Background: an optimization exercise with open tools, aiming at small area and a short achievable clock period. Do not read the settings as production practice.
RTL that was checked went through simulation tests only; none was proved equivalent to the original.
The series may have gaps, and a smaller design here may also do less where the tests do not look.
Function not checked in runs 2 to 5: the RTL went through the layout flow alone.
No activity file was given, so power comes from the tool's default toggle rates.

[design/flow/run.sh]
#!/bin/bash
# synth_recipe.tcl (not shown) runs the flow's synth.tcl, then flattens the netlist and writes it again
# the make line also repeats each setting of config.mk as NAME=value (left out here)
make -C /OpenROAD-flow-scripts/flow DESIGN_CONFIG=/design/flow/config.mk WORK_HOME=/design/flow/orfs CLKGATE_MAP_FILE= SYNTH_SCRIPT=/design/flow/synth_recipe.tcl finish
[design/flow/config.mk]
export PLATFORM = sky130hd
export DESIGN_NAME = bcd_adder100_reg
export DESIGN_NICKNAME = bcd_adder100_reg
export VERILOG_FILES = /design/flow/design.v
export SDC_FILE = /design/flow/constraint.sdc
export NUM_CORES = 4
export LEC_CHECK = 0
export CAP_MARGIN = 20
export CORE_MARGIN = 2
export CORE_UTILIZATION = 40
export SLEW_MARGIN = 20
[design/flow/constraint.sdc]
create_clock -name core_clock -period 200.0 [get_ports {clk}]
set_input_delay 40.0000 -clock core_clock [delete_from_list [all_inputs] [get_ports {clk}]]
set_output_delay 40.0000 -clock core_clock [all_outputs]
set_load 0.01 [all_outputs]
[design/flow/design.v]
module bcd_adder100_reg (
    input          clk,
    input  [399:0] a,
    input  [399:0] b,
    input          cin,
    output reg [399:0] sum,
    output reg         cout
);
    reg  [399:0] a_r, b_r;
    reg          cin_r;
    wire [399:0] sum_w;
    wire         cout_w;
    top_module adder (
        .a(a_r),
        .b(b_r),
        .cin(cin_r),
        .cout(cout_w),
        .sum(sum_w)
    );
    always @(posedge clk) begin
        a_r   <= a;
        b_r   <= b;
        cin_r <= cin;
        sum   <= sum_w;
        cout  <= cout_w;
    end
endmodule

module top_module( 
    input [399:0] a, b,
    input cin,
    output cout,
    output [399:0] sum );
    wire [99:0]tempcout;
    genvar i;
    generate
        for(i=0; i<100; i=i+1)begin : loop
            if(i!=0)begin
                BCDadder BCDaddersN ( 
                    .x(a[4*i+3 : 4*i] ), 
                    .y(b[4*i+3 : 4*i] ),
                    .cin(tempcout[i-1]),
                    .cout(tempcout[i]),
                    .sum(sum[4*i+3 : 4*i] )
                    );
             end
             else begin
                 BCDadder BCDadder0(
                    .x(a[4*i+3 : 4*i] ), 
                    .y(b[4*i+3 : 4*i] ),
                    .cin(cin),
                    .cout(tempcout[i]),
                     .sum(sum[4*i+3 : 4*i] )
                    );
             end
        end
     endgenerate
     assign cout = tempcout[99];
endmodule
module BCDadder(
    input [3:0]x, y,
    input cin,
    output reg cout,
    output reg [3:0]sum);
    reg [4:0]temp;
    always @(*) begin
        temp = cin+x+y;
        if(temp>9)begin
            temp = temp + 6;
            cout = 1;
        end 
        else begin
            cout = 0;
        end
        sum = temp[3:0];
    end
endmodule
### M2 wires, run 1

Scale: 1.5 px per um.
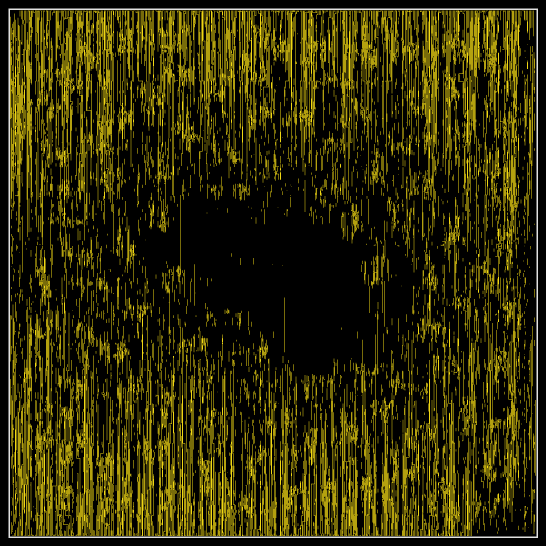
The layer holds 48% of the routed length. The wires run mostly vertical. The longest straight run is 123 um. 5966 nets have wire on it. The layer carries 76.4 mm of wire.

### Met3 routing, run 1

Scale: 1.5 px per um.
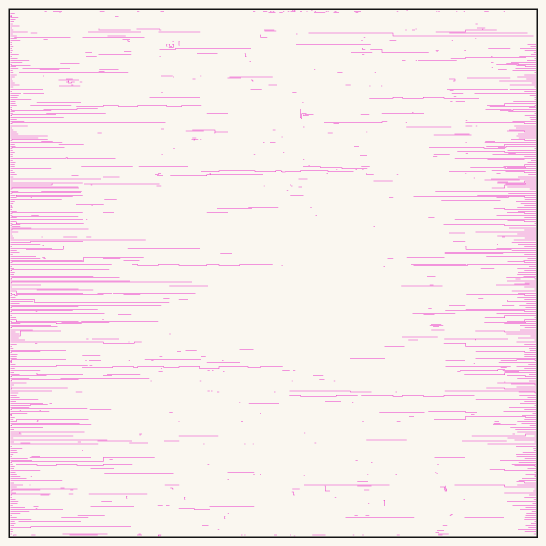
The longest straight run is 120 um. The wires run mostly horizontal. The layer holds 8.8% of the routed length. 722 nets have wire on it.

==> reports/results.ini, run 1 <==
[status]
status = timing/DRC/antenna clean

[clock_tree]
clk_pin_slew_ns = 0.06
tritoncts = yes
cts_buffers = 135
cts_hold_buffers = 0
clockBufferDepth = 3
cts_max_level = 4
cts.sinks = 1202
cts_setup_buffers = 0
post_cts_resized = 0
root_buffer = clkbuf_16
clock_latency_ns = 0.77

[synth]
synth.largest_area_cell = dfxtp_1
synth_compound_area_share_pct = 13.2
synth_seq_area_share_pct = 50.0
synth_nets = 5558
synth_top_family_by_area = adder cells
avgSynthCellArea_um2 = 11.9
synth_mux_area_share_pct = 2.08
synthSimpleGateAreaFrac_pct = 5.98
synthCells = 4058
syn-cell-area_um2 = 48200
synth_top_area_share_pct = 50.0
synth_adder_area_share_pct = 21.3
ys_warn_count = 2
synthXorXnorAreaFrac_pct = 3.64
synth_area_leaders = dfxtp_1 50%, ha_1 13%, fa_1 8.3%, inv_1 3.9%, xnor2_1 3.6%
synth_cell_type_count = 26
synth_seq_cells = 1202

[setup_path]
critPathLaunchType = register
endpoint = sum[399]$_DFF_P_
path_depth = 961
cp-end-kind = register
startpoint = a_r[0]$_DFF_P_
slowest_delay_ns = 0.57
crit_slowest_cell = o31a_1
cp.arrival_ns = 177.95
critPathTopFamily = adder cells
regToRegEndpoint = sum[399]$_DFF_P_
critPathMaxFanout = 5
criticalPathCategory = reg2reg
path_buf_inv = 210
crit_top_cell = fa_1
worstPathRequired_ns = 200.64
reg2regPathDepth = 767
r2r_slack_ns = 22.69
rr_startpoint = a_r[0]$_DFF_P_

[pwr]
clkPwrFrac_pct = 29.1
p_seq_share_pct = 35.8
pg_comb_w = 0.000297
p_switching_w = 0.000265
seq_power_w = 0.000304
power_frac_comb_pct = 35.1
leakage_nw = 29.5
irDropWorstVdd_mv = 0.00867
power_leader = registers
power.density_nw_per_um2 = 12.7
pg_clk_w = 0.000247
p_sw_share_pct = 31.2
p_int_w = 0.000583

[placement]
place_congestion = 0.954
hpwl_um = 135000
io_buffers = 1202
post-place-cells = 6872

[routing]
wl_met3_um = 13900
wl_met1_um = 59000
dr_wl_met2_um = 76400
antenna_left = 0
first_pass_iters = 5
highest_layer = met5
drt_iter0_markers = 1375
via_per_inst = 4.80
drc_errors = 0
wl_per_cell_um = 22.1
via_count = 34400

[timing]
skew_ns = 0.0382
finalCriticalPeriod_ns = 177.31
hold_slack_ns = 0.617
max_slew_margin_pct = 37.6
rsz0062_at_grt = no
worstMarginPinSlew_ns = 0.927
timing.final.hold_violations = 0
setup_viol = 0
finalSetupTns_ns = 0
fin_crit_sh_pct = 88.7
max_freq_ghz = 0.00564
finalMaxSlewViolations = 0

[global_routing]
grt_pass1_wl_um = 220000
grt_antenna_before_repair = 93
use_met3_pct = 9.13
use_met2_pct = 42.3
grt_usage_pct = 24.9
grt_max_degree = 17
grt_util_met1_pct = 26.7
grt_overflow_total = 0
top_usage_layer = met2
grt_pass1_vias = 34400

[die]
dieArea_um2 = 123000
core_um2 = 120000
io_pins = 1203
initial_core_util_pct = 40.2
fp.dieW_um = 351
die_y_um = 351

[min_path]
hold_depth = 1
hp-class = reg2reg
min_from = b_r[0]$_DFF_P_
min_to = sum[0]$_DFF_P_

[final_layout]
fillers = 10200
layout.nets = 6897
drive_gt1_share_pct = 4.56
area.growth.synth_to_final_pct = 38.7

[run]
cap_viol_max_count = 0

### The whole layout, all layers, run 1

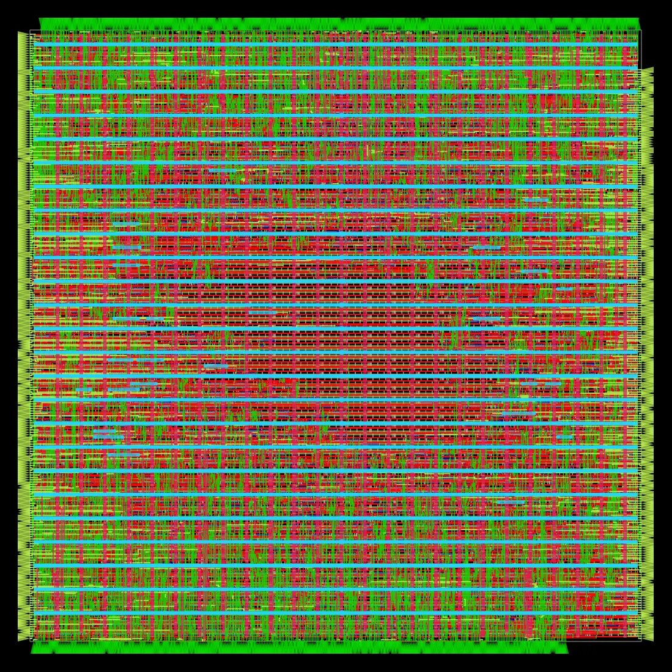
Final Core Density: 55.8%
Core Rows: 127
final WL: 158000 um
Final Cell Area: 66800 um^2
Cell Count, Final, Fillers Out: 7162

run 1: cells in the mapped netlist:
cell type,n
a31o_2,33
or2_2,2
o31a_1,129
a2111oi_0,3
o41a_1,1
nor2b_1,3
inv_1,495
dfxtp_1,1202
and3b_1,98
o22ai_1,99
a21o_1,100
and3_1,2
ha_1,498
a21boi_0,165
and3_4,1
nor2_1,163
xnor2_1,200
nand3b_1,98
a31oi_1,66
a22o_1,97
mux2i_1,100
nand3_1,2
o31ai_4,1
fa_1,200
nand2b_1,97
a21oi_1,203
run 1: kinds of logic (layout without fill, tap and decap cells):
group,Yosys count,in the layout
AO/OA/AOI/OAI,897,897
XOR/XNOR,200,200
adder cells (fa/ha/maj),698,698
buffers and inverters,495,1936
flip-flops,1202,1202
multiplexers,100,100
other,0,51
AND/OR/NAND/NOR,466,466
run 1: per-stage QoR:
stage | worst slack [ns] | utilization, % | power (W) | instance area (um^2)
2_1_floorplan | 37.47 | - | 0.000453 | 48200
3_3_place_gp | 26.23 | 52.0 | 0.000604 | 62200
3_5_place_dp | 23.00 | 52.0 | 0.000606 | 62200
4_1_cts | 22.43 | 55.7 | 0.000856 | 66600
5_1_grt | 10.40 | 55.8 | 0.000892 | 66700
6_report | 22.69 | 55.8 | 0.000848 | 66800
run 1: area by class of cell:
| cell class | count | area [um^2] | share of cell area (%) |
|---|---|---|---|
| flip-flops and latches | 1202 | 24100 | 36.0 |
| multi-input cells | 2361 | 22200 | 33.3 |
| repair buffers | 1202 | 12000 | 18.0 |
| clock buffers | 198 | 4040 | 6.05 |
| well taps | 1612 | 2020 | 3.02 |
| inverters | 495 | 1860 | 2.78 |
| clock inverters | 41 | 407 | 0.609 |
| diodes | 51 | 128 | 0.191 |
run 1: placed cells by master, fill, tap and decap left out, types with 129 or more instances in the layout:
master,n
inv_1,495
a21boi_0,165
nor2_1,163
clkdlybuf4s50_1,1202
a21oi_1,203
o31a_1,129
clkbuf_16,139
dfxtp_1,1202
xnor2_1,200
ha_1,498
fa_1,200
run 1: flip-flops by register name (all words and copies together) (netlist names):
register,flops
b_r,400
cin_r,1
sum,400
cout,1
a_r,400
==> inputs of run 2 (changes only) <==
==> design/flow/design.v (replaced) <==
module bcd_adder100_reg (
    input          clk,
    input  [399:0] a,
    input  [399:0] b,
    input          cin,
    output reg [399:0] sum,
    output reg         cout
);
    reg  [399:0] a_r, b_r;
    reg          cin_r;
    wire [399:0] sum_w;
    wire         cout_w;
    top_module adder (
        .a(a_r),
        .b(b_r),
        .cin(cin_r),
        .cout(cout_w),
        .sum(sum_w)
    );
    always @(posedge clk) begin
        a_r   <= a;
        b_r   <= b;
        cin_r <= cin;
        sum   <= sum_w;
        cout  <= cout_w;
    end
endmodule

module top_module(
    input [399:0] a, b,
    input cin,
    output cout,
    output [399:0] sum );
    wire [100:0] c;
    assign c[0] = cin;
    genvar i;
    generate
        for (i = 0; i < 100; i = i + 1) begin : dig
            wire [3:0] x = a[4*i+3:4*i];
            wire [3:0] y = b[4*i+3:4*i];
            wire x0 = x[0] ^ y[0];
            wire g0 = x[0] & y[0];
            wire n0 = x[1] ^ y[1];
            wire h1 = x[1] & y[1];
            wire n1 = x[2] ^ y[2] ^ h1;
            wire h2 = (x[2] & y[2]) | (h1 & (x[2] ^ y[2]));
            wire n2 = x[3] ^ y[3] ^ h2;
            wire n3 = (x[3] & y[3]) | (h2 & (x[3] ^ y[3]));
            wire G = n3 | (n2 & (n1 | n0 | g0));
            wire P = n2 & ~n3 & ~n1 & ~n0 & x0;
            assign c[i+1] = G | (P & c[i]);
            wire co = c[i+1];
            wire k0 = g0 | (x0 & c[i]);
            wire s1 = n0 ^ k0 ^ co;
            wire q1 = (n0 & k0) | (co & (n0 ^ k0));
            wire s2 = n1 ^ co ^ q1;
            wire q2 = (n1 & co) | (q1 & (n1 ^ co));
            wire s3 = n2 ^ q2;
            assign sum[4*i+3:4*i] = {s3, s2, s1, x0 ^ c[i]};
        end
    endgenerate
    assign cout = c[100];
endmodule
--- a/design/flow/config.mk
+++ b/design/flow/config.mk
@@ -5,7 +5,9 @@
 export SDC_FILE = /design/flow/constraint.sdc
 export NUM_CORES = 4
 export LEC_CHECK = 0
+export ABC_AREA = 1
 export CAP_MARGIN = 20
 export CORE_MARGIN = 2
 export CORE_UTILIZATION = 40
+export CTS_BUF_LIST = sky130_fd_sc_hd__clkbuf_8
 export SLEW_MARGIN = 20
==> reports/results.ini, run 2 <==
[synth]
synthTopCellsByCount = 1202 x dfxtp_1, 616 x inv_1, 500 x fa_1
yosysMostFrequentCell = dfxtp_1
synth_seq_cells = 1202  ; unchanged
synth_area_leaders = dfxtp_1 56%, fa_1 23%, ha_1 5.8%, inv_1 5.3%, nand2_2 2.8%
syn-cell-area_um2 = 43300  ; -10%
synth_top_area_share_pct = 55.6  ; +5.6 points
synth_seq_area_share_pct = 55.6  ; +5.6 points
synthCells = 3208  ; -21%
synth_edf_count = 0  ; unchanged
synth_async_sr_flop_share_pct = 0  ; unchanged
avgSynthCellArea_um2 = 13.5  ; +14%
synth_cell_type_count = 16  ; -38%
synth_nets = 4710  ; -15%
synth_flop_cell = dfxtp_1
synth.largest_area_cell = dfxtp_1
ys_warn_count = 1  ; -1

[die]
fp.dieW_um = 333  ; -5.1%
die_y_um = 333  ; -5.1%
placementRows = 120  ; -5.5%
initial_core_util_pct = 40.4  ; +0.13 points

[status]
status = did not finish
stop_stage = I/O pin placement
stop_error = [ERROR PPL-0024] Number of IO pins (1203) exceeds maximum number of available positions (1202). Increase the die perimeter from 1331.70um to 1636.08um.

## run 2: cells by family after synthesis
group	count (synthesis)	synth area share [%]
flip-flops	1202	55.6
adder cells (fa/ha/maj)	700	28.9
buffers and inverters	632	5.48
AND/OR/NAND/NOR	475	6.26
XOR/XNOR	100	2.02
AO/OA/AOI/OAI	99	1.72
==> inputs of run 3 (changes only) <==
--- a/design/flow/config.mk
+++ b/design/flow/config.mk
@@ -9,5 +9,6 @@
 export CAP_MARGIN = 20
 export CORE_MARGIN = 2
 export CORE_UTILIZATION = 40
-export CTS_BUF_LIST = sky130_fd_sc_hd__clkbuf_8
+export CTS_BUF_LIST = sky130_fd_sc_hd__clkbuf_4
+export CTS_CLUSTER_SIZE = 20
 export SLEW_MARGIN = 20
==> reports/results.ini, run 3 <==
[synth]
synth_area_leaders = dfxtp_1 56%, fa_1 23%, ha_1 5.8%, inv_1 5.3%, nand2_2 2.8%
synth_flop_cell = dfxtp_1
syn-cell-area_um2 = 43300  ; unchanged
avgSynthCellArea_um2 = 13.5  ; unchanged
yosysMostFrequentCell = dfxtp_1
synth_cell_type_count = 16  ; unchanged
synth_top_area_share_pct = 55.6  ; unchanged
synth.largest_area_cell = dfxtp_1
synthCells = 3208  ; unchanged
synthTopCellsByCount = 1202 x dfxtp_1, 616 x inv_1, 500 x fa_1
ys_warn_count = 1  ; unchanged
synth_seq_area_share_pct = 55.6  ; unchanged
synth_nets = 4710  ; unchanged
synth_async_sr_flop_share_pct = 0  ; unchanged
synth_edf_count = 0  ; unchanged
synth_seq_cells = 1202  ; unchanged

[die]
placementRows = 120  ; unchanged
fp.dieW_um = 333  ; unchanged
die_y_um = 333  ; unchanged
initial_core_util_pct = 40.4  ; unchanged

[status]
status = did not finish
stop_error = [ERROR PPL-0024] Number of IO pins (1203) exceeds maximum number of available positions (1202). Increase the die perimeter from 1331.70um to 1636.08um.
stop_stage = I/O pin placement

run 3: cell counts after synthesis:
No cell type changed its count.
run 3: logic make-up after synthesis:
kind of cell               share of synthesized area (%)
and+or+nand+nor                                     6.26
DFF                                                 55.6
AOI/OAI and AO/OA                                   1.72
buffers and inverters                               5.48
xor gates and xnor gates                            2.02
adders and majority gates                           28.9
==> inputs of run 4 (changes only) <==
--- a/design/flow/config.mk
+++ b/design/flow/config.mk
@@ -7,8 +7,8 @@
 export LEC_CHECK = 0
 export ABC_AREA = 1
 export CAP_MARGIN = 20
-export CORE_MARGIN = 2
-export CORE_UTILIZATION = 40
+export CORE_AREA = 5 5 415 415
 export CTS_BUF_LIST = sky130_fd_sc_hd__clkbuf_4
 export CTS_CLUSTER_SIZE = 20
+export DIE_AREA = 0 0 420 420
 export SLEW_MARGIN = 20
==> reports/results.ini, run 4 <==
[status]
status = timing/DRC/antenna clean

[setup_path]
regToRegEndpoint = sum[398]$_DFF_P_
critPathTopFamily = buffers and inverters
criticalPathCategory = reg2out
cp.arrival_ns = 2.30
cp-end-kind = output pin
path_buf_inv = 1
startpoint = sum[370]$_DFF_P_
crit_slowest_cell = clkdlybuf4s50_1
critPathLaunchType = register
worstPathRequired_ns = 160.00
endpoint = sum[370]
rr_startpoint = a_r[1]$_DFF_P_
slowest_delay_ns = 0.58
reg2regPathDepth = 207
critPathMaxFanout = 1
crit_chain = clkdlybuf4s50_1

[final_layout]
drive_gt1_share_pct = 14.1
area.growth.synth_to_final_pct = 43.4
top_regs = a_r: 400 flops, b_r: 400 flops, sum: 400 flops
final_cells = 7198
final_cell_mix = 1202 x dfxtp_1, 1202 x clkdlybuf4s50_1, 616 x inv_1
fillers = 16300
layout.nets = 6251
ff_latch_area_um2 = 24100
multi_input_area_um2 = 16800

[die]
placementRows = 150  ; +25%
dieArea_um2 = 176000
initial_core_util_pct = 25.9  ; -14 points
core_um2 = 167000

[run]
cap_viol_max_count = 0

[pwr]
power.density_nw_per_um2 = 11.7
irDropWorstVdd_mv = 0.00893
leakage_nw = 26.4

[placement]
io_buffers = 1202
post-place-cells = 6614
hpwl_um = 134000
place_congestion = 0.949

[synth]
synthTopCellsByCount = 1202 x dfxtp_1, 616 x inv_1, 500 x fa_1
synth_flop_cell = dfxtp_1
synthXorXnorAreaFrac_pct = 2.02  ; unchanged
synthCells = 3208  ; unchanged
synth_async_sr_flop_share_pct = 0  ; unchanged
yosysMostFrequentCell = dfxtp_1
synth_top_family_by_area = adder cells
syn-cell-area_um2 = 43300  ; unchanged
synth_seq_area_share_pct = 55.6  ; unchanged
ys_warn_count = 1  ; unchanged
synthSimpleGateAreaFrac_pct = 6.26  ; unchanged
synth_nets = 4710  ; unchanged
synth_mux_area_share_pct = 0  ; unchanged
synth_edf_count = 0  ; unchanged
synth.largest_area_cell = dfxtp_1
avgSynthCellArea_um2 = 13.5  ; unchanged
synth_cell_type_count = 16  ; unchanged
synth_compound_area_share_pct = 1.72  ; unchanged
synth_area_leaders = dfxtp_1 56%, fa_1 23%, ha_1 5.8%, inv_1 5.3%, nand2_2 2.8%
synth_adder_area_share_pct = 28.9  ; unchanged
synth_top_area_share_pct = 55.6  ; unchanged
synth_seq_cells = 1202  ; unchanged

[clock_tree]
cts_max_level = 5
root_buffer = clkbuf_4
cts_hold_buffers = 0
cts_setup_buffers = 0
cts.sinks = 1202
post_cts_resized = 0
clock_latency_ns = 1.34
clockBufferDepth = 4
cts_buffers = 337

[routing]
wl_per_cell_um = 21.6
via_per_inst = 3.92
drc_errors = 0
via_count = 28200
antenna_left = 0
drt_iter0_markers = 1214
first_pass_iters = 5

[timing]
timing.final.hold_violations = 0
max_slew_margin_pct = 40.7
fin_crit_sh_pct = 21.2
finalMaxSlewViolations = 0
finalSetupTns_ns = 0
worstMarginPinSlew_ns = 0.883
max_freq_ghz = 0.0236
skew_ns = 0.124
rsz0062_at_grt = no
finalCriticalPeriod_ns = 42.30
setup_viol = 0

[global_routing]
grt_overflow_total = 0
grt_usage_pct = 17.4
grt_pass1_vias = 31100
grt_pass1_wl_um = 215000
grt_antenna_before_repair = 85
grt_max_degree = 17

[min_path]
hp-class = reg2reg

run 4: cell counts after synthesis:
Identical to the previous run, type by type.
run 4: layer usage:
layer | routed length (um) | GRT usage (%)
met5 | 92 | 0
met4 | 5750 | 7.45
met3 | 11200 | 5.35
met2 | 81000 | 31.1
met1 | 57700 | 19.1
run 4: cell type report:
type                       count  share of cell area (%)
sequential                  1202                    38.8
multi-input combinational   1374                    27.1
timing repair buffer        1202                    19.4
clock buffer                 447                    5.41
tap                         2204                    4.44
inverter                     632                    3.82
clock inverter               106                   0.907
antenna                       31                   0.125
run 4: kinds of logic (layout without fill, tap and decap cells):
logic type | after synthesis | count (layout)
adder cells (fa/ha/maj) | 700 | 700
flip-flops | 1202 | 1202
buffers and inverters | 632 | 2387
AND/OR/NAND/NOR | 475 | 475
XOR/XNOR | 100 | 100
AO/OA/AOI/OAI | 99 | 99
other | 0 | 31
run 4: where the power goes:
part | internal (W) | leakage (nW) | total [W] | switching (W)
Clock | 0.000110 | 2.35 | 0.000214 | 0.000104
Combinational | 0.000110 | 13.9 | 0.000214 | 0.000105
Sequential | 0.000283 | 10.1 | 0.000300 | 0.0000171
Total | 0.000503 | 26.4 | 0.000728 | 0.000226
run 4: per-stage QoR:
stage / utilization (%) / cell area (um^2) / worst slack [ns] / power [W] / hold slack (ns)
after global routing: 37.1 / 62100 / 157.48 / 0.000770 / 0.497
after global placement: 34.7 / 58100 / 158.99 / 0.000523 / 0.510
after detailed placement: 34.7 / 58100 / 159.00 / 0.000523 / 0.517
final: 37.1 / 62100 / 157.70 / 0.000728 / 0.466
after CTS: 37.1 / 62000 / 157.45 / 0.000742 / 0.478
after floorplan: - / 43300 / 159.67 / 0.000377 / 0.499
run 4: worst min-delay path by stage:
stage / start / to / slack (ns) / depth (start not counted)
after floorplan: b_r[100]$_DFF_P_ / sum[100]$_DFF_P_ / 0.50 / 1
after global placement: b_r[392]$_DFF_P_ / sum[392]$_DFF_P_ / 0.51 / 1
after detailed placement: b_r[220]$_DFF_P_ / sum[220]$_DFF_P_ / 0.52 / 1
after CTS: b_r[368]$_DFF_P_ / sum[368]$_DFF_P_ / 0.48 / 1
after global routing: b_r[368]$_DFF_P_ / sum[368]$_DFF_P_ / 0.50 / 1
final: b_r[368]$_DFF_P_ / sum[368]$_DFF_P_ / 0.47 / 1
### Placement density heat map, run 4

Scale: 1 px per um. 21 x 21 tiles, from white (low) to dark blue (high), 0 to 100% covered.
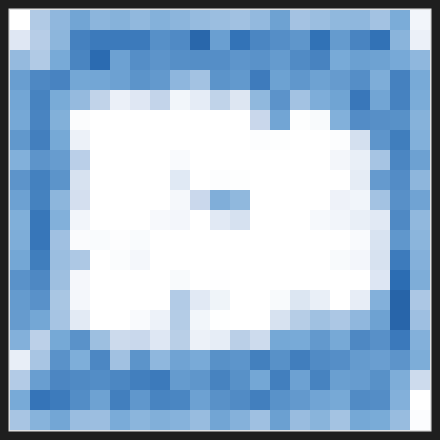
The emptiest ninth of the die: centre. The fullest tile reaches 79%. 25% of the tiles are nearly empty. 1.1% of the tiles are over 75% full.

### Met3 routing, run 4

Scale: 1.5 px per um.
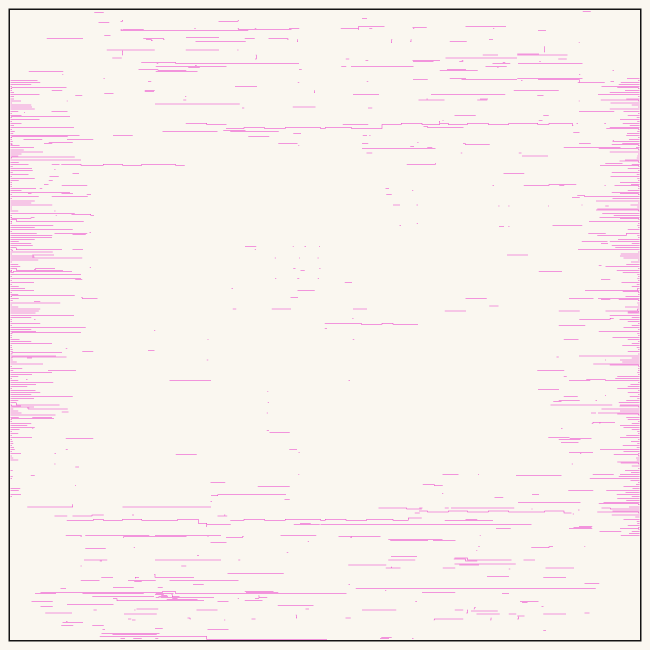
The wires run mostly horizontal. The layer holds 7.2% of the routed length. 635 nets have wire on it. The layer carries 11200 um of wire. The longest straight run is 160 um.

### The whole layout, all layers, run 4

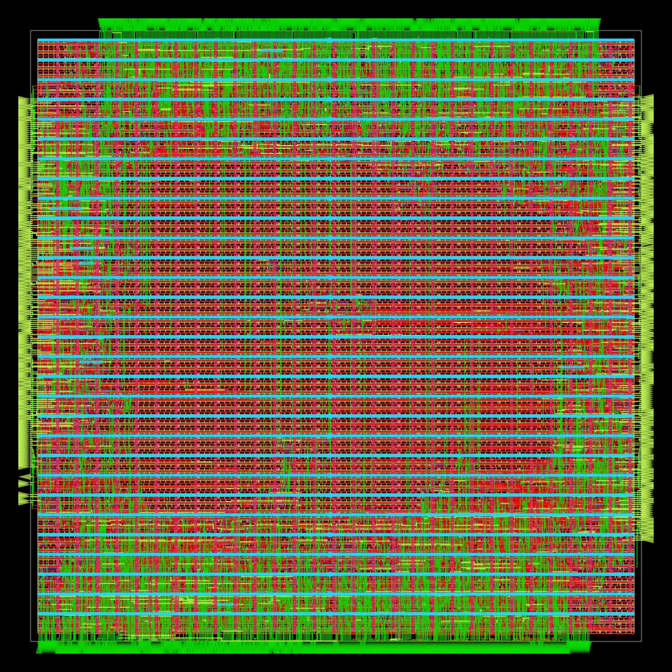
Die X: 420 um
io pins: 1203
Final Core Density: 37.1%
final WL: 156000 um

==> inputs of run 5 (changes only) <==
--- a/design/flow/config.mk
+++ b/design/flow/config.mk
@@ -8,7 +8,6 @@
 export ABC_AREA = 1
 export CAP_MARGIN = 20
 export CORE_AREA = 5 5 415 415
-export CTS_BUF_LIST = sky130_fd_sc_hd__clkbuf_4
-export CTS_CLUSTER_SIZE = 20
+export CTS_BUF_LIST = sky130_fd_sc_hd__clkbuf_8
 export DIE_AREA = 0 0 420 420
 export SLEW_MARGIN = 20
==> reports/results.ini, run 5 <==
[routing]
wl_per_cell_um = 22.0  ; +1.8%
via_per_inst = 3.90  ; -0.73%
drt_iter0_markers = 1232  ; +1.5%
antenna_left = 0  ; unchanged
first_pass_iters = 5  ; unchanged
drc_errors = 0  ; unchanged

[die]
fp.dieW_um = 420  ; unchanged
placementRows = 150  ; unchanged
io_pins = 1203  ; unchanged
core_um2 = 167000  ; unchanged

[setup_path]
path_buf_inv = 1  ; unchanged
cp.arrival_ns = 1.96  ; -0.34 ns
crit_slowest_cell = clkdlybuf4s50_1
rr_startpoint = a_r[1]$_DFF_P_
critPathTopFamily = buffers and inverters
crit_chain = clkdlybuf4s50_1
critPathMaxFanout = 1  ; unchanged
criticalPathCategory = reg2out
reg2regPathDepth = 207  ; unchanged
startpoint = sum[93]$_DFF_P_
cp-end-kind = output pin

[min_path]
min_to = sum[44]$_DFF_P_

[clock_tree]
root_buffer = clkbuf_8
cts_setup_buffers = 0  ; unchanged
clock_latency_ns = 0.98  ; -0.36 ns
clockBufferDepth = 3  ; -1
cts_hold_buffers = 0  ; unchanged

[synth]
synth_top_area_share_pct = 55.6  ; unchanged
syn-cell-area_um2 = 43300  ; unchanged
synth_area_leaders = dfxtp_1 56%, fa_1 23%, ha_1 5.8%, inv_1 5.3%, nand2_2 2.8%
synth.largest_area_cell = dfxtp_1
yosysMostFrequentCell = dfxtp_1
ys_warn_count = 1  ; unchanged
synth_cell_type_count = 16  ; unchanged
synthCells = 3208  ; unchanged
synth_async_sr_flop_share_pct = 0  ; unchanged
synth_nets = 4710  ; unchanged
avgSynthCellArea_um2 = 13.5  ; unchanged

[timing]
finalMaxSlewViolations = 0  ; unchanged
worstMarginPinSlew_ns = 0.992  ; +0.109 ns
setup_viol = 0  ; unchanged
hold_slack_ns = 0.502  ; +0.0354 ns
max_slew_margin_pct = 33.4  ; -7.3 points
max_freq_ghz = 0.0238  ; +0.81%
fin_crit_sh_pct = 21.0  ; -0.17 points
finalCriticalPeriod_ns = 41.96  ; -0.341 ns

[pwr]
irDropWorstVdd_mv = 0.00843  ; -5.6%
clkPwrFrac_pct = 31.8  ; +2.4 points
p_sw_share_pct = 30.1  ; -0.91 points
power.density_nw_per_um2 = 12.0  ; +2.6%
leakage_nw = 26.5  ; +0.57%
p_switching_w = 0.000227  ; +0.60%
p_int_w = 0.000528  ; +5.0%

[global_routing]
grt_antenna_before_repair = 89  ; +4.7%
grt_usage_pct = 17.3  ; -0.15 points
grt_overflow_total = 0  ; unchanged
grt_pass1_wl_um = 213000  ; -1.1%

[placement]
io_buffers = 1202  ; unchanged

[final_layout]
fillers = 16100  ; -1.1%
layout.nets = 6118  ; -2.1%
area.growth.synth_to_final_pct = 44.8
drive_gt1_share_pct = 11.2  ; -2.9 points

[status]
status = timing/DRC/antenna clean

[run]
cap_viol_max_count = 0  ; unchanged

-- run 5: changes by cell type in the layout (fill, tap and decap cells not counted), sizes merged --
cell	delta
inv	+52
clkbuf	-189
clkinvlp	+9
diode	+8
clkinv	-63
bufinv	+9
-- run 5: cell families (layout without fill, tap and decap cells) --
| family | after synthesis | count (layout) | share of synthesized area, % |
|---|---|---|---|
| flops | 1202 | 1202 | 55.6 |
| fa+ha+maj | 700 | 700 | 28.9 |
| buf+inv | 632 | 2205 | 5.48 |
| simple gates | 475 | 475 | 6.26 |
| xor+xnor | 100 | 100 | 2.02 |
| compound gates | 99 | 99 | 1.72 |
| other cells | 0 | 39 | 0 |
-- run 5: stage by stage --
stage / total power [W] / util [%] / cells / setup slack (ns)
floorplan: 0.000377 / - / 3208 / 159.67
global placement: 0.000523 / 34.7 / 6614 / 158.99
detailed placement: 0.000523 / 34.7 / 6614 / 159.00
CTS: 0.000766 / 37.4 / 6985 / 157.91
global route: 0.000792 / 37.5 / 7016 / 157.89
finish: 0.000755 / 37.5 / 7024 / 158.04
-- run 5: how the worst max path moves through the flow --
stage,endpoint,slack [ns],depth (start not counted)
after floorplan,cout,159.67,0
after global placement,sum[93],158.99,1
after detailed placement,sum[71],159.00,1
after CTS,sum[93],157.91,1
after global routing,sum[93],157.89,1
final,sum[93],158.04,1
-- run 5: cell type report --
class                      instances  area, um^2  share of cell area [%]
inverter                         632        2370                    3.78
clock buffer                     258        3550                    5.67
multi-input combinational       1374       16800                    26.9
clock inverter                   113         963                    1.54
timing repair buffer            1202       12000                    19.2
tap                             2204        2760                    4.40
antenna                           39        97.6                   0.156
sequential                      1202       24100                    38.4
-- run 5: per-layer routing --
layer / track usage [%] / up-vias / share of wire (%)
met5: 0 / - / 0.067
li1: - / 12700 / -
met1: 19.1 / 13400 / 37
met3: 5.35 / 273 / 7.5
met4: 6.59 / 16 / 3.1
met2: 31.0 / 1050 / 52
-- run 5: power by group through the flow --
stage               Combinational (W)  Sequential, W  Clock [W]
global placement             0.000218       0.000305          0
floorplan                   0.0000593       0.000318          0
global route                 0.000231       0.000304   0.000258
detailed placement           0.000218       0.000306          0
finish                       0.000214       0.000300   0.000240
CTS                          0.000219       0.000301   0.000247
### Met3 routing, run 5

Scale: 1.5 px per um.
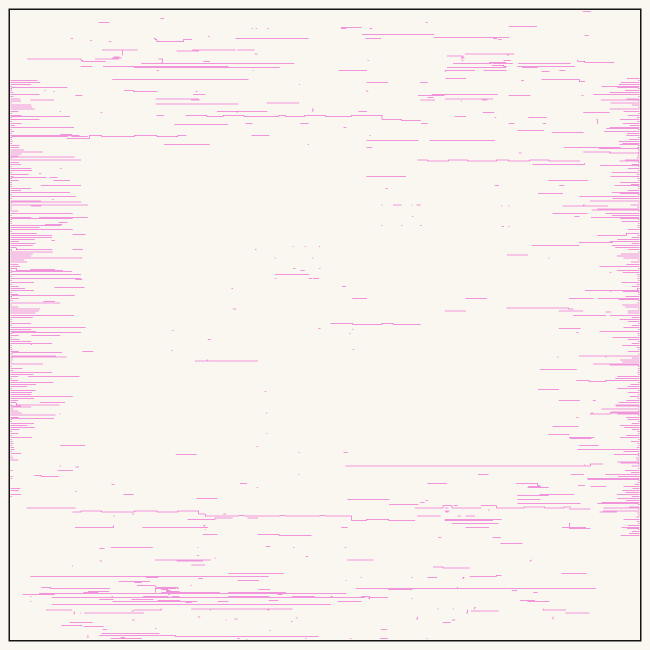
619 nets have wire on it. The longest straight run is 209 um. The wires run mostly horizontal.

### M2 wires, run 5

Scale: 1 px per um.
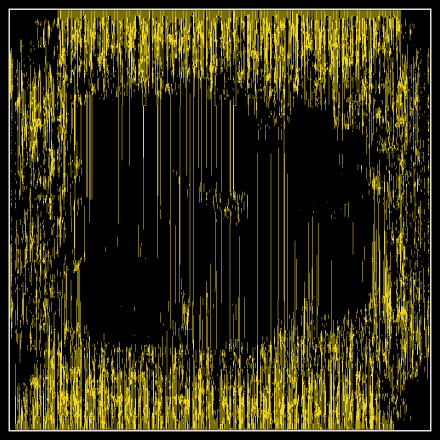
The longest straight run is 276 um. 5297 nets have wire on it. The layer carries 80.9 mm of wire.

### Placement density heat map, run 5

Scale: 1 px per um. 21 x 21 tiles, from white (low) to dark blue (high), 0 to 100% covered.
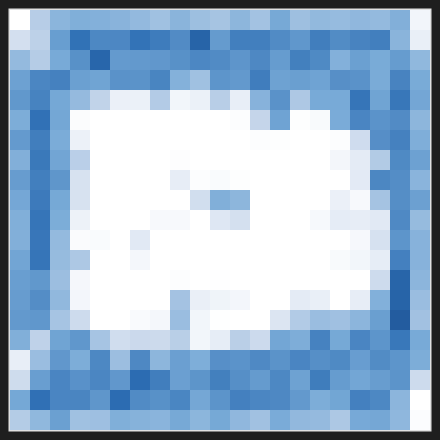
The mean over all tiles is 34%. 1.6% of the tiles are over 75% full. The fullest tile reaches 82%. 25% of the tiles are nearly empty.

==> inputs of run 6 (changes only) <==
==> design/flow/design.v (replaced) <==
module bcd_adder100_reg (
    input          clk,
    input  [399:0] a,
    input  [399:0] b,
    input          cin,
    output reg [399:0] sum,
    output reg         cout
);
    reg  [399:0] a_r, b_r;
    reg          cin_r;
    wire [399:0] sum_w;
    wire         cout_w;
    top_module adder (
        .a(a_r),
        .b(b_r),
        .cin(cin_r),
        .cout(cout_w),
        .sum(sum_w)
    );
    always @(posedge clk) begin
        a_r   <= a;
        b_r   <= b;
        cin_r <= cin;
        sum   <= sum_w;
        cout  <= cout_w;
    end
endmodule

module top_module(
    input [399:0] a, b,
    input cin,
    output cout,
    output [399:0] sum );
    wire [100:0] c;
    assign c[0] = cin;
    genvar i;
    generate
        for (i = 0; i < 100; i = i + 1) begin : dig
            wire [4:0] m = a[4*i+3:4*i] + b[4*i+3:4*i];
            wire g = m > 5'd9;
            wire p = m == 5'd9;
            assign c[i+1] = g | (p & c[i]);
            wire [3:0] t = m[3:0] + c[i];
            assign sum[4*i+3:4*i] = t + (c[i+1] ? 4'd6 : 4'd0);
        end
    endgenerate
    assign cout = c[100];
endmodule
--- a/design/flow/config.mk
+++ b/design/flow/config.mk
@@ -7,7 +7,6 @@
 export LEC_CHECK = 0
 export ABC_AREA = 1
 export CAP_MARGIN = 20
-export CORE_AREA = 5 5 415 415
-export CTS_BUF_LIST = sky130_fd_sc_hd__clkbuf_8
-export DIE_AREA = 0 0 420 420
+export CORE_MARGIN = 2
+export CORE_UTILIZATION = 40
 export SLEW_MARGIN = 20
==> reports/results.ini, run 6 <==
[setup_path]
path_depth = 1  ; unchanged
critPathLaunchType = register
regToRegEndpoint = sum[398]$_DFF_P_
critPathTopFamily = buffers and inverters
r2r_slack_ns = 181.25
slowest_delay_ns = 0.62
crit_slowest_cell = clkdlybuf4s50_1
path_buf_inv = 1  ; unchanged
startpoint = sum[364]$_DFF_P_
critPathMaxFanout = 1  ; unchanged
cp.arrival_ns = 1.69  ; -0.27 ns
rr_startpoint = a_r[0]$_DFF_P_
reg2regPathDepth = 205  ; -0.97%
criticalPathCategory = reg2out
worstPathRequired_ns = 160.00
endpoint = sum[364]
crit_chain = clkdlybuf4s50_1
cp-end-kind = output pin

[placement]
placed_cell_area_um2 = 64100
post-place-ws_ns = 159.08  ; +0.0800 ns
place_congestion = 0.961
io_buffers = 1202  ; unchanged
hpwl_um = 151000
post-place-cells = 7631  ; +15%

[pwr]
power.density_nw_per_um2 = 12.2  ; +1.2%
irDropWorstVdd_mv = 0.00855  ; +1.4%
leakage_nw = 32.4  ; +22%
power_w = 0.000839  ; +11%

[timing]
timing.final.hold_violations = 0
finalCriticalPeriod_ns = 41.69  ; -0.265 ns
setup_viol = 0  ; unchanged
finalMaxSlewViolations = 0  ; unchanged
rsz0062_at_grt = no
max_freq_ghz = 0.0240  ; +0.64%
hold_slack_ns = 0.518  ; +0.0160 ns
skew_ns = 0.0333
finalSetupTns_ns = 0
worst_slack_ns = 158.31  ; +0.265 ns
worstMarginPinSlew_ns = 1.16  ; +0.172 ns
fin_crit_sh_pct = 20.8  ; -0.13 points
max_slew_margin_pct = 22.1  ; -11 points

[status]
status = timing/DRC/antenna clean

[synth]
synth_nets = 6493  ; +38%
avgSynthCellArea_um2 = 10.4  ; -23%
syn-cell-area_um2 = 50100  ; +16%
synth_area_leaders = dfxtp_1 48%, ha_1 17%, fa_1 8.0%, inv_1 5.9%, nand2_1 4.3%
synth_async_sr_flop_share_pct = 0  ; unchanged
synth_seq_cells = 1202
ys_warn_count = 1  ; unchanged
synth_cell_type_count = 31  ; +15
synthCells = 4792  ; +49%
yosysMostFrequentCell = dfxtp_1
synth.largest_area_cell = dfxtp_1
synth_top_area_share_pct = 48.1  ; -7.5 points
synth_seq_area_share_pct = 48.1
synthTopCellsByCount = 1202 x dfxtp_1, 781 x inv_1, 699 x ha_1
synth_flop_cell = dfxtp_1
synth_edf_count = 0

[final_layout]
final_cell_mix = 1202 x dfxtp_1, 1202 x clkdlybuf4s50_1, 781 x inv_1
top_regs = a_r: 400 flops, b_r: 400 flops, sum: 400 flops
layout.nets = 7832  ; +28%
drive_gt1_share_pct = 5.37  ; -5.8 points
final_cells = 7919  ; +13%
fillers = 10900  ; -33%
area.growth.synth_to_final_pct = 37.6

[clock_tree]
cts_hold_buffers = 0  ; unchanged
cts_setup_buffers = 0  ; unchanged
root_buffer = clkbuf_16
cts_max_level = 4
clockBufferDepth = 3  ; unchanged
cts.sinks = 1202
cts_buffers = 135
post_cts_resized = 0
clock_latency_ns = 0.77  ; -0.21 ns
tritoncts = yes
clk_pin_slew_ns = 0.06

[die]
initial_core_util_pct = 40.4
io_pins = 1203  ; unchanged
core_um2 = 124000  ; -26%
dieArea_um2 = 128000

[global_routing]
grt_overflow_total = 0  ; unchanged
grt_usage_pct = 26.5  ; +9.2 points
grt_max_degree = 17
grt_pass1_vias = 36400
grt_antenna_before_repair = 114  ; +28%
grt_pass1_wl_um = 240000  ; +13%

[routing]
drc_errors = 0  ; unchanged
via_per_inst = 4.61  ; +18%
first_pass_iters = 7  ; +2
wl_per_cell_um = 22.0  ; -0.33%
via_count = 36500
drt_iter0_markers = 1610  ; +31%
antenna_left = 0  ; unchanged

[run]
cap_viol_max_count = 0  ; unchanged

[min_path]
hp-class = reg2reg

run 6: cell count changes after synthesis, sizes merged, moves of 196 or more:
cell,delta
xor2,+199
ha,+499
a21oi,+296
nand2,+318
fa,-300
o21ai,+196
run 6: area by class of cell:
| type | instances | area (um^2) | area share [%] |
|---|---|---|---|
| Timing Repair Buffer | 1202 | 12000 | 17.5 |
| Tap cell | 1637 | 2050 | 2.97 |
| Inverter | 788 | 2960 | 4.29 |
| Clock buffer | 191 | 3990 | 5.79 |
| Sequential cell | 1202 | 24100 | 34.9 |
| Antenna cell | 49 | 123 | 0.178 |
| Multi-Input combinational cell | 2802 | 23000 | 33.4 |
| Clock inverter | 48 | 652 | 0.946 |
run 6: worst min-delay path by stage:
stage	from	endpoint	cells after the start
2_1_floorplan	cin_r$_DFF_P_	sum[0]$_DFF_P_	1
3_3_place_gp	cin_r$_DFF_P_	sum[0]$_DFF_P_	1
3_5_place_dp	cin_r$_DFF_P_	sum[0]$_DFF_P_	1
4_1_cts	cin_r$_DFF_P_	sum[0]$_DFF_P_	1
5_1_grt	cin_r$_DFF_P_	sum[0]$_DFF_P_	1
6_report	cin_r$_DFF_P_	sum[0]$_DFF_P_	1
run 6: where the power goes:
group          internal, W  leakage [nW]  switching (W)
clock             0.000156          2.27       0.000102
sequential        0.000288          10.1      0.0000143
combinational     0.000133          20.0       0.000146
total             0.000577          32.4       0.000262
run 6: cell families (layout without fill, tap and decap cells):
logic type / after synthesis / in the layout / synth area share (%)
other: 0 / 49 / 0
xor gates and xnor gates: 308 / 308 / 5.40
DFF: 1202 / 1202 / 48.1
adders and majority gates: 899 / 899 / 25.5
buffers and inverters: 788 / 2229 / 5.91
AOI/OAI and AO/OA: 594 / 594 / 6.46
and+or+nand+nor: 1001 / 1001 / 8.68
run 6: routing by layer:
| layer | up-vias | GRT usage [%] | share of wire, % | wire length [um] |
|---|---|---|---|---|
| met2 | 1132 | 48.6 | 52 | 90200 |
| li1 | 18000 | - | - | - |
| met1 | 16900 | 26.2 | 35 | 60300 |
| met5 | - | 0 | 0.30 | 516 |
| met4 | 78 | 13.4 | 5.0 | 8660 |
| met3 | 401 | 9.25 | 8.2 | 14300 |
### The whole layout, all layers, run 6

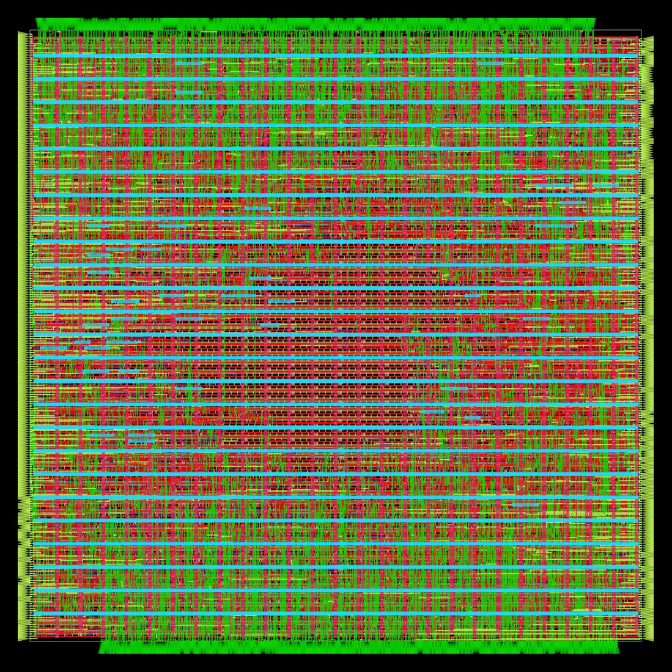
Core Rows: 129
Die X: 358 um
Final Core Density: 55.6%
final WL: 174000 um
Final Cell Area: 68900 um^2

### A small window of the routed layout, run 6

Region (77, 77) to (102, 102) um. Cells in grey, sequential cells in the stronger grey; small squares are vias.
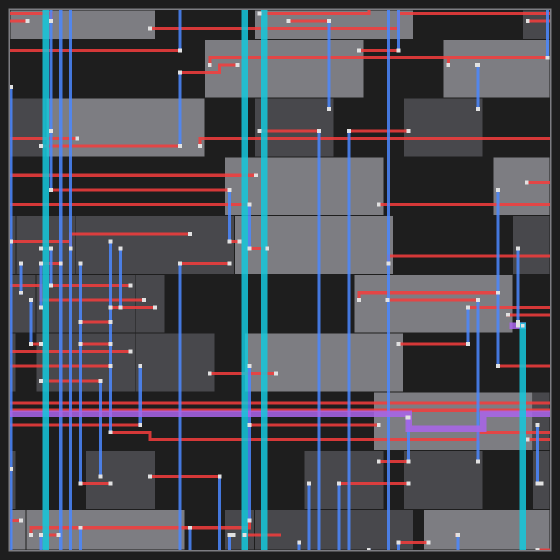
met3: in purple. met1: in red. met2: in blue. met4: in cyan.
Netlist names of flops here include a_r (6), b_r (4). 25 logic cells have their middle in the window. Sequential cells in the window: 10. Most frequent: dfxtp_1 (10), clkdlybuf4s50_1 (5), inv_1 (3).

### M2 wires, run 6

Scale: 1.5 px per um.
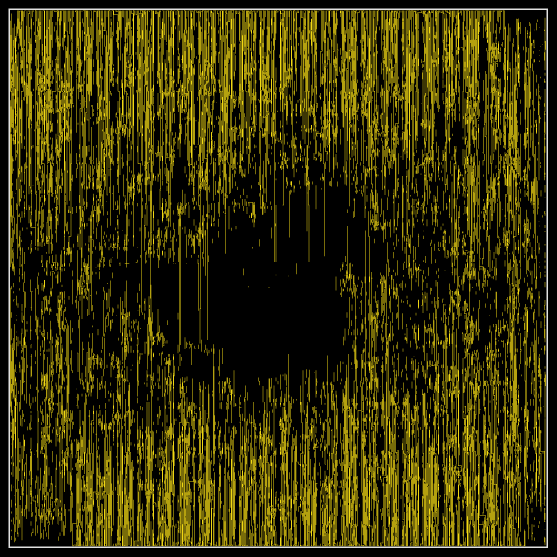
The layer holds 52% of the routed length. 6565 nets have wire on it. The layer carries 90.2 mm of wire. The wires run mostly vertical. The longest straight run is 146 um.

--- run 7 (changed files replaced; the others as in run 6) ---
removed: design/flow/run.sh
==> design/flow/design.v <==
module bcd_adder100_reg (
    input          clk,
    input  [399:0] a,
    input  [399:0] b,
    input          cin,
    output reg [399:0] sum,
    output reg         cout
);
    reg  [399:0] a_r, b_r;
    reg          cin_r;
    wire [399:0] sum_w;
    wire         cout_w;
    top_module adder (
        .a(a_r),
        .b(b_r),
        .cin(cin_r),
        .cout(cout_w),
        .sum(sum_w)
    );
    always @(posedge clk) begin
        a_r   <= a;
        b_r   <= b;
        cin_r <= cin;
        sum   <= sum_w;
        cout  <= cout_w;
    end
endmodule

module top_module(
    input [399:0] a, b,
    input cin,
    output cout,
    output [399:0] sum );
    wire [100:0] c;
    assign c[0] = cin;
    genvar i;
    generate
        for (i = 0; i < 100; i = i + 1) begin : dig
            bcd_digit d (
                .x(a[4*i+3:4*i]),
                .y(b[4*i+3:4*i]),
                .ci(c[i]),
                .co(c[i+1]),
                .s(sum[4*i+3:4*i])
            );
        end
    endgenerate
    assign cout = c[100];
endmodule
module bcd_digit(
    input [3:0] x, y,
    input ci,
    output co,
    output [3:0] s );
    wire x0 = x[0] ^ y[0];
    wire g0 = x[0] & y[0];
    wire n0 = x[1] ^ y[1];
    wire h1 = x[1] & y[1];
    wire n1 = x[2] ^ y[2] ^ h1;
    wire h2 = (x[2] & y[2]) | (h1 & (x[2] ^ y[2]));
    wire n2 = x[3] ^ y[3] ^ h2;
    wire n3 = (x[3] & y[3]) | (h2 & (x[3] ^ y[3]));
    wire u  = n1 | n0 | g0;
    wire G  = n3 | (n2 & u);
    wire P  = n2 & x0 & ~n3 & ~u;
    assign co = G | (P & ci);
    wire k0 = g0 | (x0 & ci);
    wire q1 = (n0 & k0) | (co & (n0 ^ k0));
    wire q2 = (n1 & co) | (q1 & (n1 ^ co));
    assign s[0] = x0 ^ ci;
    assign s[1] = n0 ^ k0 ^ co;
    assign s[2] = n1 ^ co ^ q1;
    assign s[3] = n2 ^ q2;
endmodule
==> design/flow/flow/run.sh <==
#!/bin/bash
# Standard synthesis (for the register names), then the adder logic between
# the registers is replaced by the hand-mapped netlist from flow/gen.py, and
# the standard layout runs on it with smaller port buffers and a leaner
# clock tree.
set -euo pipefail
R=orfs/results/sky130hd/bcd_adder100_reg/base
bash standard.sh synth > synth.log 2>&1
cp $R/1_2_yosys.v std_1_2_yosys.v
python3 flow/gen.py $R/1_2_yosys.v > gen.log 2>&1
rm -f $R/1_synth.odb $R/1_synth.sdc
bash standard.sh \
  "BUFFER_PORTS_ARGS=-buffer_cell sky130_fd_sc_hd__buf_1" \
  "CTS_ARGS=-sink_clustering_enable -repair_clock_nets -buf_list sky130_fd_sc_hd__clkbuf_8 -dont_use_dummy_load -sink_clustering_size 16 -sink_clustering_max_diameter 60" \
  finish > finish.log 2>&1
==> design/flow/flow/gen.py <==
#!/usr/bin/env python3
"""Generate a hand-mapped sky130hd gate-level netlist of bcd_adder100_reg.

Registers are named as the standard Yosys synthesis names them
(\\a_r[i]$_DFF_P_ ...), all sky130_fd_sc_hd__dfxtp_1.  The adder between them is
a ripple of 100 digit cells with a one-level (nand-nand) digit carry chain.
"""
import sys

N = 100
P = 'sky130_fd_sc_hd__'
lines = []
wires = set()
cnt = {}

def w(n):
    wires.add(n)
    return n

def cell(typ, name, **pins):
    cnt[typ] = cnt.get(typ, 0) + 1
    ps = ', '.join('.%s(%s)' % (k, v) for k, v in pins.items())
    lines.append('  %s%s i_%s (%s);' % (P, typ, name, ps))

def esc(n):
    return '\\' + n + ' '

def digit(i, c, co):
    a = ['a_r[%d]' % (4 * i + j) for j in range(4)]
    b = ['b_r[%d]' % (4 * i + j) for j in range(4)]
    s = ['sw[%d]' % (4 * i + j) for j in range(4)]
    p = 'd%d_' % i
    x0, g0, n0, h1, n1, h2, n2, n3 = [w(p + t) for t in
        ('x0', 'g0', 'n0', 'h1', 'n1', 'h2', 'n2', 'n3')]
    cell('ha_1', p + 'ha0', A=a[0], B=b[0], SUM=x0, COUT=g0)
    cell('ha_1', p + 'ha1', A=a[1], B=b[1], SUM=n0, COUT=h1)
    cell('fa_1', p + 'fa2', A=a[2], B=b[2], CIN=h1, SUM=n1, COUT=h2)
    cell('fa_1', p + 'fa3', A=a[3], B=b[3], CIN=h2, SUM=n2, COUT=n3)
    # digit generate G = n3 | n2&(n1|n0|g0), kept inverted; propagate
    # P = n2 & x0 & ~n3 & ~n1 & ~n0
    u, ng, t, pp = [w(p + t) for t in ('u', 'ng', 't', 'pp')]
    cell('or3_1', p + 'u', A=n1, B=n0, C=g0, X=u)
    cell('a21oi_1', p + 'ng', A1=n2, A2=u, B1=n3, Y=ng)
    cell('nand2_1', p + 't', A=n2, B=x0, Y=t)
    cell('nor3_1', p + 'pp', A=n3, B=u, C=t, Y=pp)
    # carry: co = ~(ng & ~(pp & c))
    pc = w(p + 'pc')
    cell('nand2_1', p + 'pc', A=pp, B=c, Y=pc)
    cell('nand2_1', p + 'co', A=ng, B=pc, Y=co)
    # sum digit
    k0 = w(p + 'k0')
    cell('xor2_1', p + 's0', A=x0, B=c, X=s[0])
    cell('a21o_1', p + 'k0', A1=x0, A2=c, B1=g0, X=k0)
    q1, q2 = w(p + 'q1'), w(p + 'q2')
    cell('fa_1', p + 'fs1', A=n0, B=k0, CIN=co, SUM=s[1], COUT=q1)
    cell('fa_1', p + 'fs2', A=n1, B=co, CIN=q1, SUM=s[2], COUT=q2)
    cell('xor2_1', p + 's3', A=n2, B=q2, X=s[3])

def main():
    out = sys.argv[1]
    for i in range(N):
        c = 'cin_r' if i == 0 else w('c%d' % i)
        co = 'cw' if i == N - 1 else w('c%d' % (i + 1))
        digit(i, c, co)
    ff = []
    for k in range(400):
        ff.append('  %sdfxtp_1 %s (.CLK(clk), .D(a[%d]), .Q(a_r[%d]));' % (P, esc('a_r[%d]$_DFF_P_' % k), k, k))
    for k in range(400):
        ff.append('  %sdfxtp_1 %s (.CLK(clk), .D(b[%d]), .Q(b_r[%d]));' % (P, esc('b_r[%d]$_DFF_P_' % k), k, k))
    ff.append('  %sdfxtp_1 %s (.CLK(clk), .D(cin), .Q(cin_r));' % (P, esc('cin_r$_DFF_P_')))
    for k in range(400):
        ff.append('  %sdfxtp_1 %s (.CLK(clk), .D(sw[%d]), .Q(sum[%d]));' % (P, esc('sum[%d]$_DFF_P_' % k), k, k))
    ff.append('  %sdfxtp_1 %s (.CLK(clk), .D(cw), .Q(cout));' % (P, esc('cout$_DFF_P_')))
    with open(out, 'w') as f:
        f.write('module bcd_adder100_reg(clk, a, b, cin, sum, cout);\n')
        f.write('  input clk;\n  input [399:0] a;\n  input [399:0] b;\n  input cin;\n'
                '  output [399:0] sum;\n  output cout;\n')
        f.write('  wire [399:0] a_r;\n  wire [399:0] b_r;\n  wire [399:0] sw;\n  wire cin_r;\n  wire cw;\n')
        for n in sorted(wires):
            f.write('  wire %s;\n' % n)
        f.write('\n'.join(ff) + '\n')
        f.write('\n'.join(lines) + '\n')
        f.write('endmodule\n')
    sys.stderr.write(repr(cnt) + '\n')

main()
==> design/flow/standard.sh <==
#!/bin/bash
# synth_recipe.tcl (not shown) runs the flow's synth.tcl, then flattens the netlist and writes it again
# the make line also repeats each setting of config.mk as NAME=value (left out here)
make -C /OpenROAD-flow-scripts/flow DESIGN_CONFIG=/design/flow/config.mk WORK_HOME=/design/flow/orfs CLKGATE_MAP_FILE= SYNTH_SCRIPT=/design/flow/synth_recipe.tcl "${@:-finish}"
==> design/flow/config.mk <==
export PLATFORM = sky130hd
export DESIGN_NAME = bcd_adder100_reg
export DESIGN_NICKNAME = bcd_adder100_reg
export VERILOG_FILES = /design/flow/design.v
export SDC_FILE = /design/flow/constraint.sdc
export NUM_CORES = 4
export LEC_CHECK = 0
export ABC_AREA = 1
export CAP_MARGIN = 20
export CORE_AREA = 5 5 415 415
export CTS_BUF_LIST = sky130_fd_sc_hd__clkbuf_8
export DIE_AREA = 0 0 420 420
export SLEW_MARGIN = 20
==> reports/results.ini, run 7 <==
[status]
status = timing/DRC/antenna clean

[setup_path]
criticalPathCategory = reg2out
critPathMaxFanout = 1  ; unchanged
worstPathRequired_ns = 160.00  ; about the same
path_buf_inv = 1  ; unchanged
cp-end-kind = output pin
critPathLaunchType = register
crit_chain = buf_1
critPathTopFamily = flip-flops

[timing]
finalMaxSlewViolations = 0  ; unchanged
rsz0062_at_grt = no
worstMarginPinSlew_ns = 1.00  ; -0.160 ns
hold_slack_ns = 0.585  ; +0.0672 ns
fin_crit_sh_pct = 20.7  ; -0.12 points
max_freq_ghz = 0.0241  ; +0.59%
finalSetupTns_ns = 0  ; unchanged
finalCriticalPeriod_ns = 41.45  ; -0.243 ns
skew_ns = 0.127  ; +0.0939 ns
setup_viol = 0  ; unchanged

[clock_tree]
cts_hold_buffers = 0  ; unchanged
clock_latency_ns = 0.88  ; +0.11 ns
cts.sinks = 1202  ; unchanged
cts_max_level = 3  ; -1
clockBufferDepth = 3  ; unchanged
post_cts_resized = 0  ; unchanged
root_buffer = clkbuf_8
cts_setup_buffers = 0  ; unchanged
cts_buffers = 106  ; -21%

[run]
cap_viol_max_count = 0  ; unchanged

[global_routing]
grt_pass1_wl_um = 208000  ; -13%
use_met3_pct = 4.75  ; -4.5 points
grt_max_degree = 17  ; unchanged
grt_pass1_vias = 27200  ; -25%
grt_usage_pct = 17.2  ; -9.3 points
grt_util_met1_pct = 22.7  ; -3.5 points
top_usage_layer = met2

[final_layout]
final_cell_mix = 1202 x dfxtp_1, 1202 x buf_1, 400 x fa_1
ff_latch_area_um2 = 24100  ; unchanged
final_area_um2 = 48700  ; -29%
fillers = 17100  ; +58%
layout.nets = 5418  ; -31%
final_cells = 6248  ; -21%

[routing]
via_count = 25700  ; -30%
drt_wl_total_um = 156000  ; -10%
drc_errors = 0  ; unchanged
drt_iter0_markers = 1468  ; -8.8%
first_pass_iters = 5  ; -2
wl_per_cell_um = 25.0  ; +14%

[placement]
io_buffers = 1202  ; unchanged
post-place-cells = 6112  ; -20%
hpwl_um = 136000  ; -10%
place_congestion = 0.953  ; -0.82%
placed_cell_area_um2 = 47100  ; -27%

[synth]
synth_nets = 4104  ; -37%
syn-cell-area_um2 = 39800  ; -20%
synthCells = 2702  ; -44%
avgSynthCellArea_um2 = 14.7  ; +41%

[die]
dieArea_um2 = 176000  ; +38%
io_pins = 1203  ; unchanged
core_um2 = 167000  ; +35%
placementRows = 150  ; +16%
initial_core_util_pct = 23.8  ; -17 points

[pwr]
power_w = 0.000589  ; -30%
power.density_nw_per_um2 = 12.1  ; -0.74%

==> run 7: stage by stage <==
| step | worst slack [ns] | utilization (%) |
|---|---|---|
| floorplan | 159.67 | - |
| global placement | 159.44 | 28.2 |
| detailed placement | 159.42 | 28.2 |
| CTS | 158.39 | 29.1 |
| global route | 158.39 | 29.1 |
| finish | 158.55 | 29.1 |
==> run 7: area by class of cell <==
cell class	instances	area share, %
antenna	30	0.154
clock buffer	106	3.00
multi-input combinational	1500	32.4
sequential	1202	49.4
tap	2204	5.67
timing repair buffer	1206	9.33
==> run 7: worst register-to-register path: cells and delay by family, from the launching register on <==
family / cells / cell delay (ns)
adders and majority gates: 5 / 1.85
buffers and inverters: 3 / 0.54
DFF: 1 / 0.32
and+or+nand+nor: 202 / 32.67
==> run 7: final timing paths <==
check / start / end / cells past startpoint
max: sum[124]$_DFF_P_ / sum[124] / 1
min: cin_r$_DFF_P_ / sum[0]$_DFF_P_ / 1
max reg2reg: a_r[1]$_DFF_P_ / sum[398]$_DFF_P_ / 210
min reg2reg: cin_r$_DFF_P_ / sum[0]$_DFF_P_ / 1
==> run 7: per-layer routing <==
metal,vias up,wire (um)
li1,11400,-
met1,12700,67100
met2,1199,72100
met3,337,11800
met4,16,5190
met5,-,113
==> run 7: where the power goes <==
group          switching (W)  internal (W)  leakage (nW)
clock network      0.0000779     0.0000468         0.762
registers          0.0000191      0.000283          10.1
logic               0.000107     0.0000546          8.29
### Nets reached from selected ports, run 7

Scale: 1 px per um.
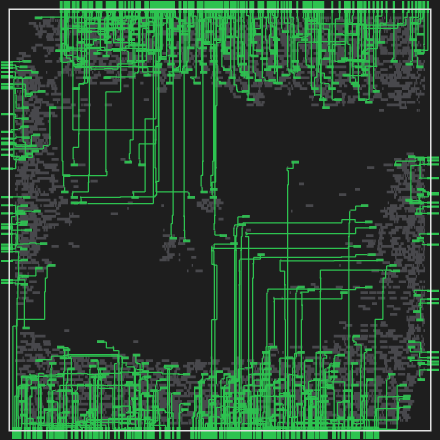
a: in green, bits 400, direction input, end cells 400, wire 27.7 mm.

### M2 wires, run 7

Scale: 1 px per um.
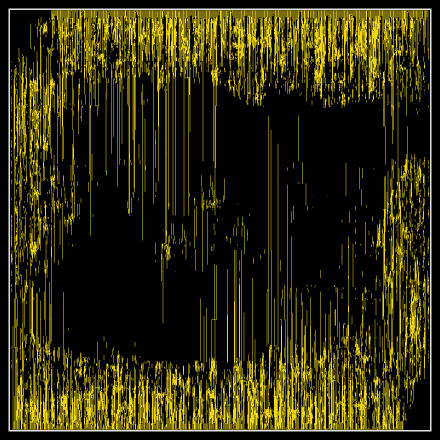
4886 nets have wire on it. The longest straight run is 243 um. The layer holds 46% of the routed length. The layer carries 72.1 mm of wire.

### Placement density heat map, run 7

Scale: 1 px per um. 21 x 21 tiles, from white (low) to dark blue (high), 0 to 100% covered.
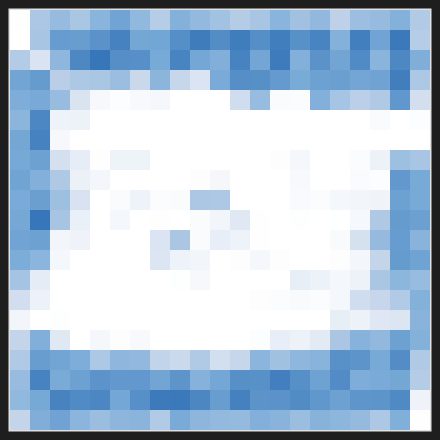
The fullest tile reaches 72%. The densest ninth of the die: south-east. 32% of the tiles are nearly empty. The emptiest ninth of the die: centre. The mean over all tiles is 26%.

==> inputs of run 8 (changes only) <==
--- a/design/flow/flow/run.sh
+++ b/design/flow/flow/run.sh
@@ -11,5 +11,5 @@
 rm -f $R/1_synth.odb $R/1_synth.sdc
 bash standard.sh \
   "BUFFER_PORTS_ARGS=-buffer_cell sky130_fd_sc_hd__buf_1" \
-  "CTS_ARGS=-sink_clustering_enable -repair_clock_nets -buf_list sky130_fd_sc_hd__clkbuf_8 -dont_use_dummy_load -sink_clustering_size 16 -sink_clustering_max_diameter 60" \
+  "CTS_ARGS=-sink_clustering_enable -repair_clock_nets -buf_list sky130_fd_sc_hd__clkbuf_8 -dont_use_dummy_load" \
   finish > finish.log 2>&1
==> reports/results.ini, run 8 <==
[synth]
syn-cell-area_um2 = 39800  ; unchanged
avgSynthCellArea_um2 = 14.7  ; unchanged
synth_nets = 4104  ; unchanged
synthCells = 2702  ; unchanged
ys_warn_count = 1

[timing]
finalSetupTns_ns = 0  ; unchanged
skew_ns = 0.125  ; -0.00231 ns
worstMarginPinSlew_ns = 1.02  ; +0.0175 ns
rsz0062_at_grt = no
timing.final.hold_violations = 0
max_slew_margin_pct = 31.6
finalMaxSlewViolations = 0  ; unchanged
setup_viol = 0  ; unchanged
fin_crit_sh_pct = 20.7  ; +0.022 points
max_freq_ghz = 0.0241  ; -0.11%
finalCriticalPeriod_ns = 41.50  ; +0.0440 ns

[clock_tree]
root_buffer = clkbuf_8
cts_hold_buffers = 0  ; unchanged
clock_latency_ns = 0.92  ; +0.04 ns
clockBufferDepth = 3  ; unchanged
cts_max_level = 4  ; +1
cts.sinks = 1202  ; unchanged
clk_pin_slew_ns = 0.06
cts_setup_buffers = 0  ; unchanged
cts_buffers = 198  ; +87%
post_cts_resized = 0  ; unchanged
tritoncts = yes

[setup_path]
criticalPathCategory = reg2out
crit_slowest_cell = dfxtp_1
crit_chain = buf_1
worstPathRequired_ns = 160.00  ; about the same
slowest_delay_ns = 0.40
critPathLaunchType = register
critPathMaxFanout = 1  ; unchanged
cp.arrival_ns = 1.49
path_buf_inv = 1  ; unchanged
cp-end-kind = output pin
critPathTopFamily = flip-flops

[pwr]
irDropWorstVdd_mv = 0.00750
power.density_nw_per_um2 = 12.8  ; +5.9%
leakage_nw = 19.9

[min_path]
hp-class = reg2reg

[placement]
io_buffers = 1202  ; unchanged
place_congestion = 0.953  ; unchanged
hpwl_um = 136000  ; unchanged

[global_routing]
grt_pass1_wl_um = 212000  ; +1.6%
grt_usage_pct = 17.5  ; +0.29 points
grt_antenna_before_repair = 104
grt_pass1_vias = 28000  ; +3.0%
grt_overflow_total = 0
grt_max_degree = 17  ; unchanged

[final_layout]
area.growth.synth_to_final_pct = 25.4
fillers = 17000  ; -0.61%
drive_gt1_share_pct = 4.94
layout.nets = 5510  ; +1.7%
final_cell_mix = 1202 x dfxtp_1, 1202 x buf_1, 400 x fa_1
top_regs = a_r: 400 flops, b_r: 400 flops, sum: 400 flops

[status]
status = timing/DRC/antenna clean

[die]
core_um2 = 167000  ; unchanged
initial_core_util_pct = 23.8  ; unchanged
dieArea_um2 = 176000  ; unchanged
io_pins = 1203  ; unchanged

[routing]
wl_per_cell_um = 24.9  ; -0.32%
drc_errors = 0  ; unchanged
via_count = 26100  ; +1.6%
via_per_inst = 4.12
first_pass_iters = 5  ; unchanged
antenna_left = 0
drt_iter0_markers = 1557  ; +6.1%

[run]
cap_viol_max_count = 0  ; unchanged

## run 8: through the flow
| stage | setup slack [ns] | std cells | total power, W | area, um^2 | hold slack, ns |
|---|---|---|---|---|---|
| after floorplan | 159.67 | 2702 | 0.000372 | 39800 | 0.450 |
| after global placement | 159.44 | 6112 | 0.000469 | 47100 | 0.582 |
| after detailed placement | 159.42 | 6112 | 0.000470 | 47100 | 0.584 |
| after CTS | 158.36 | 6310 | 0.000649 | 49900 | 0.589 |
| after global routing | 158.35 | 6335 | 0.000674 | 49900 | 0.609 |
| final | 158.51 | 6343 | 0.000640 | 49900 | 0.597 |
## run 8: cell type report
type	count	area (um^2)	share of cell area, %
repair buffers	1206	4540	9.09
flip-flops and latches	1202	24100	48.2
diodes	33	82.6	0.165
multi-input cells	1500	15800	31.6
well taps	2204	2760	5.52
clock buffers	198	2730	5.46
## run 8: worst paths after layout
check        depth (start not counted)              from  slack (ns)          endpoint
min                                  2  b_r[332]$_DFF_P_        0.60  sum[332]$_DFF_P_
max reg2reg                        210    a_r[1]$_DFF_P_      164.54  sum[398]$_DFF_P_
min reg2reg                          2  b_r[332]$_DFF_P_        0.60  sum[332]$_DFF_P_
max                                  1  sum[129]$_DFF_P_      158.51          sum[129]
## run 8: worst min-delay path, cell delays in order (launching register included)
cell and delay, ns:
dfxtp_1 0.30, ha_1 0.17, xor2_1 0.07
## run 8: routing by layer
metal / vias up / track usage [%] / wire (um) / share of wire [%]
met5: - / 0 / 123 / 0.078
met4: 18 / 6.61 / 5220 / 3.3
met3: 328 / 5.33 / 13200 / 8.4
met2: 1301 / 27.3 / 72900 / 46
met1: 12900 / 22.7 / 66700 / 42
li1: 11600 / - / - / -
## run 8: report_power, final
part / switching (W) / total [W] / internal [W] / leakage [nW]
clock network: 0.0000886 / 0.000175 / 0.0000864 / 1.42
registers: 0.0000191 / 0.000303 / 0.000284 / 10.1
logic: 0.000107 / 0.000162 / 0.0000547 / 8.29
total: 0.000215 / 0.000640 / 0.000425 / 19.9
### Met3 routing, run 8

Scale: 1.5 px per um.
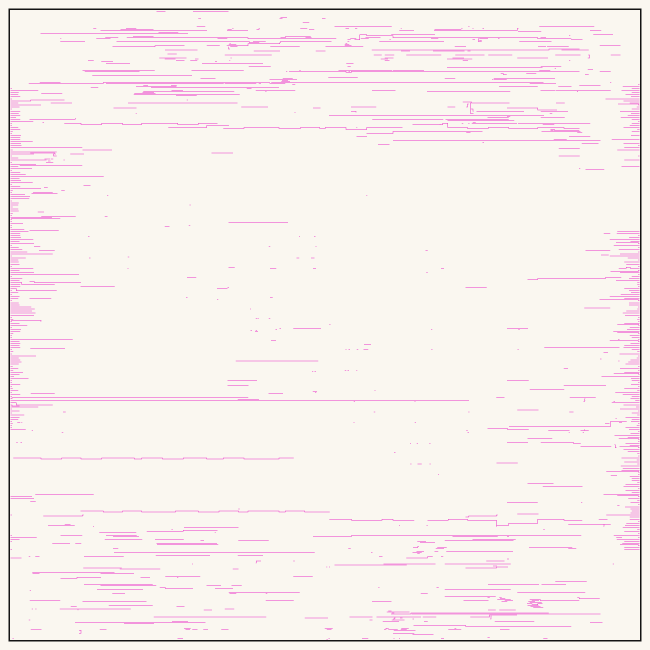
The layer carries 13200 um of wire. The longest straight run is 305 um. The layer holds 8.4% of the routed length. The wires run mostly horizontal. 714 nets have wire on it.

### The whole layout, all layers, run 8

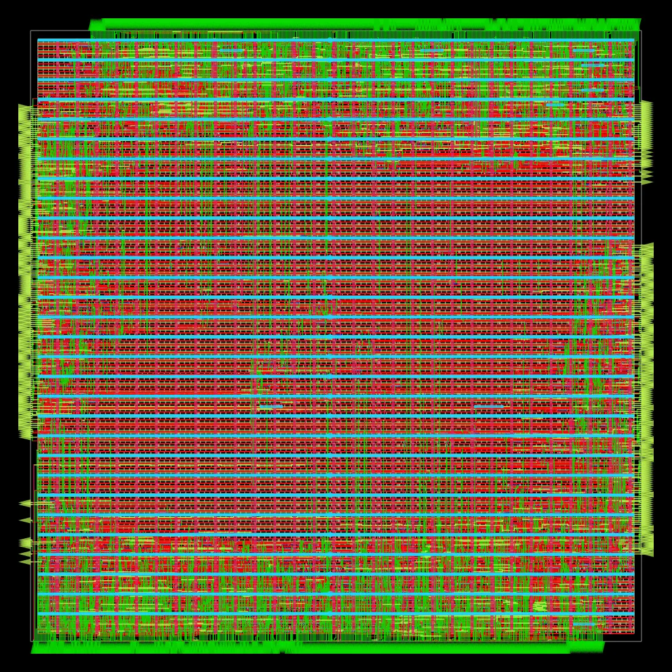
Final Core Density: 29.9%
Core Rows: 150
final WL: 158000 um
Die X: 420 um

### Nets reached from selected ports, run 8

Scale: 1 px per um.
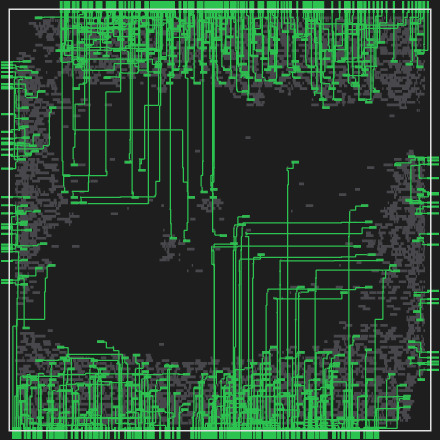
a: in green, bits 400, direction input, end cells 400, wire 27.7 mm.

==> inputs of run 9 (changes only) <==
--- a/design/flow/flow/run.sh
+++ b/design/flow/flow/run.sh
@@ -11,5 +11,5 @@
 rm -f $R/1_synth.odb $R/1_synth.sdc
 bash standard.sh \
   "BUFFER_PORTS_ARGS=-buffer_cell sky130_fd_sc_hd__buf_1" \
-  "CTS_ARGS=-sink_clustering_enable -repair_clock_nets -buf_list sky130_fd_sc_hd__clkbuf_8 -dont_use_dummy_load" \
+  "CTS_ARGS=-sink_clustering_enable -repair_clock_nets -buf_list {sky130_fd_sc_hd__clkbuf_4 sky130_fd_sc_hd__clkbuf_8} -dont_use_dummy_load -sink_clustering_size 16 -sink_clustering_max_diameter 80" \
   finish > finish.log 2>&1
==> reports/results.ini, run 9 <==
[setup_path]
cp-end-kind = output pin
cp.arrival_ns = 1.45  ; -0.04 ns
reg2regPathDepth = 210  ; unchanged
critPathMaxFanout = 1  ; unchanged
criticalPathCategory = reg2out
regToRegEndpoint = sum[398]$_DFF_P_
r2r_slack_ns = 164.75  ; +0.21 ns
path_buf_inv = 1  ; unchanged
crit_chain = buf_1
critPathTopFamily = flip-flops
rr_startpoint = a_r[1]$_DFF_P_
critPathLaunchType = register
crit_slowest_cell = dfxtp_1
worstPathRequired_ns = 160.00  ; about the same
slowest_delay_ns = 0.41  ; about the same

[synth]
synth_nets = 4104  ; unchanged
avgSynthCellArea_um2 = 14.7  ; unchanged
syn-cell-area_um2 = 39800  ; unchanged
ys_warn_count = 1  ; unchanged
synthCells = 2702  ; unchanged

[routing]
drt_wl_total_um = 156000  ; -1.2%
drt_iter0_markers = 1624  ; +4.3%
first_pass_iters = 7  ; +2
drc_errors = 0  ; unchanged
antenna_left = 0  ; unchanged
via_count = 25600  ; -1.9%
wl_per_cell_um = 25.1  ; +0.53%
via_per_inst = 4.11  ; -0.26%

[clock_tree]
tritoncts = yes
post_cts_resized = 0  ; unchanged
cts_setup_buffers = 0  ; unchanged
clock_latency_ns = 0.88  ; -0.04 ns
clk_pin_slew_ns = 0.10  ; +0.04 ns
cts_buffers = 95  ; -52%
clockBufferDepth = 3  ; unchanged
cts.sinks = 1202  ; unchanged
cts_max_level = 3  ; -1
root_buffer = clkbuf_8
cts_hold_buffers = 0  ; unchanged

[die]
placementRows = 150  ; unchanged
io_pins = 1203  ; unchanged
dieArea_um2 = 176000  ; unchanged
initial_core_util_pct = 23.8  ; unchanged
fp.dieW_um = 420  ; unchanged
core_um2 = 167000  ; unchanged

[final_layout]
layout.nets = 5407  ; -1.9%
top_regs = a_r: 400 flops, b_r: 400 flops, sum: 400 flops
utilization_pct = 29.0  ; -0.85 points
drive_gt1_share_pct = 2.50  ; -2.4 points
final_area_um2 = 48500  ; -2.9%
fillers = 17200  ; +0.70%
area.growth.synth_to_final_pct = 21.8
final_cell_mix = 1202 x dfxtp_1, 1202 x buf_1, 400 x fa_1

[status]
status = timing/DRC/antenna clean

[timing]
finalCriticalPeriod_ns = 41.45  ; -0.0480 ns
skew_ns = 0.131  ; +0.00638 ns
rsz0062_at_grt = no
finalMaxSlewViolations = 0  ; unchanged
worstMarginPinSlew_ns = 1.07  ; +0.0505 ns
fin_crit_sh_pct = 20.7  ; -0.024 points
timing.final.hold_violations = 0  ; unchanged
finalSetupTns_ns = 0  ; unchanged
max_freq_ghz = 0.0241  ; +0.12%
worst_slack_ns = 158.55  ; +0.0480 ns
setup_viol = 0  ; unchanged
max_slew_margin_pct = 28.2  ; -3.4 points

[placement]
post-place-cells = 6112  ; unchanged
hpwl_um = 136000  ; unchanged
post-place-ws_ns = 159.42  ; unchanged
placed_cell_area_um2 = 47100  ; unchanged
place_congestion = 0.953  ; unchanged
io_buffers = 1202  ; unchanged

[global_routing]
grt_pass1_wl_um = 208000  ; -1.5%
grt_usage_pct = 17.2  ; -0.28 points
grt_max_degree = 17  ; unchanged
grt_pass1_vias = 27000  ; -3.5%
grt_antenna_before_repair = 107  ; +2.9%
grt_overflow_total = 0  ; unchanged

[pwr]
leakage_nw = 19.1  ; -3.7%
irDropWorstVdd_mv = 0.00823  ; +9.7%
power.density_nw_per_um2 = 12.0  ; -6.1%

[run]
cap_viol_max_count = 0  ; unchanged

[min_path]
min_to = sum[0]$_DFF_P_
hp-class = reg2reg
hold_depth = 1  ; -1
min_from = cin_r$_DFF_P_

[run 9: power breakdown]
group | switching (W) | internal, W | total, W | leakage, nW
sequential | 0.0000191 | 0.000283 | 0.000302 | 10.1
combinational | 0.000107 | 0.0000547 | 0.000162 | 8.29
clock | 0.0000772 | 0.0000422 | 0.000119 | 0.683
total | 0.000203 | 0.000380 | 0.000583 | 19.1
[run 9: area by class of cell]
class | count | area (um^2) | area share [%]
diodes | 29 | 72.6 | 0.150
well taps | 2204 | 2760 | 5.68
repair buffers | 1206 | 4540 | 9.36
flip-flops and latches | 1202 | 24100 | 49.6
multi-input cells | 1500 | 15800 | 32.5
clock buffers | 95 | 1310 | 2.70
[run 9: routing by layer]
| metal | vias to the layer above | wire, um | global-route usage [%] |
|---|---|---|---|
| li1 | 11400 | - | - |
| met1 | 12800 | 66900 | 22.8 |
| met2 | 1154 | 72400 | 27.3 |
| met3 | 302 | 11900 | 4.54 |
| met4 | 20 | 4990 | 5.64 |
| met5 | - | 122 | 0 |
[run 9: worst max path at each step]
stage,startpoint,to,cells after the start
floorplan,cout$_DFF_P_,cout,0
global placement,sum[81]$_DFF_P_,sum[81],1
detailed placement,sum[81]$_DFF_P_,sum[81],1
CTS,sum[129]$_DFF_P_,sum[129],1
global route,sum[129]$_DFF_P_,sum[129],1
finish,sum[129]$_DFF_P_,sum[129],1
[run 9: metrics by stage]
stage / total power [W] / hold WS [ns]
global route: 0.000615 / 0.572
global placement: 0.000469 / 0.582
detailed placement: 0.000470 / 0.584
floorplan: 0.000372 / 0.450
CTS: 0.000591 / 0.553
finish: 0.000583 / 0.575
### The whole layout, all layers, run 9

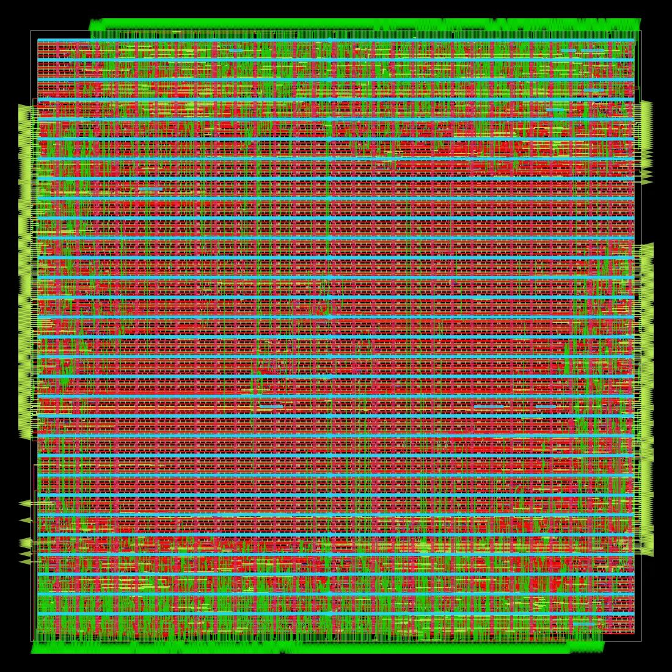
Cell Count, Final, Fillers Out: 6236
die height: 420 um

### Placement density heat map, run 9

Scale: 1 px per um. 21 x 21 tiles, from white (low) to dark blue (high), 0 to 100% covered.
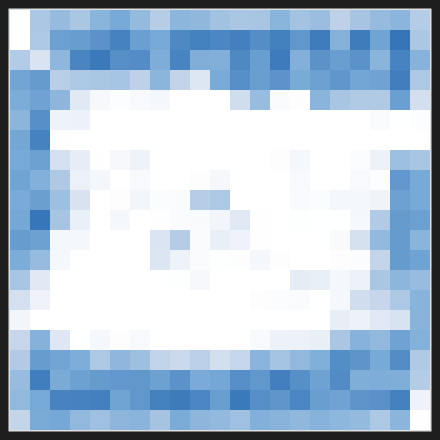
The fullest tile reaches 73%. 32% of the tiles are nearly empty. The densest ninth of the die: south-east. The emptiest ninth of the die: centre. The mean over all tiles is 26%.

### Met3 routing, run 9

Scale: 1.5 px per um.
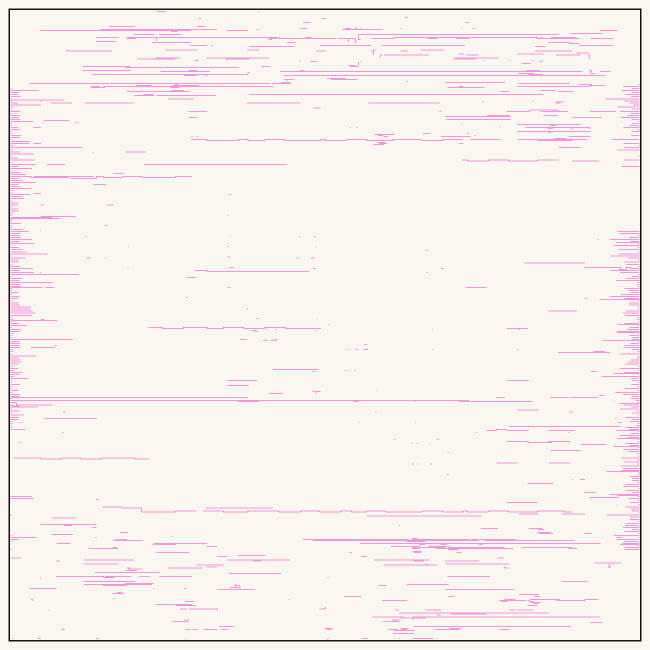
686 nets have wire on it. The layer carries 11900 um of wire. The layer holds 7.6% of the routed length. The longest straight run is 305 um. The wires run mostly horizontal.

==> inputs of run 10 (changes only) <==
--- a/design/flow/design.v
+++ b/design/flow/design.v
@@ -52,22 +52,20 @@
     input ci,
     output co,
     output [3:0] s );
-    wire x0 = x[0] ^ y[0];
-    wire g0 = x[0] & y[0];
+    wire k0 = (x[0] & y[0]) | (ci & (x[0] ^ y[0]));
     wire n0 = x[1] ^ y[1];
     wire h1 = x[1] & y[1];
     wire n1 = x[2] ^ y[2] ^ h1;
     wire h2 = (x[2] & y[2]) | (h1 & (x[2] ^ y[2]));
     wire n2 = x[3] ^ y[3] ^ h2;
     wire n3 = (x[3] & y[3]) | (h2 & (x[3] ^ y[3]));
-    wire u  = n1 | n0 | g0;
+    wire u  = (x[0] & y[0]) | n1 | n0;
     wire G  = n3 | (n2 & u);
-    wire P  = n2 & x0 & ~n3 & ~u;
+    wire P  = n2 & (x[0] | y[0]);
     assign co = G | (P & ci);
-    wire k0 = g0 | (x0 & ci);
     wire q1 = (n0 & k0) | (co & (n0 ^ k0));
     wire q2 = (n1 & co) | (q1 & (n1 ^ co));
-    assign s[0] = x0 ^ ci;
+    assign s[0] = x[0] ^ y[0] ^ ci;
     assign s[1] = n0 ^ k0 ^ co;
     assign s[2] = n1 ^ co ^ q1;
     assign s[3] = n2 ^ q2;
--- a/design/flow/flow/run.sh
+++ b/design/flow/flow/run.sh
@@ -11,5 +11,5 @@
 rm -f $R/1_synth.odb $R/1_synth.sdc
 bash standard.sh \
   "BUFFER_PORTS_ARGS=-buffer_cell sky130_fd_sc_hd__buf_1" \
-  "CTS_ARGS=-sink_clustering_enable -repair_clock_nets -buf_list {sky130_fd_sc_hd__clkbuf_4 sky130_fd_sc_hd__clkbuf_8} -dont_use_dummy_load -sink_clustering_size 16 -sink_clustering_max_diameter 80" \
+  "CTS_ARGS=-sink_clustering_enable -repair_clock_nets -buf_list sky130_fd_sc_hd__clkbuf_8 -dont_use_dummy_load -sink_clustering_size 20 -sink_clustering_max_diameter 50" \
   finish > finish.log 2>&1
--- a/design/flow/flow/gen.py
+++ b/design/flow/flow/gen.py
@@ -30,27 +30,24 @@
     b = ['b_r[%d]' % (4 * i + j) for j in range(4)]
     s = ['sw[%d]' % (4 * i + j) for j in range(4)]
     p = 'd%d_' % i
-    x0, g0, n0, h1, n1, h2, n2, n3 = [w(p + t) for t in
-        ('x0', 'g0', 'n0', 'h1', 'n1', 'h2', 'n2', 'n3')]
-    cell('ha_1', p + 'ha0', A=a[0], B=b[0], SUM=x0, COUT=g0)
+    n0, h1, n1, h2, n2, n3 = [w(p + t) for t in ('n0', 'h1', 'n1', 'h2', 'n2', 'n3')]
+    k0 = w(p + 'k0')
+    # bit 0 with the carry in: s0 and k0, the carry into bit 1
+    cell('fa_1', p + 'fa0', A=a[0], B=b[0], CIN=c, SUM=s[0], COUT=k0)
+    # n = x[3:1] + y[3:1]
     cell('ha_1', p + 'ha1', A=a[1], B=b[1], SUM=n0, COUT=h1)
     cell('fa_1', p + 'fa2', A=a[2], B=b[2], CIN=h1, SUM=n1, COUT=h2)
     cell('fa_1', p + 'fa3', A=a[3], B=b[3], CIN=h2, SUM=n2, COUT=n3)
-    # digit generate G = n3 | n2&(n1|n0|g0), kept inverted; propagate
-    # P = n2 & x0 & ~n3 & ~n1 & ~n0
-    u, ng, t, pp = [w(p + t) for t in ('u', 'ng', 't', 'pp')]
-    cell('or3_1', p + 'u', A=n1, B=n0, C=g0, X=u)
+    # digit generate G = n3 | n2&(n1|n0|a0&b0), kept inverted; with
+    # P' = n2 & (a0|b0) the carry is co = G | P'&c (P' may overlap G)
+    u, ng, t, pc = [w(p + t) for t in ('u', 'ng', 't', 'pc')]
+    cell('a211o_1', p + 'u', A1=a[0], A2=b[0], B1=n1, C1=n0, X=u)
     cell('a21oi_1', p + 'ng', A1=n2, A2=u, B1=n3, Y=ng)
-    cell('nand2_1', p + 't', A=n2, B=x0, Y=t)
-    cell('nor3_1', p + 'pp', A=n3, B=u, C=t, Y=pp)
-    # carry: co = ~(ng & ~(pp & c))
-    pc = w(p + 'pc')
-    cell('nand2_1', p + 'pc', A=pp, B=c, Y=pc)
+    cell('o21ai_0', p + 't', A1=a[0], A2=b[0], B1=n2, Y=t)
+    # carry: co = ~(ng & ~(P' & c)) = nand(ng, t | ~c)
+    cell('nand2b_1', p + 'pc', A_N=t, B=c, Y=pc)
     cell('nand2_1', p + 'co', A=ng, B=pc, Y=co)
-    # sum digit
-    k0 = w(p + 'k0')
-    cell('xor2_1', p + 's0', A=x0, B=c, X=s[0])
-    cell('a21o_1', p + 'k0', A1=x0, A2=c, B1=g0, X=k0)
+    # upper three sum bits: n + k0 + 3*co (mod 8)
     q1, q2 = w(p + 'q1'), w(p + 'q2')
     cell('fa_1', p + 'fs1', A=n0, B=k0, CIN=co, SUM=s[1], COUT=q1)
     cell('fa_1', p + 'fs2', A=n1, B=co, CIN=q1, SUM=s[2], COUT=q2)
==> reports/results.ini, run 10 <==
[setup_path]
cp.arrival_ns = 1.46  ; about the same
cp-end-kind = output pin
slowest_delay_ns = 0.38  ; -0.03 ns
critPathMaxFanout = 1  ; unchanged
startpoint = sum[163]$_DFF_P_
rr_startpoint = b_r[1]$_DFF_P_
criticalPathCategory = reg2out
critPathTopFamily = flip-flops
critPathLaunchType = register
path_buf_inv = 1  ; unchanged
crit_chain = buf_1
crit_slowest_cell = dfxtp_1
worstPathRequired_ns = 160.00  ; about the same

[clock_tree]
clock_latency_ns = 0.88  ; about the same
post_cts_resized = 0  ; unchanged
cts_hold_buffers = 0  ; unchanged
cts_buffers = 115  ; +21%
root_buffer = clkbuf_8
tritoncts = yes
cts_max_level = 3  ; unchanged
cts.sinks = 1202  ; unchanged
cts_setup_buffers = 0  ; unchanged
clk_pin_slew_ns = 0.09  ; about the same
clockBufferDepth = 3  ; unchanged

[synth]
syn-cell-area_um2 = 39100  ; -1.9%
synthCells = 2402  ; -11%
avgSynthCellArea_um2 = 16.3  ; +10%
ys_warn_count = 1  ; unchanged
synth_nets = 3804  ; -7.3%

[final_layout]
multi_input_area_um2 = 15000  ; -4.8%
area.growth.synth_to_final_pct = 22.9
final_cell_mix = 1202 x dfxtp_1, 1202 x buf_1, 500 x fa_1
ff_latch_area_um2 = 24100  ; unchanged
layout.nets = 5127  ; -5.2%
fillers = 17200  ; +0.15%
top_regs = a_r: 400 flops, b_r: 400 flops, sum: 400 flops
drive_gt1_share_pct = 3.20  ; +0.70 points

[min_path]
hp-class = reg2reg
min_from = a_r[208]$_DFF_P_

[pwr]
clkPwrFrac_pct = 21.9  ; +1.4 points
leakage_nw = 18.0  ; -5.6%
p_switching_w = 0.000192  ; -5.4%
power_frac_comb_pct = 26.0  ; -1.7 points
p_seq_share_pct = 52.1  ; +0.3 points
irDropWorstVdd_mv = 0.00747  ; -9.2%
p_sw_share_pct = 33.1  ; -1.7 points
p_int_w = 0.000388  ; +2.0%
power.density_nw_per_um2 = 12.1  ; +0.48%

[timing]
timing.final.hold_violations = 0  ; unchanged
rsz0062_at_grt = no
finalMaxSlewViolations = 0  ; unchanged
fin_crit_sh_pct = 20.7  ; about the same
max_freq_ghz = 0.0241  ; about the same
worst_slack_ns = 158.54  ; -0.0120 ns
skew_ns = 0.112  ; -0.0190 ns
finalSetupTns_ns = 0  ; unchanged
setup_viol = 0  ; unchanged
finalCriticalPeriod_ns = 41.46  ; +0.0120 ns
worstMarginPinSlew_ns = 0.839  ; -0.234 ns
max_slew_margin_pct = 43.9  ; +16 points

[routing]
drt_iter0_markers = 1372  ; -16%
via_count = 23400  ; -8.8%
wl_per_cell_um = 23.7  ; -5.4%
wl_met3_um = 10800  ; -9.2%
dr_wl_met2_um = 70700  ; -2.4%
antenna_left = 0  ; unchanged
first_pass_iters = 5  ; -2
drc_errors = 0  ; unchanged
highest_layer = met5
wl_met1_um = 55400  ; -17%
via_per_inst = 3.93  ; -4.4%

[placement]
hpwl_um = 123000  ; -9.7%
post-place-ws_ns = 159.39  ; -0.0340 ns
io_buffers = 1202  ; unchanged
place_congestion = 0.932  ; -2.3%

[global_routing]
grt_antenna_before_repair = 83  ; -22%
grt_pass1_vias = 25400  ; -6.2%
grt_overflow_total = 0  ; unchanged
grt_usage_pct = 15.5  ; -1.6 points
grt_max_degree = 21  ; +4
grt_pass1_wl_um = 190000  ; -8.6%

[status]
status = timing/DRC/antenna clean

[die]
initial_core_util_pct = 23.4  ; -0.45 points
placementRows = 150  ; unchanged
fp.dieW_um = 420  ; unchanged
die_y_um = 420  ; unchanged
core_um2 = 167000  ; unchanged
io_pins = 1203  ; unchanged

[run]
cap_viol_max_count = 0  ; unchanged

-- run 10: power groups by stage --
stage	combinational [W]	clock [W]	sequential, W
floorplan	0.0000490	0	0.000320
global placement	0.000154	0	0.000307
detailed placement	0.000153	0	0.000308
CTS	0.000154	0.000133	0.000303
global route	0.000165	0.000142	0.000307
finish	0.000151	0.000127	0.000302
-- run 10: worst reg2reg max path, delay by kind of cell, from the launching register on --
| family | cells | cell delay [ns] |
|---|---|---|
| fa+ha+maj | 6 | 2.35 |
| simple gates | 198 | 29.50 |
| buf+inv | 3 | 0.57 |
| compound gates | 1 | 0.10 |
| flops | 1 | 0.33 |
| xor+xnor | 1 | 0.17 |
-- run 10: through the flow --
stage	cells	hold slack, ns	instance area (um^2)	power, W
2_1_floorplan	2402	0.496	39100	0.000369
3_3_place_gp	5812	0.537	46400	0.000461
3_5_place_dp	5812	0.545	46400	0.000460
4_1_cts	5927	0.559	48000	0.000590
5_1_grt	5946	0.586	48000	0.000614
6_report	5950	0.555	48000	0.000580
-- run 10: final cells by class --
type / count / area share, %
flip-flops and latches: 1202 / 50.1
multi-input cells: 1200 / 31.3
diodes: 23 / 0.120
clock buffers: 115 / 3.30
well taps: 2204 / 5.74
repair buffers: 1206 / 9.46
-- run 10: path summary, 6_finish.rpt --
| kind | end | slack (ns) | cells past startpoint |
|---|---|---|---|
| worst max-delay path | sum[163] | 158.54 | 1 |
| worst min-delay path | sum[208]$_DFF_P_ | 0.56 | 1 |
| worst max register to register | sum[399]$_DFF_P_ | 166.83 | 209 |
| worst min register to register | sum[208]$_DFF_P_ | 0.56 | 1 |
-- run 10: layer usage --
layer  track usage [%]  vias up
met3              4.19      221
met1              19.0    11700
li1                  -    10400
met5                 0        -
met2              26.7     1019
met4              4.81        8
### Nets reached from selected ports, run 10

Scale: 1 px per um.
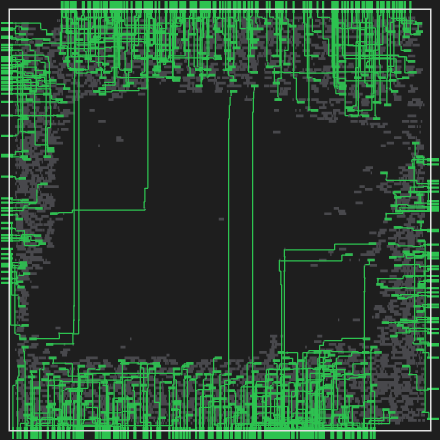
a: in green, bits 400, direction input, end cells 400, wire 25.1 mm.

### The whole layout, all layers, run 10

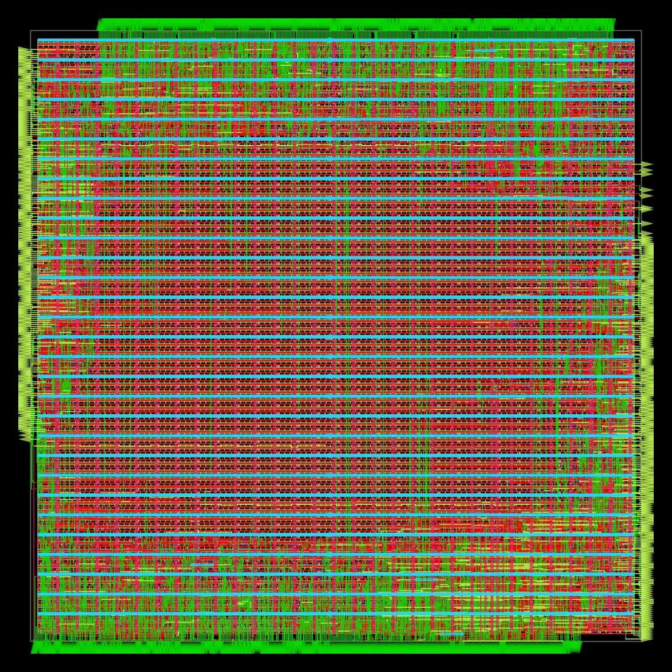
Final Cell Area: 48000 um^2
die area: 176000 um^2
Final Core Density: 28.7%
Cell Count, Final, Fillers Out: 5950
final WL: 141000 um

### Placement density heat map, run 10

Scale: 1 px per um. 21 x 21 tiles, from white (low) to dark blue (high), 0 to 100% covered.
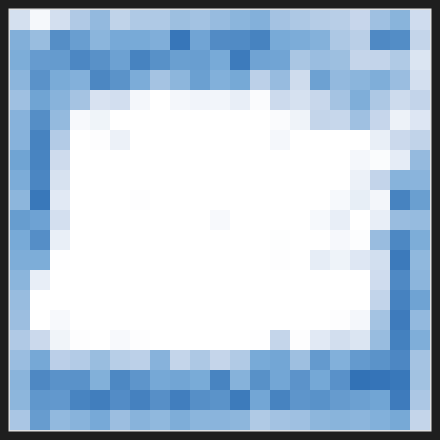
36% of the tiles are nearly empty. The emptiest ninth of the die: centre. The fullest tile reaches 74%. The mean over all tiles is 26%.

==> inputs of run 11 (changes only) <==
--- a/design/flow/flow/run.sh
+++ b/design/flow/flow/run.sh
@@ -11,5 +11,5 @@
 rm -f $R/1_synth.odb $R/1_synth.sdc
 bash standard.sh \
   "BUFFER_PORTS_ARGS=-buffer_cell sky130_fd_sc_hd__buf_1" \
-  "CTS_ARGS=-sink_clustering_enable -repair_clock_nets -buf_list sky130_fd_sc_hd__clkbuf_8 -dont_use_dummy_load -sink_clustering_size 20 -sink_clustering_max_diameter 50" \
+  "CTS_ARGS=-sink_clustering_enable -repair_clock_nets -buf_list sky130_fd_sc_hd__clkbuf_16 -dont_use_dummy_load -sink_clustering_size 32 -sink_clustering_max_diameter 80" \
   finish > finish.log 2>&1
==> reports/results.ini, run 11 <==
[routing]
drt_iter0_markers = 1469  ; +7.1%
antenna_left = 0  ; unchanged
first_pass_iters = 5  ; unchanged
drc_errors = 0  ; unchanged
via_per_inst = 3.94  ; +0.19%
via_count = 23200  ; -0.53%

[final_layout]
area.growth.synth_to_final_pct = 23.4
multi_input_area_um2 = 15000  ; unchanged
final_cell_mix = 1202 x dfxtp_1, 1202 x buf_1, 500 x fa_1
top_regs = a_r: 400 flops, b_r: 400 flops, sum: 400 flops
layout.nets = 5083  ; -0.86%

[timing]
skew_ns = 0.118  ; +0.00539 ns
worstMarginPinSlew_ns = 0.905  ; +0.0659 ns
timing.final.hold_violations = 0  ; unchanged
max_slew_margin_pct = 39.5  ; -4.4 points
finalMaxSlewViolations = 0  ; unchanged
finalSetupTns_ns = 0  ; unchanged
setup_viol = 0  ; unchanged

[clock_tree]
clock_latency_ns = 0.71  ; -0.17 ns
clockBufferDepth = 3  ; unchanged
post_cts_resized = 0  ; unchanged
cts_buffers = 71  ; -38%
root_buffer = clkbuf_16
cts.sinks = 1202  ; unchanged
cts_hold_buffers = 0  ; unchanged
clk_pin_slew_ns = 0.11  ; +0.02 ns

[global_routing]
grt_antenna_before_repair = 78  ; -6.0%
grt_usage_pct = 15.4  ; -0.11 points
grt_max_degree = 33  ; +57%
grt_overflow_total = 0  ; unchanged
grt_pass1_wl_um = 189000  ; -0.62%
grt_pass1_vias = 25000  ; -1.2%

[pwr]
power.density_nw_per_um2 = 12.3  ; +1.7%
irDropWorstVdd_mv = 0.00820  ; +9.8%
leakage_nw = 18.1  ; +0.27%

[placement]
hpwl_um = 123000  ; unchanged
post-place-cells = 5812  ; unchanged
io_buffers = 1202  ; unchanged
place_congestion = 0.932  ; unchanged

[synth]
synthCells = 2402  ; unchanged
avgSynthCellArea_um2 = 16.3  ; unchanged
syn-cell-area_um2 = 39100  ; unchanged
ys_warn_count = 1  ; unchanged
synth_nets = 3804  ; unchanged

[die]
dieArea_um2 = 176000  ; unchanged
placementRows = 150  ; unchanged
core_um2 = 167000  ; unchanged
die_y_um = 420  ; unchanged
fp.dieW_um = 420  ; unchanged

[setup_path]
crit_slowest_cell = dfxtp_1
slowest_delay_ns = 0.39  ; about the same
path_buf_inv = 1  ; unchanged
critPathMaxFanout = 1  ; unchanged
critPathLaunchType = register
worstPathRequired_ns = 160.00  ; about the same
critPathTopFamily = flip-flops
cp.arrival_ns = 1.29  ; -0.17 ns

[run]
cap_viol_max_count = 0  ; unchanged

[min_path]
hp-class = reg2reg

[status]
status = timing/DRC/antenna clean

-- run 11: cell count changes in the layout (fill, tap and decap cells not counted) --
cell       previous run  this run
clkbuf_8            115         0
clkbuf_16             0        71
diode_2              23        24
-- run 11: worst paths after layout --
| check | startpoint | end | slack [ns] | cells past startpoint |
|---|---|---|---|---|
| min | b_r[216]$_DFF_P_ | sum[216]$_DFF_P_ | 0.55 | 1 |
| min reg2reg | b_r[216]$_DFF_P_ | sum[216]$_DFF_P_ | 0.55 | 1 |
| max reg2reg | b_r[1]$_DFF_P_ | sum[399]$_DFF_P_ | 166.86 | 209 |
| max | sum[109]$_DFF_P_ | sum[109] | 158.71 | 1 |
-- run 11: power breakdown --
| part | internal, W | total, W | switching [W] |
|---|---|---|---|
| Combinational | 0.0000539 | 0.000151 | 0.0000970 |
| Sequential | 0.000283 | 0.000302 | 0.0000192 |
| Clock | 0.0000631 | 0.000139 | 0.0000762 |
-- run 11: metrics by stage --
stage	instance area (um^2)	setup slack (ns)	util [%]	hold slack [ns]
2_1_floorplan	39100	159.67	-	0.496
3_3_place_gp	46400	159.40	27.7	0.537
3_5_place_dp	46400	159.39	27.7	0.545
4_1_cts	48200	158.61	28.8	0.539
5_1_grt	48200	158.62	28.8	0.575
6_report	48200	158.71	28.8	0.546
-- run 11: layer usage --
metal / share of wire (%) / wire, um / vias up / track usage [%]
met4: 3.1 / 4420 / 6 / 4.93
met1: 39 / 55200 / 11700 / 18.9
met5: 0.028 / 40 / - / 0
met2: 50 / 70400 / 971 / 26.5
met3: 7.4 / 10500 / 211 / 4.00
li1: - / - / 10400 / -
-- run 11: area by class of cell --
type | instances | area share [%]
clock buffer | 71 | 3.69
sequential | 1202 | 49.9
timing repair buffer | 1206 | 9.42
multi-input combinational | 1200 | 31.1
antenna | 24 | 0.125
tap | 2204 | 5.72
### M2 wires, run 11

Scale: 1 px per um.
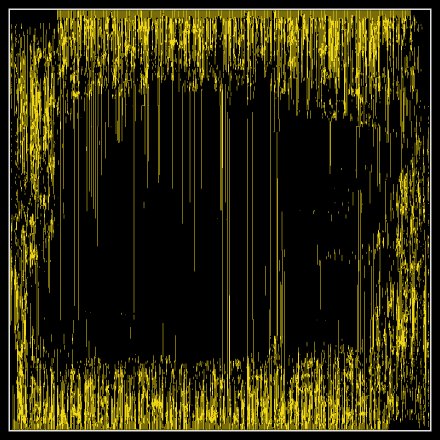
4524 nets have wire on it. The layer holds 50% of the routed length. The longest straight run is 318 um. The wires run mostly vertical.

### The whole layout, all layers, run 11

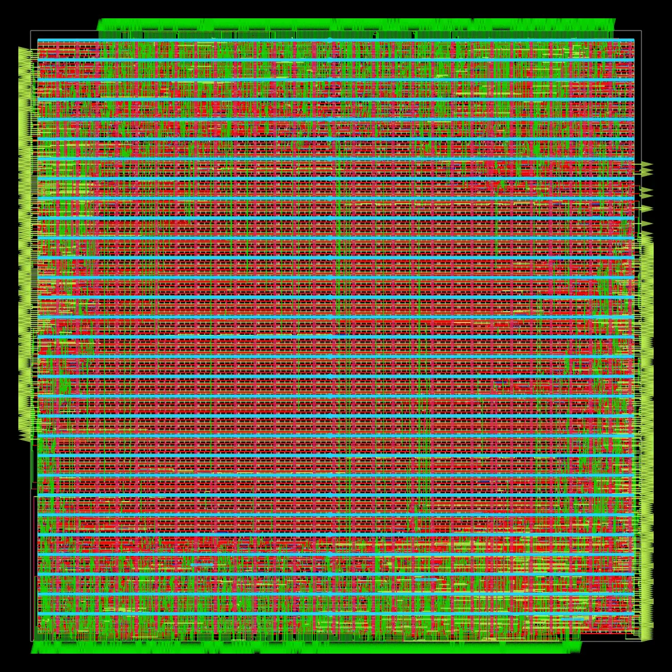
Cell Count, Final, Fillers Out: 5907
Final Core Density: 28.8%
final WL: 141000 um

### Met3 routing, run 11

Scale: 1.5 px per um.
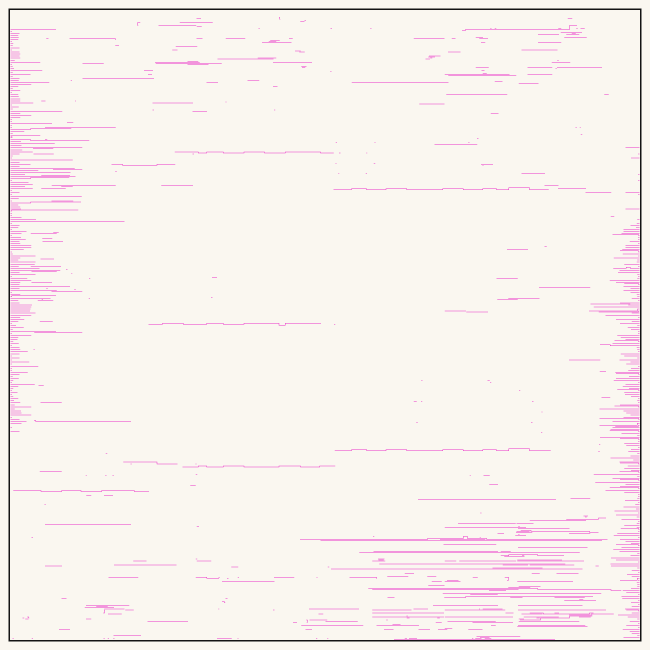
The layer carries 10500 um of wire. 643 nets have wire on it. The layer holds 7.4% of the routed length. The wires run mostly horizontal.

==> inputs of run 12 (changes only) <==
--- a/design/flow/flow/run.sh
+++ b/design/flow/flow/run.sh
@@ -11,5 +11,5 @@
 rm -f $R/1_synth.odb $R/1_synth.sdc
 bash standard.sh \
   "BUFFER_PORTS_ARGS=-buffer_cell sky130_fd_sc_hd__buf_1" \
-  "CTS_ARGS=-sink_clustering_enable -repair_clock_nets -buf_list sky130_fd_sc_hd__clkbuf_16 -dont_use_dummy_load -sink_clustering_size 32 -sink_clustering_max_diameter 80" \
+  "CTS_ARGS=-sink_clustering_enable -repair_clock_nets -buf_list {sky130_fd_sc_hd__clkbuf_4 sky130_fd_sc_hd__clkbuf_8} -dont_use_dummy_load -sink_clustering_size 16 -sink_clustering_max_diameter 80" \
   finish > finish.log 2>&1
==> reports/results.ini, run 12 <==
[clock_tree]
clk_pin_slew_ns = 0.10  ; about the same
cts_hold_buffers = 0  ; unchanged
cts_setup_buffers = 0
cts_buffers = 93  ; +31%
post_cts_resized = 0  ; unchanged
cts_max_level = 3
clockBufferDepth = 3  ; unchanged
tritoncts = yes
cts.sinks = 1202  ; unchanged
root_buffer = clkbuf_8
clock_latency_ns = 0.86  ; +0.15 ns

[setup_path]
cp-end-kind = output pin
critPathMaxFanout = 1  ; unchanged
crit_chain = buf_1
reg2regPathDepth = 209  ; unchanged
slowest_delay_ns = 0.38  ; about the same
r2r_slack_ns = 166.73  ; -0.13 ns
critPathTopFamily = flip-flops
cp.arrival_ns = 1.44  ; +0.15 ns
critPathLaunchType = register
startpoint = sum[163]$_DFF_P_
regToRegEndpoint = sum[399]$_DFF_P_
path_depth = 1  ; unchanged
worstPathRequired_ns = 160.00  ; about the same
criticalPathCategory = reg2out
path_buf_inv = 1  ; unchanged
rr_startpoint = b_r[1]$_DFF_P_
crit_slowest_cell = dfxtp_1
endpoint = sum[163]

[final_layout]
drive_gt1_share_pct = 2.62
layout.nets = 5105  ; +0.43%
fillers = 17200
final_cell_mix = 1202 x dfxtp_1, 1202 x buf_1, 500 x fa_1
top_regs = a_r: 400 flops, b_r: 400 flops, sum: 400 flops
area.growth.synth_to_final_pct = 22.1

[placement]
io_buffers = 1202  ; unchanged
post-place-ws_ns = 159.39  ; unchanged
post-place-cells = 5812  ; unchanged
placed_cell_area_um2 = 46400  ; unchanged
place_congestion = 0.932  ; unchanged
hpwl_um = 123000  ; unchanged

[timing]
finalMaxSlewViolations = 0  ; unchanged
timing.final.hold_violations = 0  ; unchanged
finalCriticalPeriod_ns = 41.44
max_freq_ghz = 0.0241
max_slew_margin_pct = 40.5  ; +1.0 points
finalSetupTns_ns = 0  ; unchanged
skew_ns = 0.100  ; -0.0175 ns
worstMarginPinSlew_ns = 0.890  ; -0.0150 ns
worst_slack_ns = 158.56  ; -0.152 ns
fin_crit_sh_pct = 20.7
hold_slack_ns = 0.548  ; +0.00208 ns
rsz0062_at_grt = no
setup_viol = 0  ; unchanged

[die]
placementRows = 150  ; unchanged
io_pins = 1203
initial_core_util_pct = 23.4
fp.dieW_um = 420  ; unchanged
die_y_um = 420  ; unchanged
dieArea_um2 = 176000  ; unchanged
core_um2 = 167000  ; unchanged

[routing]
antenna_left = 0  ; unchanged
wl_per_cell_um = 23.8
via_per_inst = 3.93  ; -0.18%
drc_errors = 0  ; unchanged
via_count = 23300  ; +0.30%
drt_iter0_markers = 1296  ; -12%
first_pass_iters = 5  ; unchanged

[global_routing]
grt_max_degree = 17  ; -48%
grt_pass1_vias = 25200  ; +0.66%
grt_pass1_wl_um = 190000  ; +0.50%
grt_antenna_before_repair = 90  ; +15%
grt_usage_pct = 15.5  ; +0.086 points
grt_overflow_total = 0  ; unchanged

[synth]
avgSynthCellArea_um2 = 16.3  ; unchanged
synthCells = 2402  ; unchanged
ys_warn_count = 1  ; unchanged
synth_nets = 3804  ; unchanged
syn-cell-area_um2 = 39100  ; unchanged

[pwr]
irDropWorstVdd_mv = 0.00785  ; -4.3%
leakage_nw = 17.9  ; -1.1%
power.density_nw_per_um2 = 11.9  ; -2.9%

[status]
status = timing/DRC/antenna clean

[run]
cap_viol_max_count = 0  ; unchanged

[min_path]
hp-class = reg2reg

-- run 12: per-stage QoR --
step,total power [W],util (%)
2_1_floorplan,0.000369,-
3_3_place_gp,0.000461,27.7
3_5_place_dp,0.000460,27.7
4_1_cts,0.000579,28.5
5_1_grt,0.000602,28.5
6_report,0.000569,28.5
-- run 12: worst min-delay path by stage --
stage	cells past startpoint	slack (ns)	start	endpoint
after floorplan	1	0.50	cin_r$_DFF_P_	sum[0]$_DFF_P_
after CTS	1	0.56	a_r[32]$_DFF_P_	sum[32]$_DFF_P_
final	1	0.55	a_r[32]$_DFF_P_	sum[32]$_DFF_P_
after global placement	1	0.54	cin_r$_DFF_P_	sum[0]$_DFF_P_
after detailed placement	1	0.54	b_r[32]$_DFF_P_	sum[32]$_DFF_P_
after global routing	1	0.59	b_r[28]$_DFF_P_	sum[28]$_DFF_P_
-- run 12: report_power, final --
group          total, W  internal [W]  switching (W)  leakage (nW)
registers      0.000302      0.000283      0.0000192          10.1
clock network  0.000117     0.0000414      0.0000752         0.669
logic          0.000150     0.0000539      0.0000966          7.08
-- run 12: final cells by class --
type	count	area [um^2]	area share (%)
antenna	30	75.1	0.157
clock buffer	93	1280	2.68
multi-input combinational	1200	15000	31.5
sequential	1202	24100	50.4
tap	2204	2760	5.78
timing repair buffer	1206	4540	9.52
-- run 12: layer usage --
layer / part of all wire (%) / vias up / track usage [%]
met5: 0.018 / - / 0
met4: 2.7 / 4 / 5.01
met3: 7.7 / 207 / 4.16
met2: 50 / 1010 / 26.6
met1: 39 / 11700 / 19.0
li1: - / 10400 / -
### Met3 routing, run 12

Scale: 1.5 px per um.
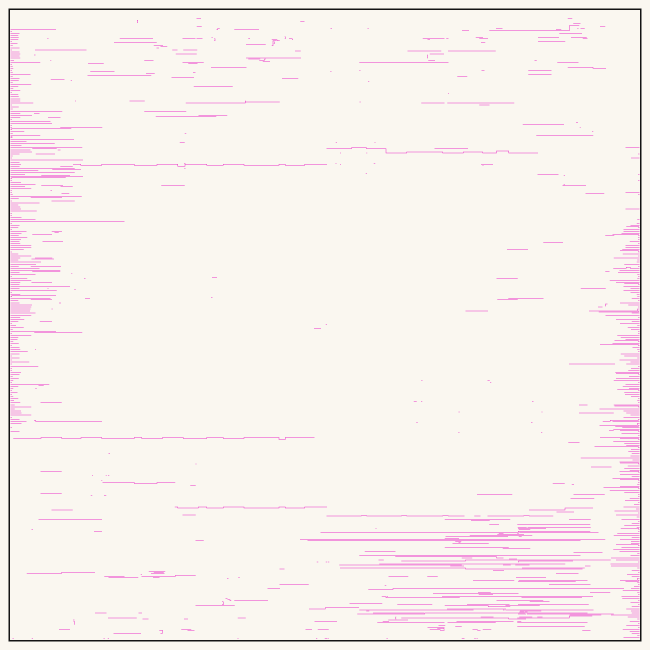
The layer holds 7.7% of the routed length. 646 nets have wire on it.

### Nets reached from selected ports, run 12

Scale: 1 px per um.
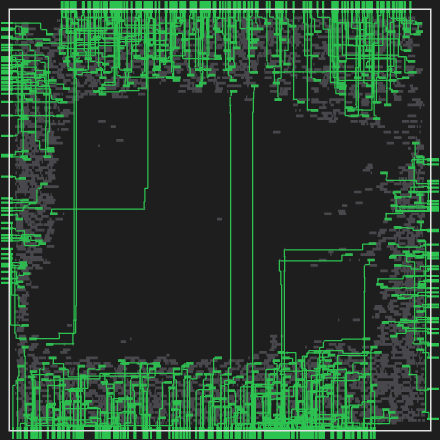
a: in green, bits 400, direction input, end cells 400, wire 25.2 mm.

### The whole layout, all layers, run 12

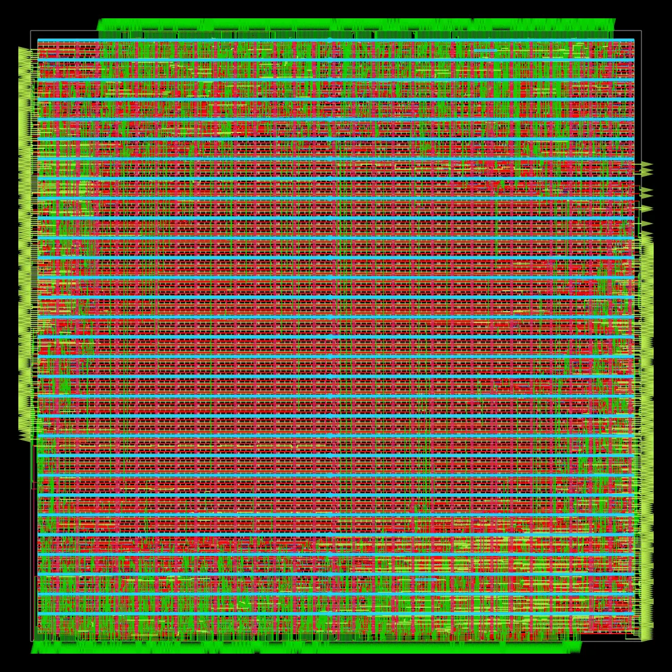
Final Cell Area: 47700 um^2
Final Core Density: 28.5%
final WL: 141000 um
Cell Count, Final, Fillers Out: 5935

==> inputs of run 13 (changes only) <==
--- a/design/flow/flow/run.sh
+++ b/design/flow/flow/run.sh
@@ -11,5 +11,5 @@
 rm -f $R/1_synth.odb $R/1_synth.sdc
 bash standard.sh \
   "BUFFER_PORTS_ARGS=-buffer_cell sky130_fd_sc_hd__buf_1" \
-  "CTS_ARGS=-sink_clustering_enable -repair_clock_nets -buf_list {sky130_fd_sc_hd__clkbuf_4 sky130_fd_sc_hd__clkbuf_8} -dont_use_dummy_load -sink_clustering_size 16 -sink_clustering_max_diameter 80" \
+  "CTS_ARGS=-sink_clustering_enable -repair_clock_nets -buf_list sky130_fd_sc_hd__clkbuf_16 -dont_use_dummy_load -sink_clustering_size 30 -sink_clustering_max_diameter 100" \
   finish > finish.log 2>&1
--- a/design/flow/config.mk
+++ b/design/flow/config.mk
@@ -8,6 +8,6 @@
 export ABC_AREA = 1
 export CAP_MARGIN = 20
 export CORE_AREA = 5 5 415 415
-export CTS_BUF_LIST = sky130_fd_sc_hd__clkbuf_8
+export CTS_BUF_LIST = sky130_fd_sc_hd__clkbuf_16
 export DIE_AREA = 0 0 420 420
 export SLEW_MARGIN = 20
==> reports/results.ini, run 13 <==
[setup_path]
crit_chain = buf_1
cp.arrival_ns = 1.28  ; -0.16 ns
critPathTopFamily = flip-flops
critPathMaxFanout = 1  ; unchanged
reg2regPathDepth = 209  ; unchanged
criticalPathCategory = reg2out
critPathLaunchType = register
path_depth = 1  ; unchanged
crit_slowest_cell = dfxtp_1
worstPathRequired_ns = 160.00  ; about the same
path_buf_inv = 1  ; unchanged
cp-end-kind = output pin
slowest_delay_ns = 0.40  ; +0.02 ns

[clock_tree]
tritoncts = yes
cts_max_level = 2  ; -1
clock_latency_ns = 0.68  ; -0.18 ns
clk_pin_slew_ns = 0.11  ; about the same
cts.sinks = 1202  ; unchanged
root_buffer = clkbuf_16
cts_buffers = 50  ; -46%
cts_setup_buffers = 0  ; unchanged
cts_hold_buffers = 0  ; unchanged
post_cts_resized = 0  ; unchanged
clockBufferDepth = 3  ; unchanged

[timing]
skew_ns = 0.105  ; +0.00485 ns
max_slew_margin_pct = 40.5  ; +0.069 points
rsz0062_at_grt = no
setup_viol = 0  ; unchanged
hold_slack_ns = 0.525  ; -0.0239 ns
finalCriticalPeriod_ns = 41.29  ; -0.157 ns
timing.final.hold_violations = 0  ; unchanged
finalSetupTns_ns = 0  ; unchanged
worstMarginPinSlew_ns = 0.889  ; -0.00103 ns
max_freq_ghz = 0.0242  ; +0.38%
fin_crit_sh_pct = 20.6  ; -0.079 points
finalMaxSlewViolations = 0  ; unchanged

[synth]
avgSynthCellArea_um2 = 16.3  ; unchanged
synthCells = 2402  ; unchanged
ys_warn_count = 1  ; unchanged
syn-cell-area_um2 = 39100  ; unchanged
synth_nets = 3804  ; unchanged

[pwr]
p_seq_share_pct = 53.0  ; about the same
irDropWorstVdd_mv = 0.00768  ; -2.1%
p_int_w = 0.000382  ; +0.91%
leakage_nw = 17.8  ; -0.29%
p_sw_share_pct = 33.0  ; -0.49 points
power.density_nw_per_um2 = 12.0  ; +0.29%
p_switching_w = 0.000189  ; -1.3%
power_frac_comb_pct = 26.4  ; about the same
clkPwrFrac_pct = 20.6  ; about the same

[placement]
place_congestion = 0.932  ; unchanged
hpwl_um = 123000  ; unchanged
post-place-cells = 5812  ; unchanged
placed_cell_area_um2 = 46400  ; unchanged
io_buffers = 1202  ; unchanged

[status]
status = timing/DRC/antenna clean

[die]
placementRows = 150  ; unchanged
io_pins = 1203  ; unchanged
initial_core_util_pct = 23.4  ; unchanged
core_um2 = 167000  ; unchanged
die_y_um = 420  ; unchanged
dieArea_um2 = 176000  ; unchanged
fp.dieW_um = 420  ; unchanged

[routing]
wl_per_cell_um = 23.8  ; +0.26%
drc_errors = 0  ; unchanged
drt_iter0_markers = 1333  ; +2.9%
first_pass_iters = 5  ; unchanged
via_per_inst = 3.92  ; -0.34%
via_count = 23000  ; -1.2%
drt_wl_total_um = 140000  ; -0.63%

[global_routing]
grt_usage_pct = 15.3  ; -0.23 points
grt_max_degree = 31  ; +14
grt_antenna_before_repair = 83  ; -7.8%
grt_pass1_wl_um = 189000  ; -0.74%
grt_pass1_vias = 24800  ; -1.6%
grt_overflow_total = 0  ; unchanged

[final_layout]
area.growth.synth_to_final_pct = 22.0
final_cell_mix = 1202 x dfxtp_1, 1202 x buf_1, 500 x fa_1
drive_gt1_share_pct = 1.48  ; -1.1 points
utilization_pct = 28.5  ; -0.032 points
layout.nets = 5062  ; -0.84%
fillers = 17200  ; -0.081%
final_cells = 5882  ; -0.89%

[min_path]
hold_depth = 1  ; unchanged

[run]
cap_viol_max_count = 0  ; unchanged

[run 13: worst paths after layout]
| path | from | endpoint | slack [ns] |
|---|---|---|---|
| min | a_r[56]$_DFF_P_ | sum[56]$_DFF_P_ | 0.52 |
| max | sum[163]$_DFF_P_ | sum[163] | 158.72 |
| max reg2reg | b_r[1]$_DFF_P_ | sum[399]$_DFF_P_ | 166.87 |
| min reg2reg | a_r[56]$_DFF_P_ | sum[56]$_DFF_P_ | 0.52 |
[run 13: power by group through the flow]
stage	combinational, W	sequential [W]	clock [W]
after floorplan	0.0000490	0.000320	0
after global placement	0.000154	0.000307	0
after detailed placement	0.000153	0.000308	0
after CTS	0.000155	0.000303	0.000122
after global routing	0.000166	0.000306	0.000130
final	0.000151	0.000302	0.000118
[run 13: cell type report]
type	instances	area (um^2)	share of cell area, %
Antenna cell	20	50.0	0.105
Multi-Input combinational cell	1200	15000	31.5
Tap cell	2204	2760	5.78
Clock buffer	50	1250	2.62
Timing Repair Buffer	1206	4540	9.53
Sequential cell	1202	24100	50.5
[run 13: through the flow]
step           worst slack [ns]  total power (W)
2_1_floorplan            159.67         0.000369
6_report                 158.72         0.000570
3_3_place_gp             159.40         0.000461
5_1_grt                  158.64         0.000602
4_1_cts                  158.64         0.000580
3_5_place_dp             159.39         0.000460
[run 13: metal layers]
layer	vias up	global-route usage, %	routed length (um)	part of all wire [%]
met3	205	3.60	10900	7.8
li1	10300	-	-	-
met5	-	0	50	0.036
met2	959	26.5	70000	50
met1	11600	18.9	55000	39
met4	8	4.62	4100	2.9
### M2 wires, run 13

Scale: 1 px per um.
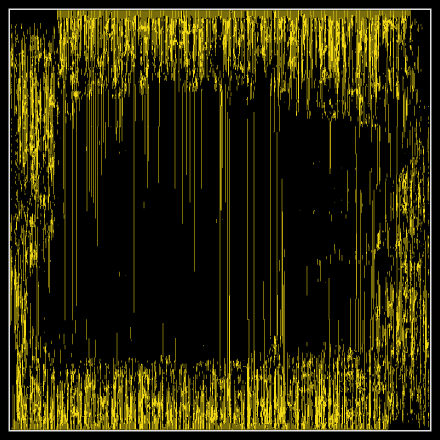
4497 nets have wire on it. The wires run mostly vertical. The layer carries 70.0 mm of wire. The longest straight run is 318 um.

### Met3 routing, run 13

Scale: 1.5 px per um.
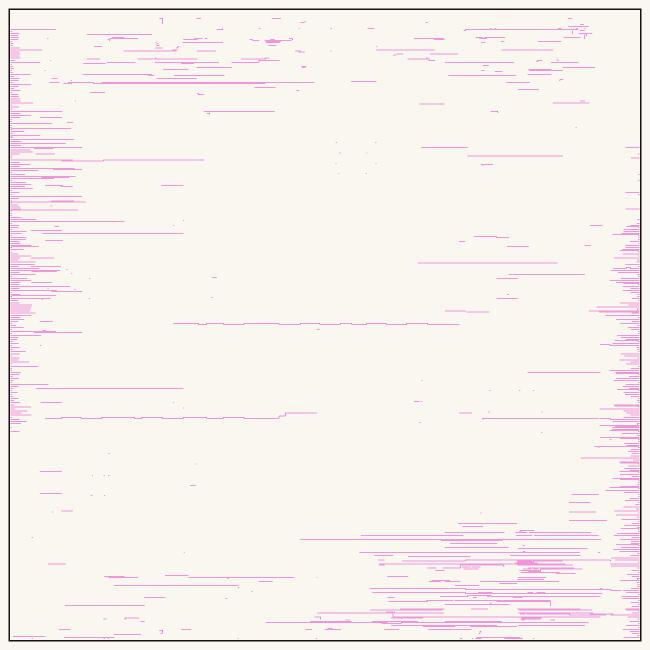
The wires run mostly horizontal. The layer carries 10900 um of wire. The longest straight run is 201 um. 651 nets have wire on it.

### Placement density heat map, run 13

Scale: 1 px per um. 21 x 21 tiles, from white (low) to dark blue (high), 0 to 100% covered.
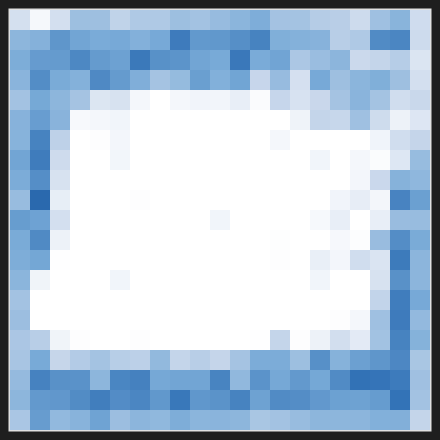
The fullest tile reaches 77%. The mean over all tiles is 25%. The emptiest ninth of the die: centre. 0.20% of the tiles are over 75% full. 36% of the tiles are nearly empty.


==> layout pictures side by side <==
Placement density heat map.
Scale: 1 px per um. 21 x 21 tiles, from white (low) to dark blue (high), 0 to 100% covered.
shot_01.png
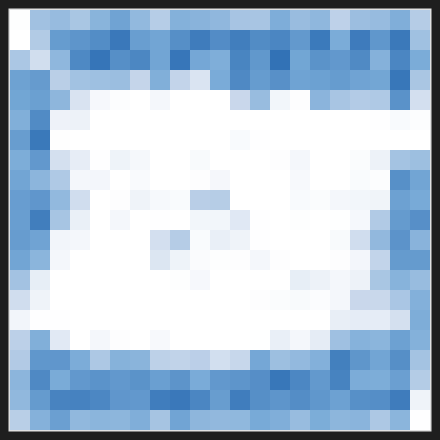
shot_02.png
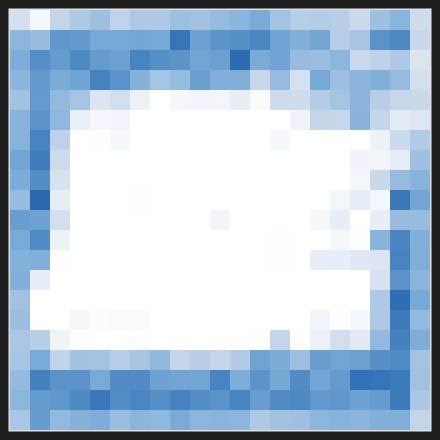
Run 8 is shot_01.png.
Run 11 is shot_02.png.


==> gallery <==
The whole layout, all layers.
picture 1
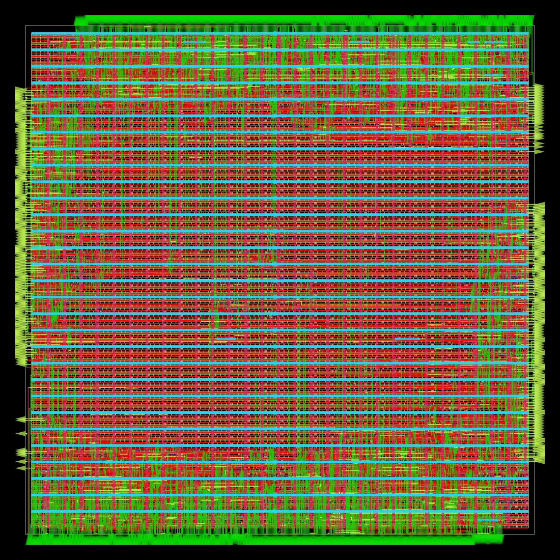
picture 2
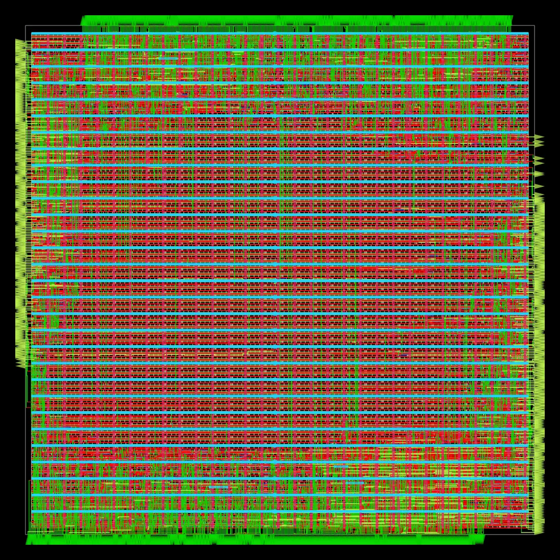
picture 2 -> run 13
picture 1 -> run 7

-- re-timing with driven ports --
Ports are ideal in the flow. The routed layouts listed here were re-timed in OpenROAD. Step 1: set_driving_cell puts a clkbuf_16 on clk and a buf_2 on each other input, an assumption about the parent block. Step 2 times the ports against the registers' clock, not the clock port: input delays grow and output delays shrink by t, the midpoint of the rising clock arrivals with the driver on. Slacks: ideal / step 1 / step 2; pairs: ideal / step 1.
| run | shift t [ns] | setup slack, ns | hold slack, ns |
|---|---|---|---|
| run 1 | 0.832 | 22.690 / 22.690 / 22.690 | 0.617 / 0.617 / 0.617 |
| run 4 | 1.350 | 157.700 / 157.629 / 158.979 | 0.466 / 0.466 / 0.466 |
| run 5 | 1.020 | 158.041 / 157.971 / 158.991 | 0.502 / 0.502 / 0.502 |
| run 6 | 0.829 | 158.306 / 158.226 / 159.055 | 0.518 / 0.518 / 0.518 |
| run 7 | 0.886 | 158.549 / 158.476 / 159.363 | 0.585 / 0.585 / 0.585 |
| run 8 | 0.931 | 158.505 / 158.433 / 159.365 | 0.597 / 0.597 / 0.597 |
| run 9 | 0.890 | 158.553 / 158.481 / 159.371 | 0.575 / 0.575 / 0.575 |
| run 10 | 0.891 | 158.541 / 158.471 / 159.362 | 0.555 / 0.555 / 0.555 |
| run 11 | 0.721 | 158.710 / 158.637 / 159.358 | 0.546 / 0.546 / 0.546 |
| run 12 | 0.873 | 158.558 / 158.489 / 159.362 | 0.548 / 0.548 / 0.548 |
| run 13 | 0.711 | 158.715 / 158.637 / 159.348 | 0.525 / 0.525 / 0.525 |
After both steps setup and hold are still met in every run listed.
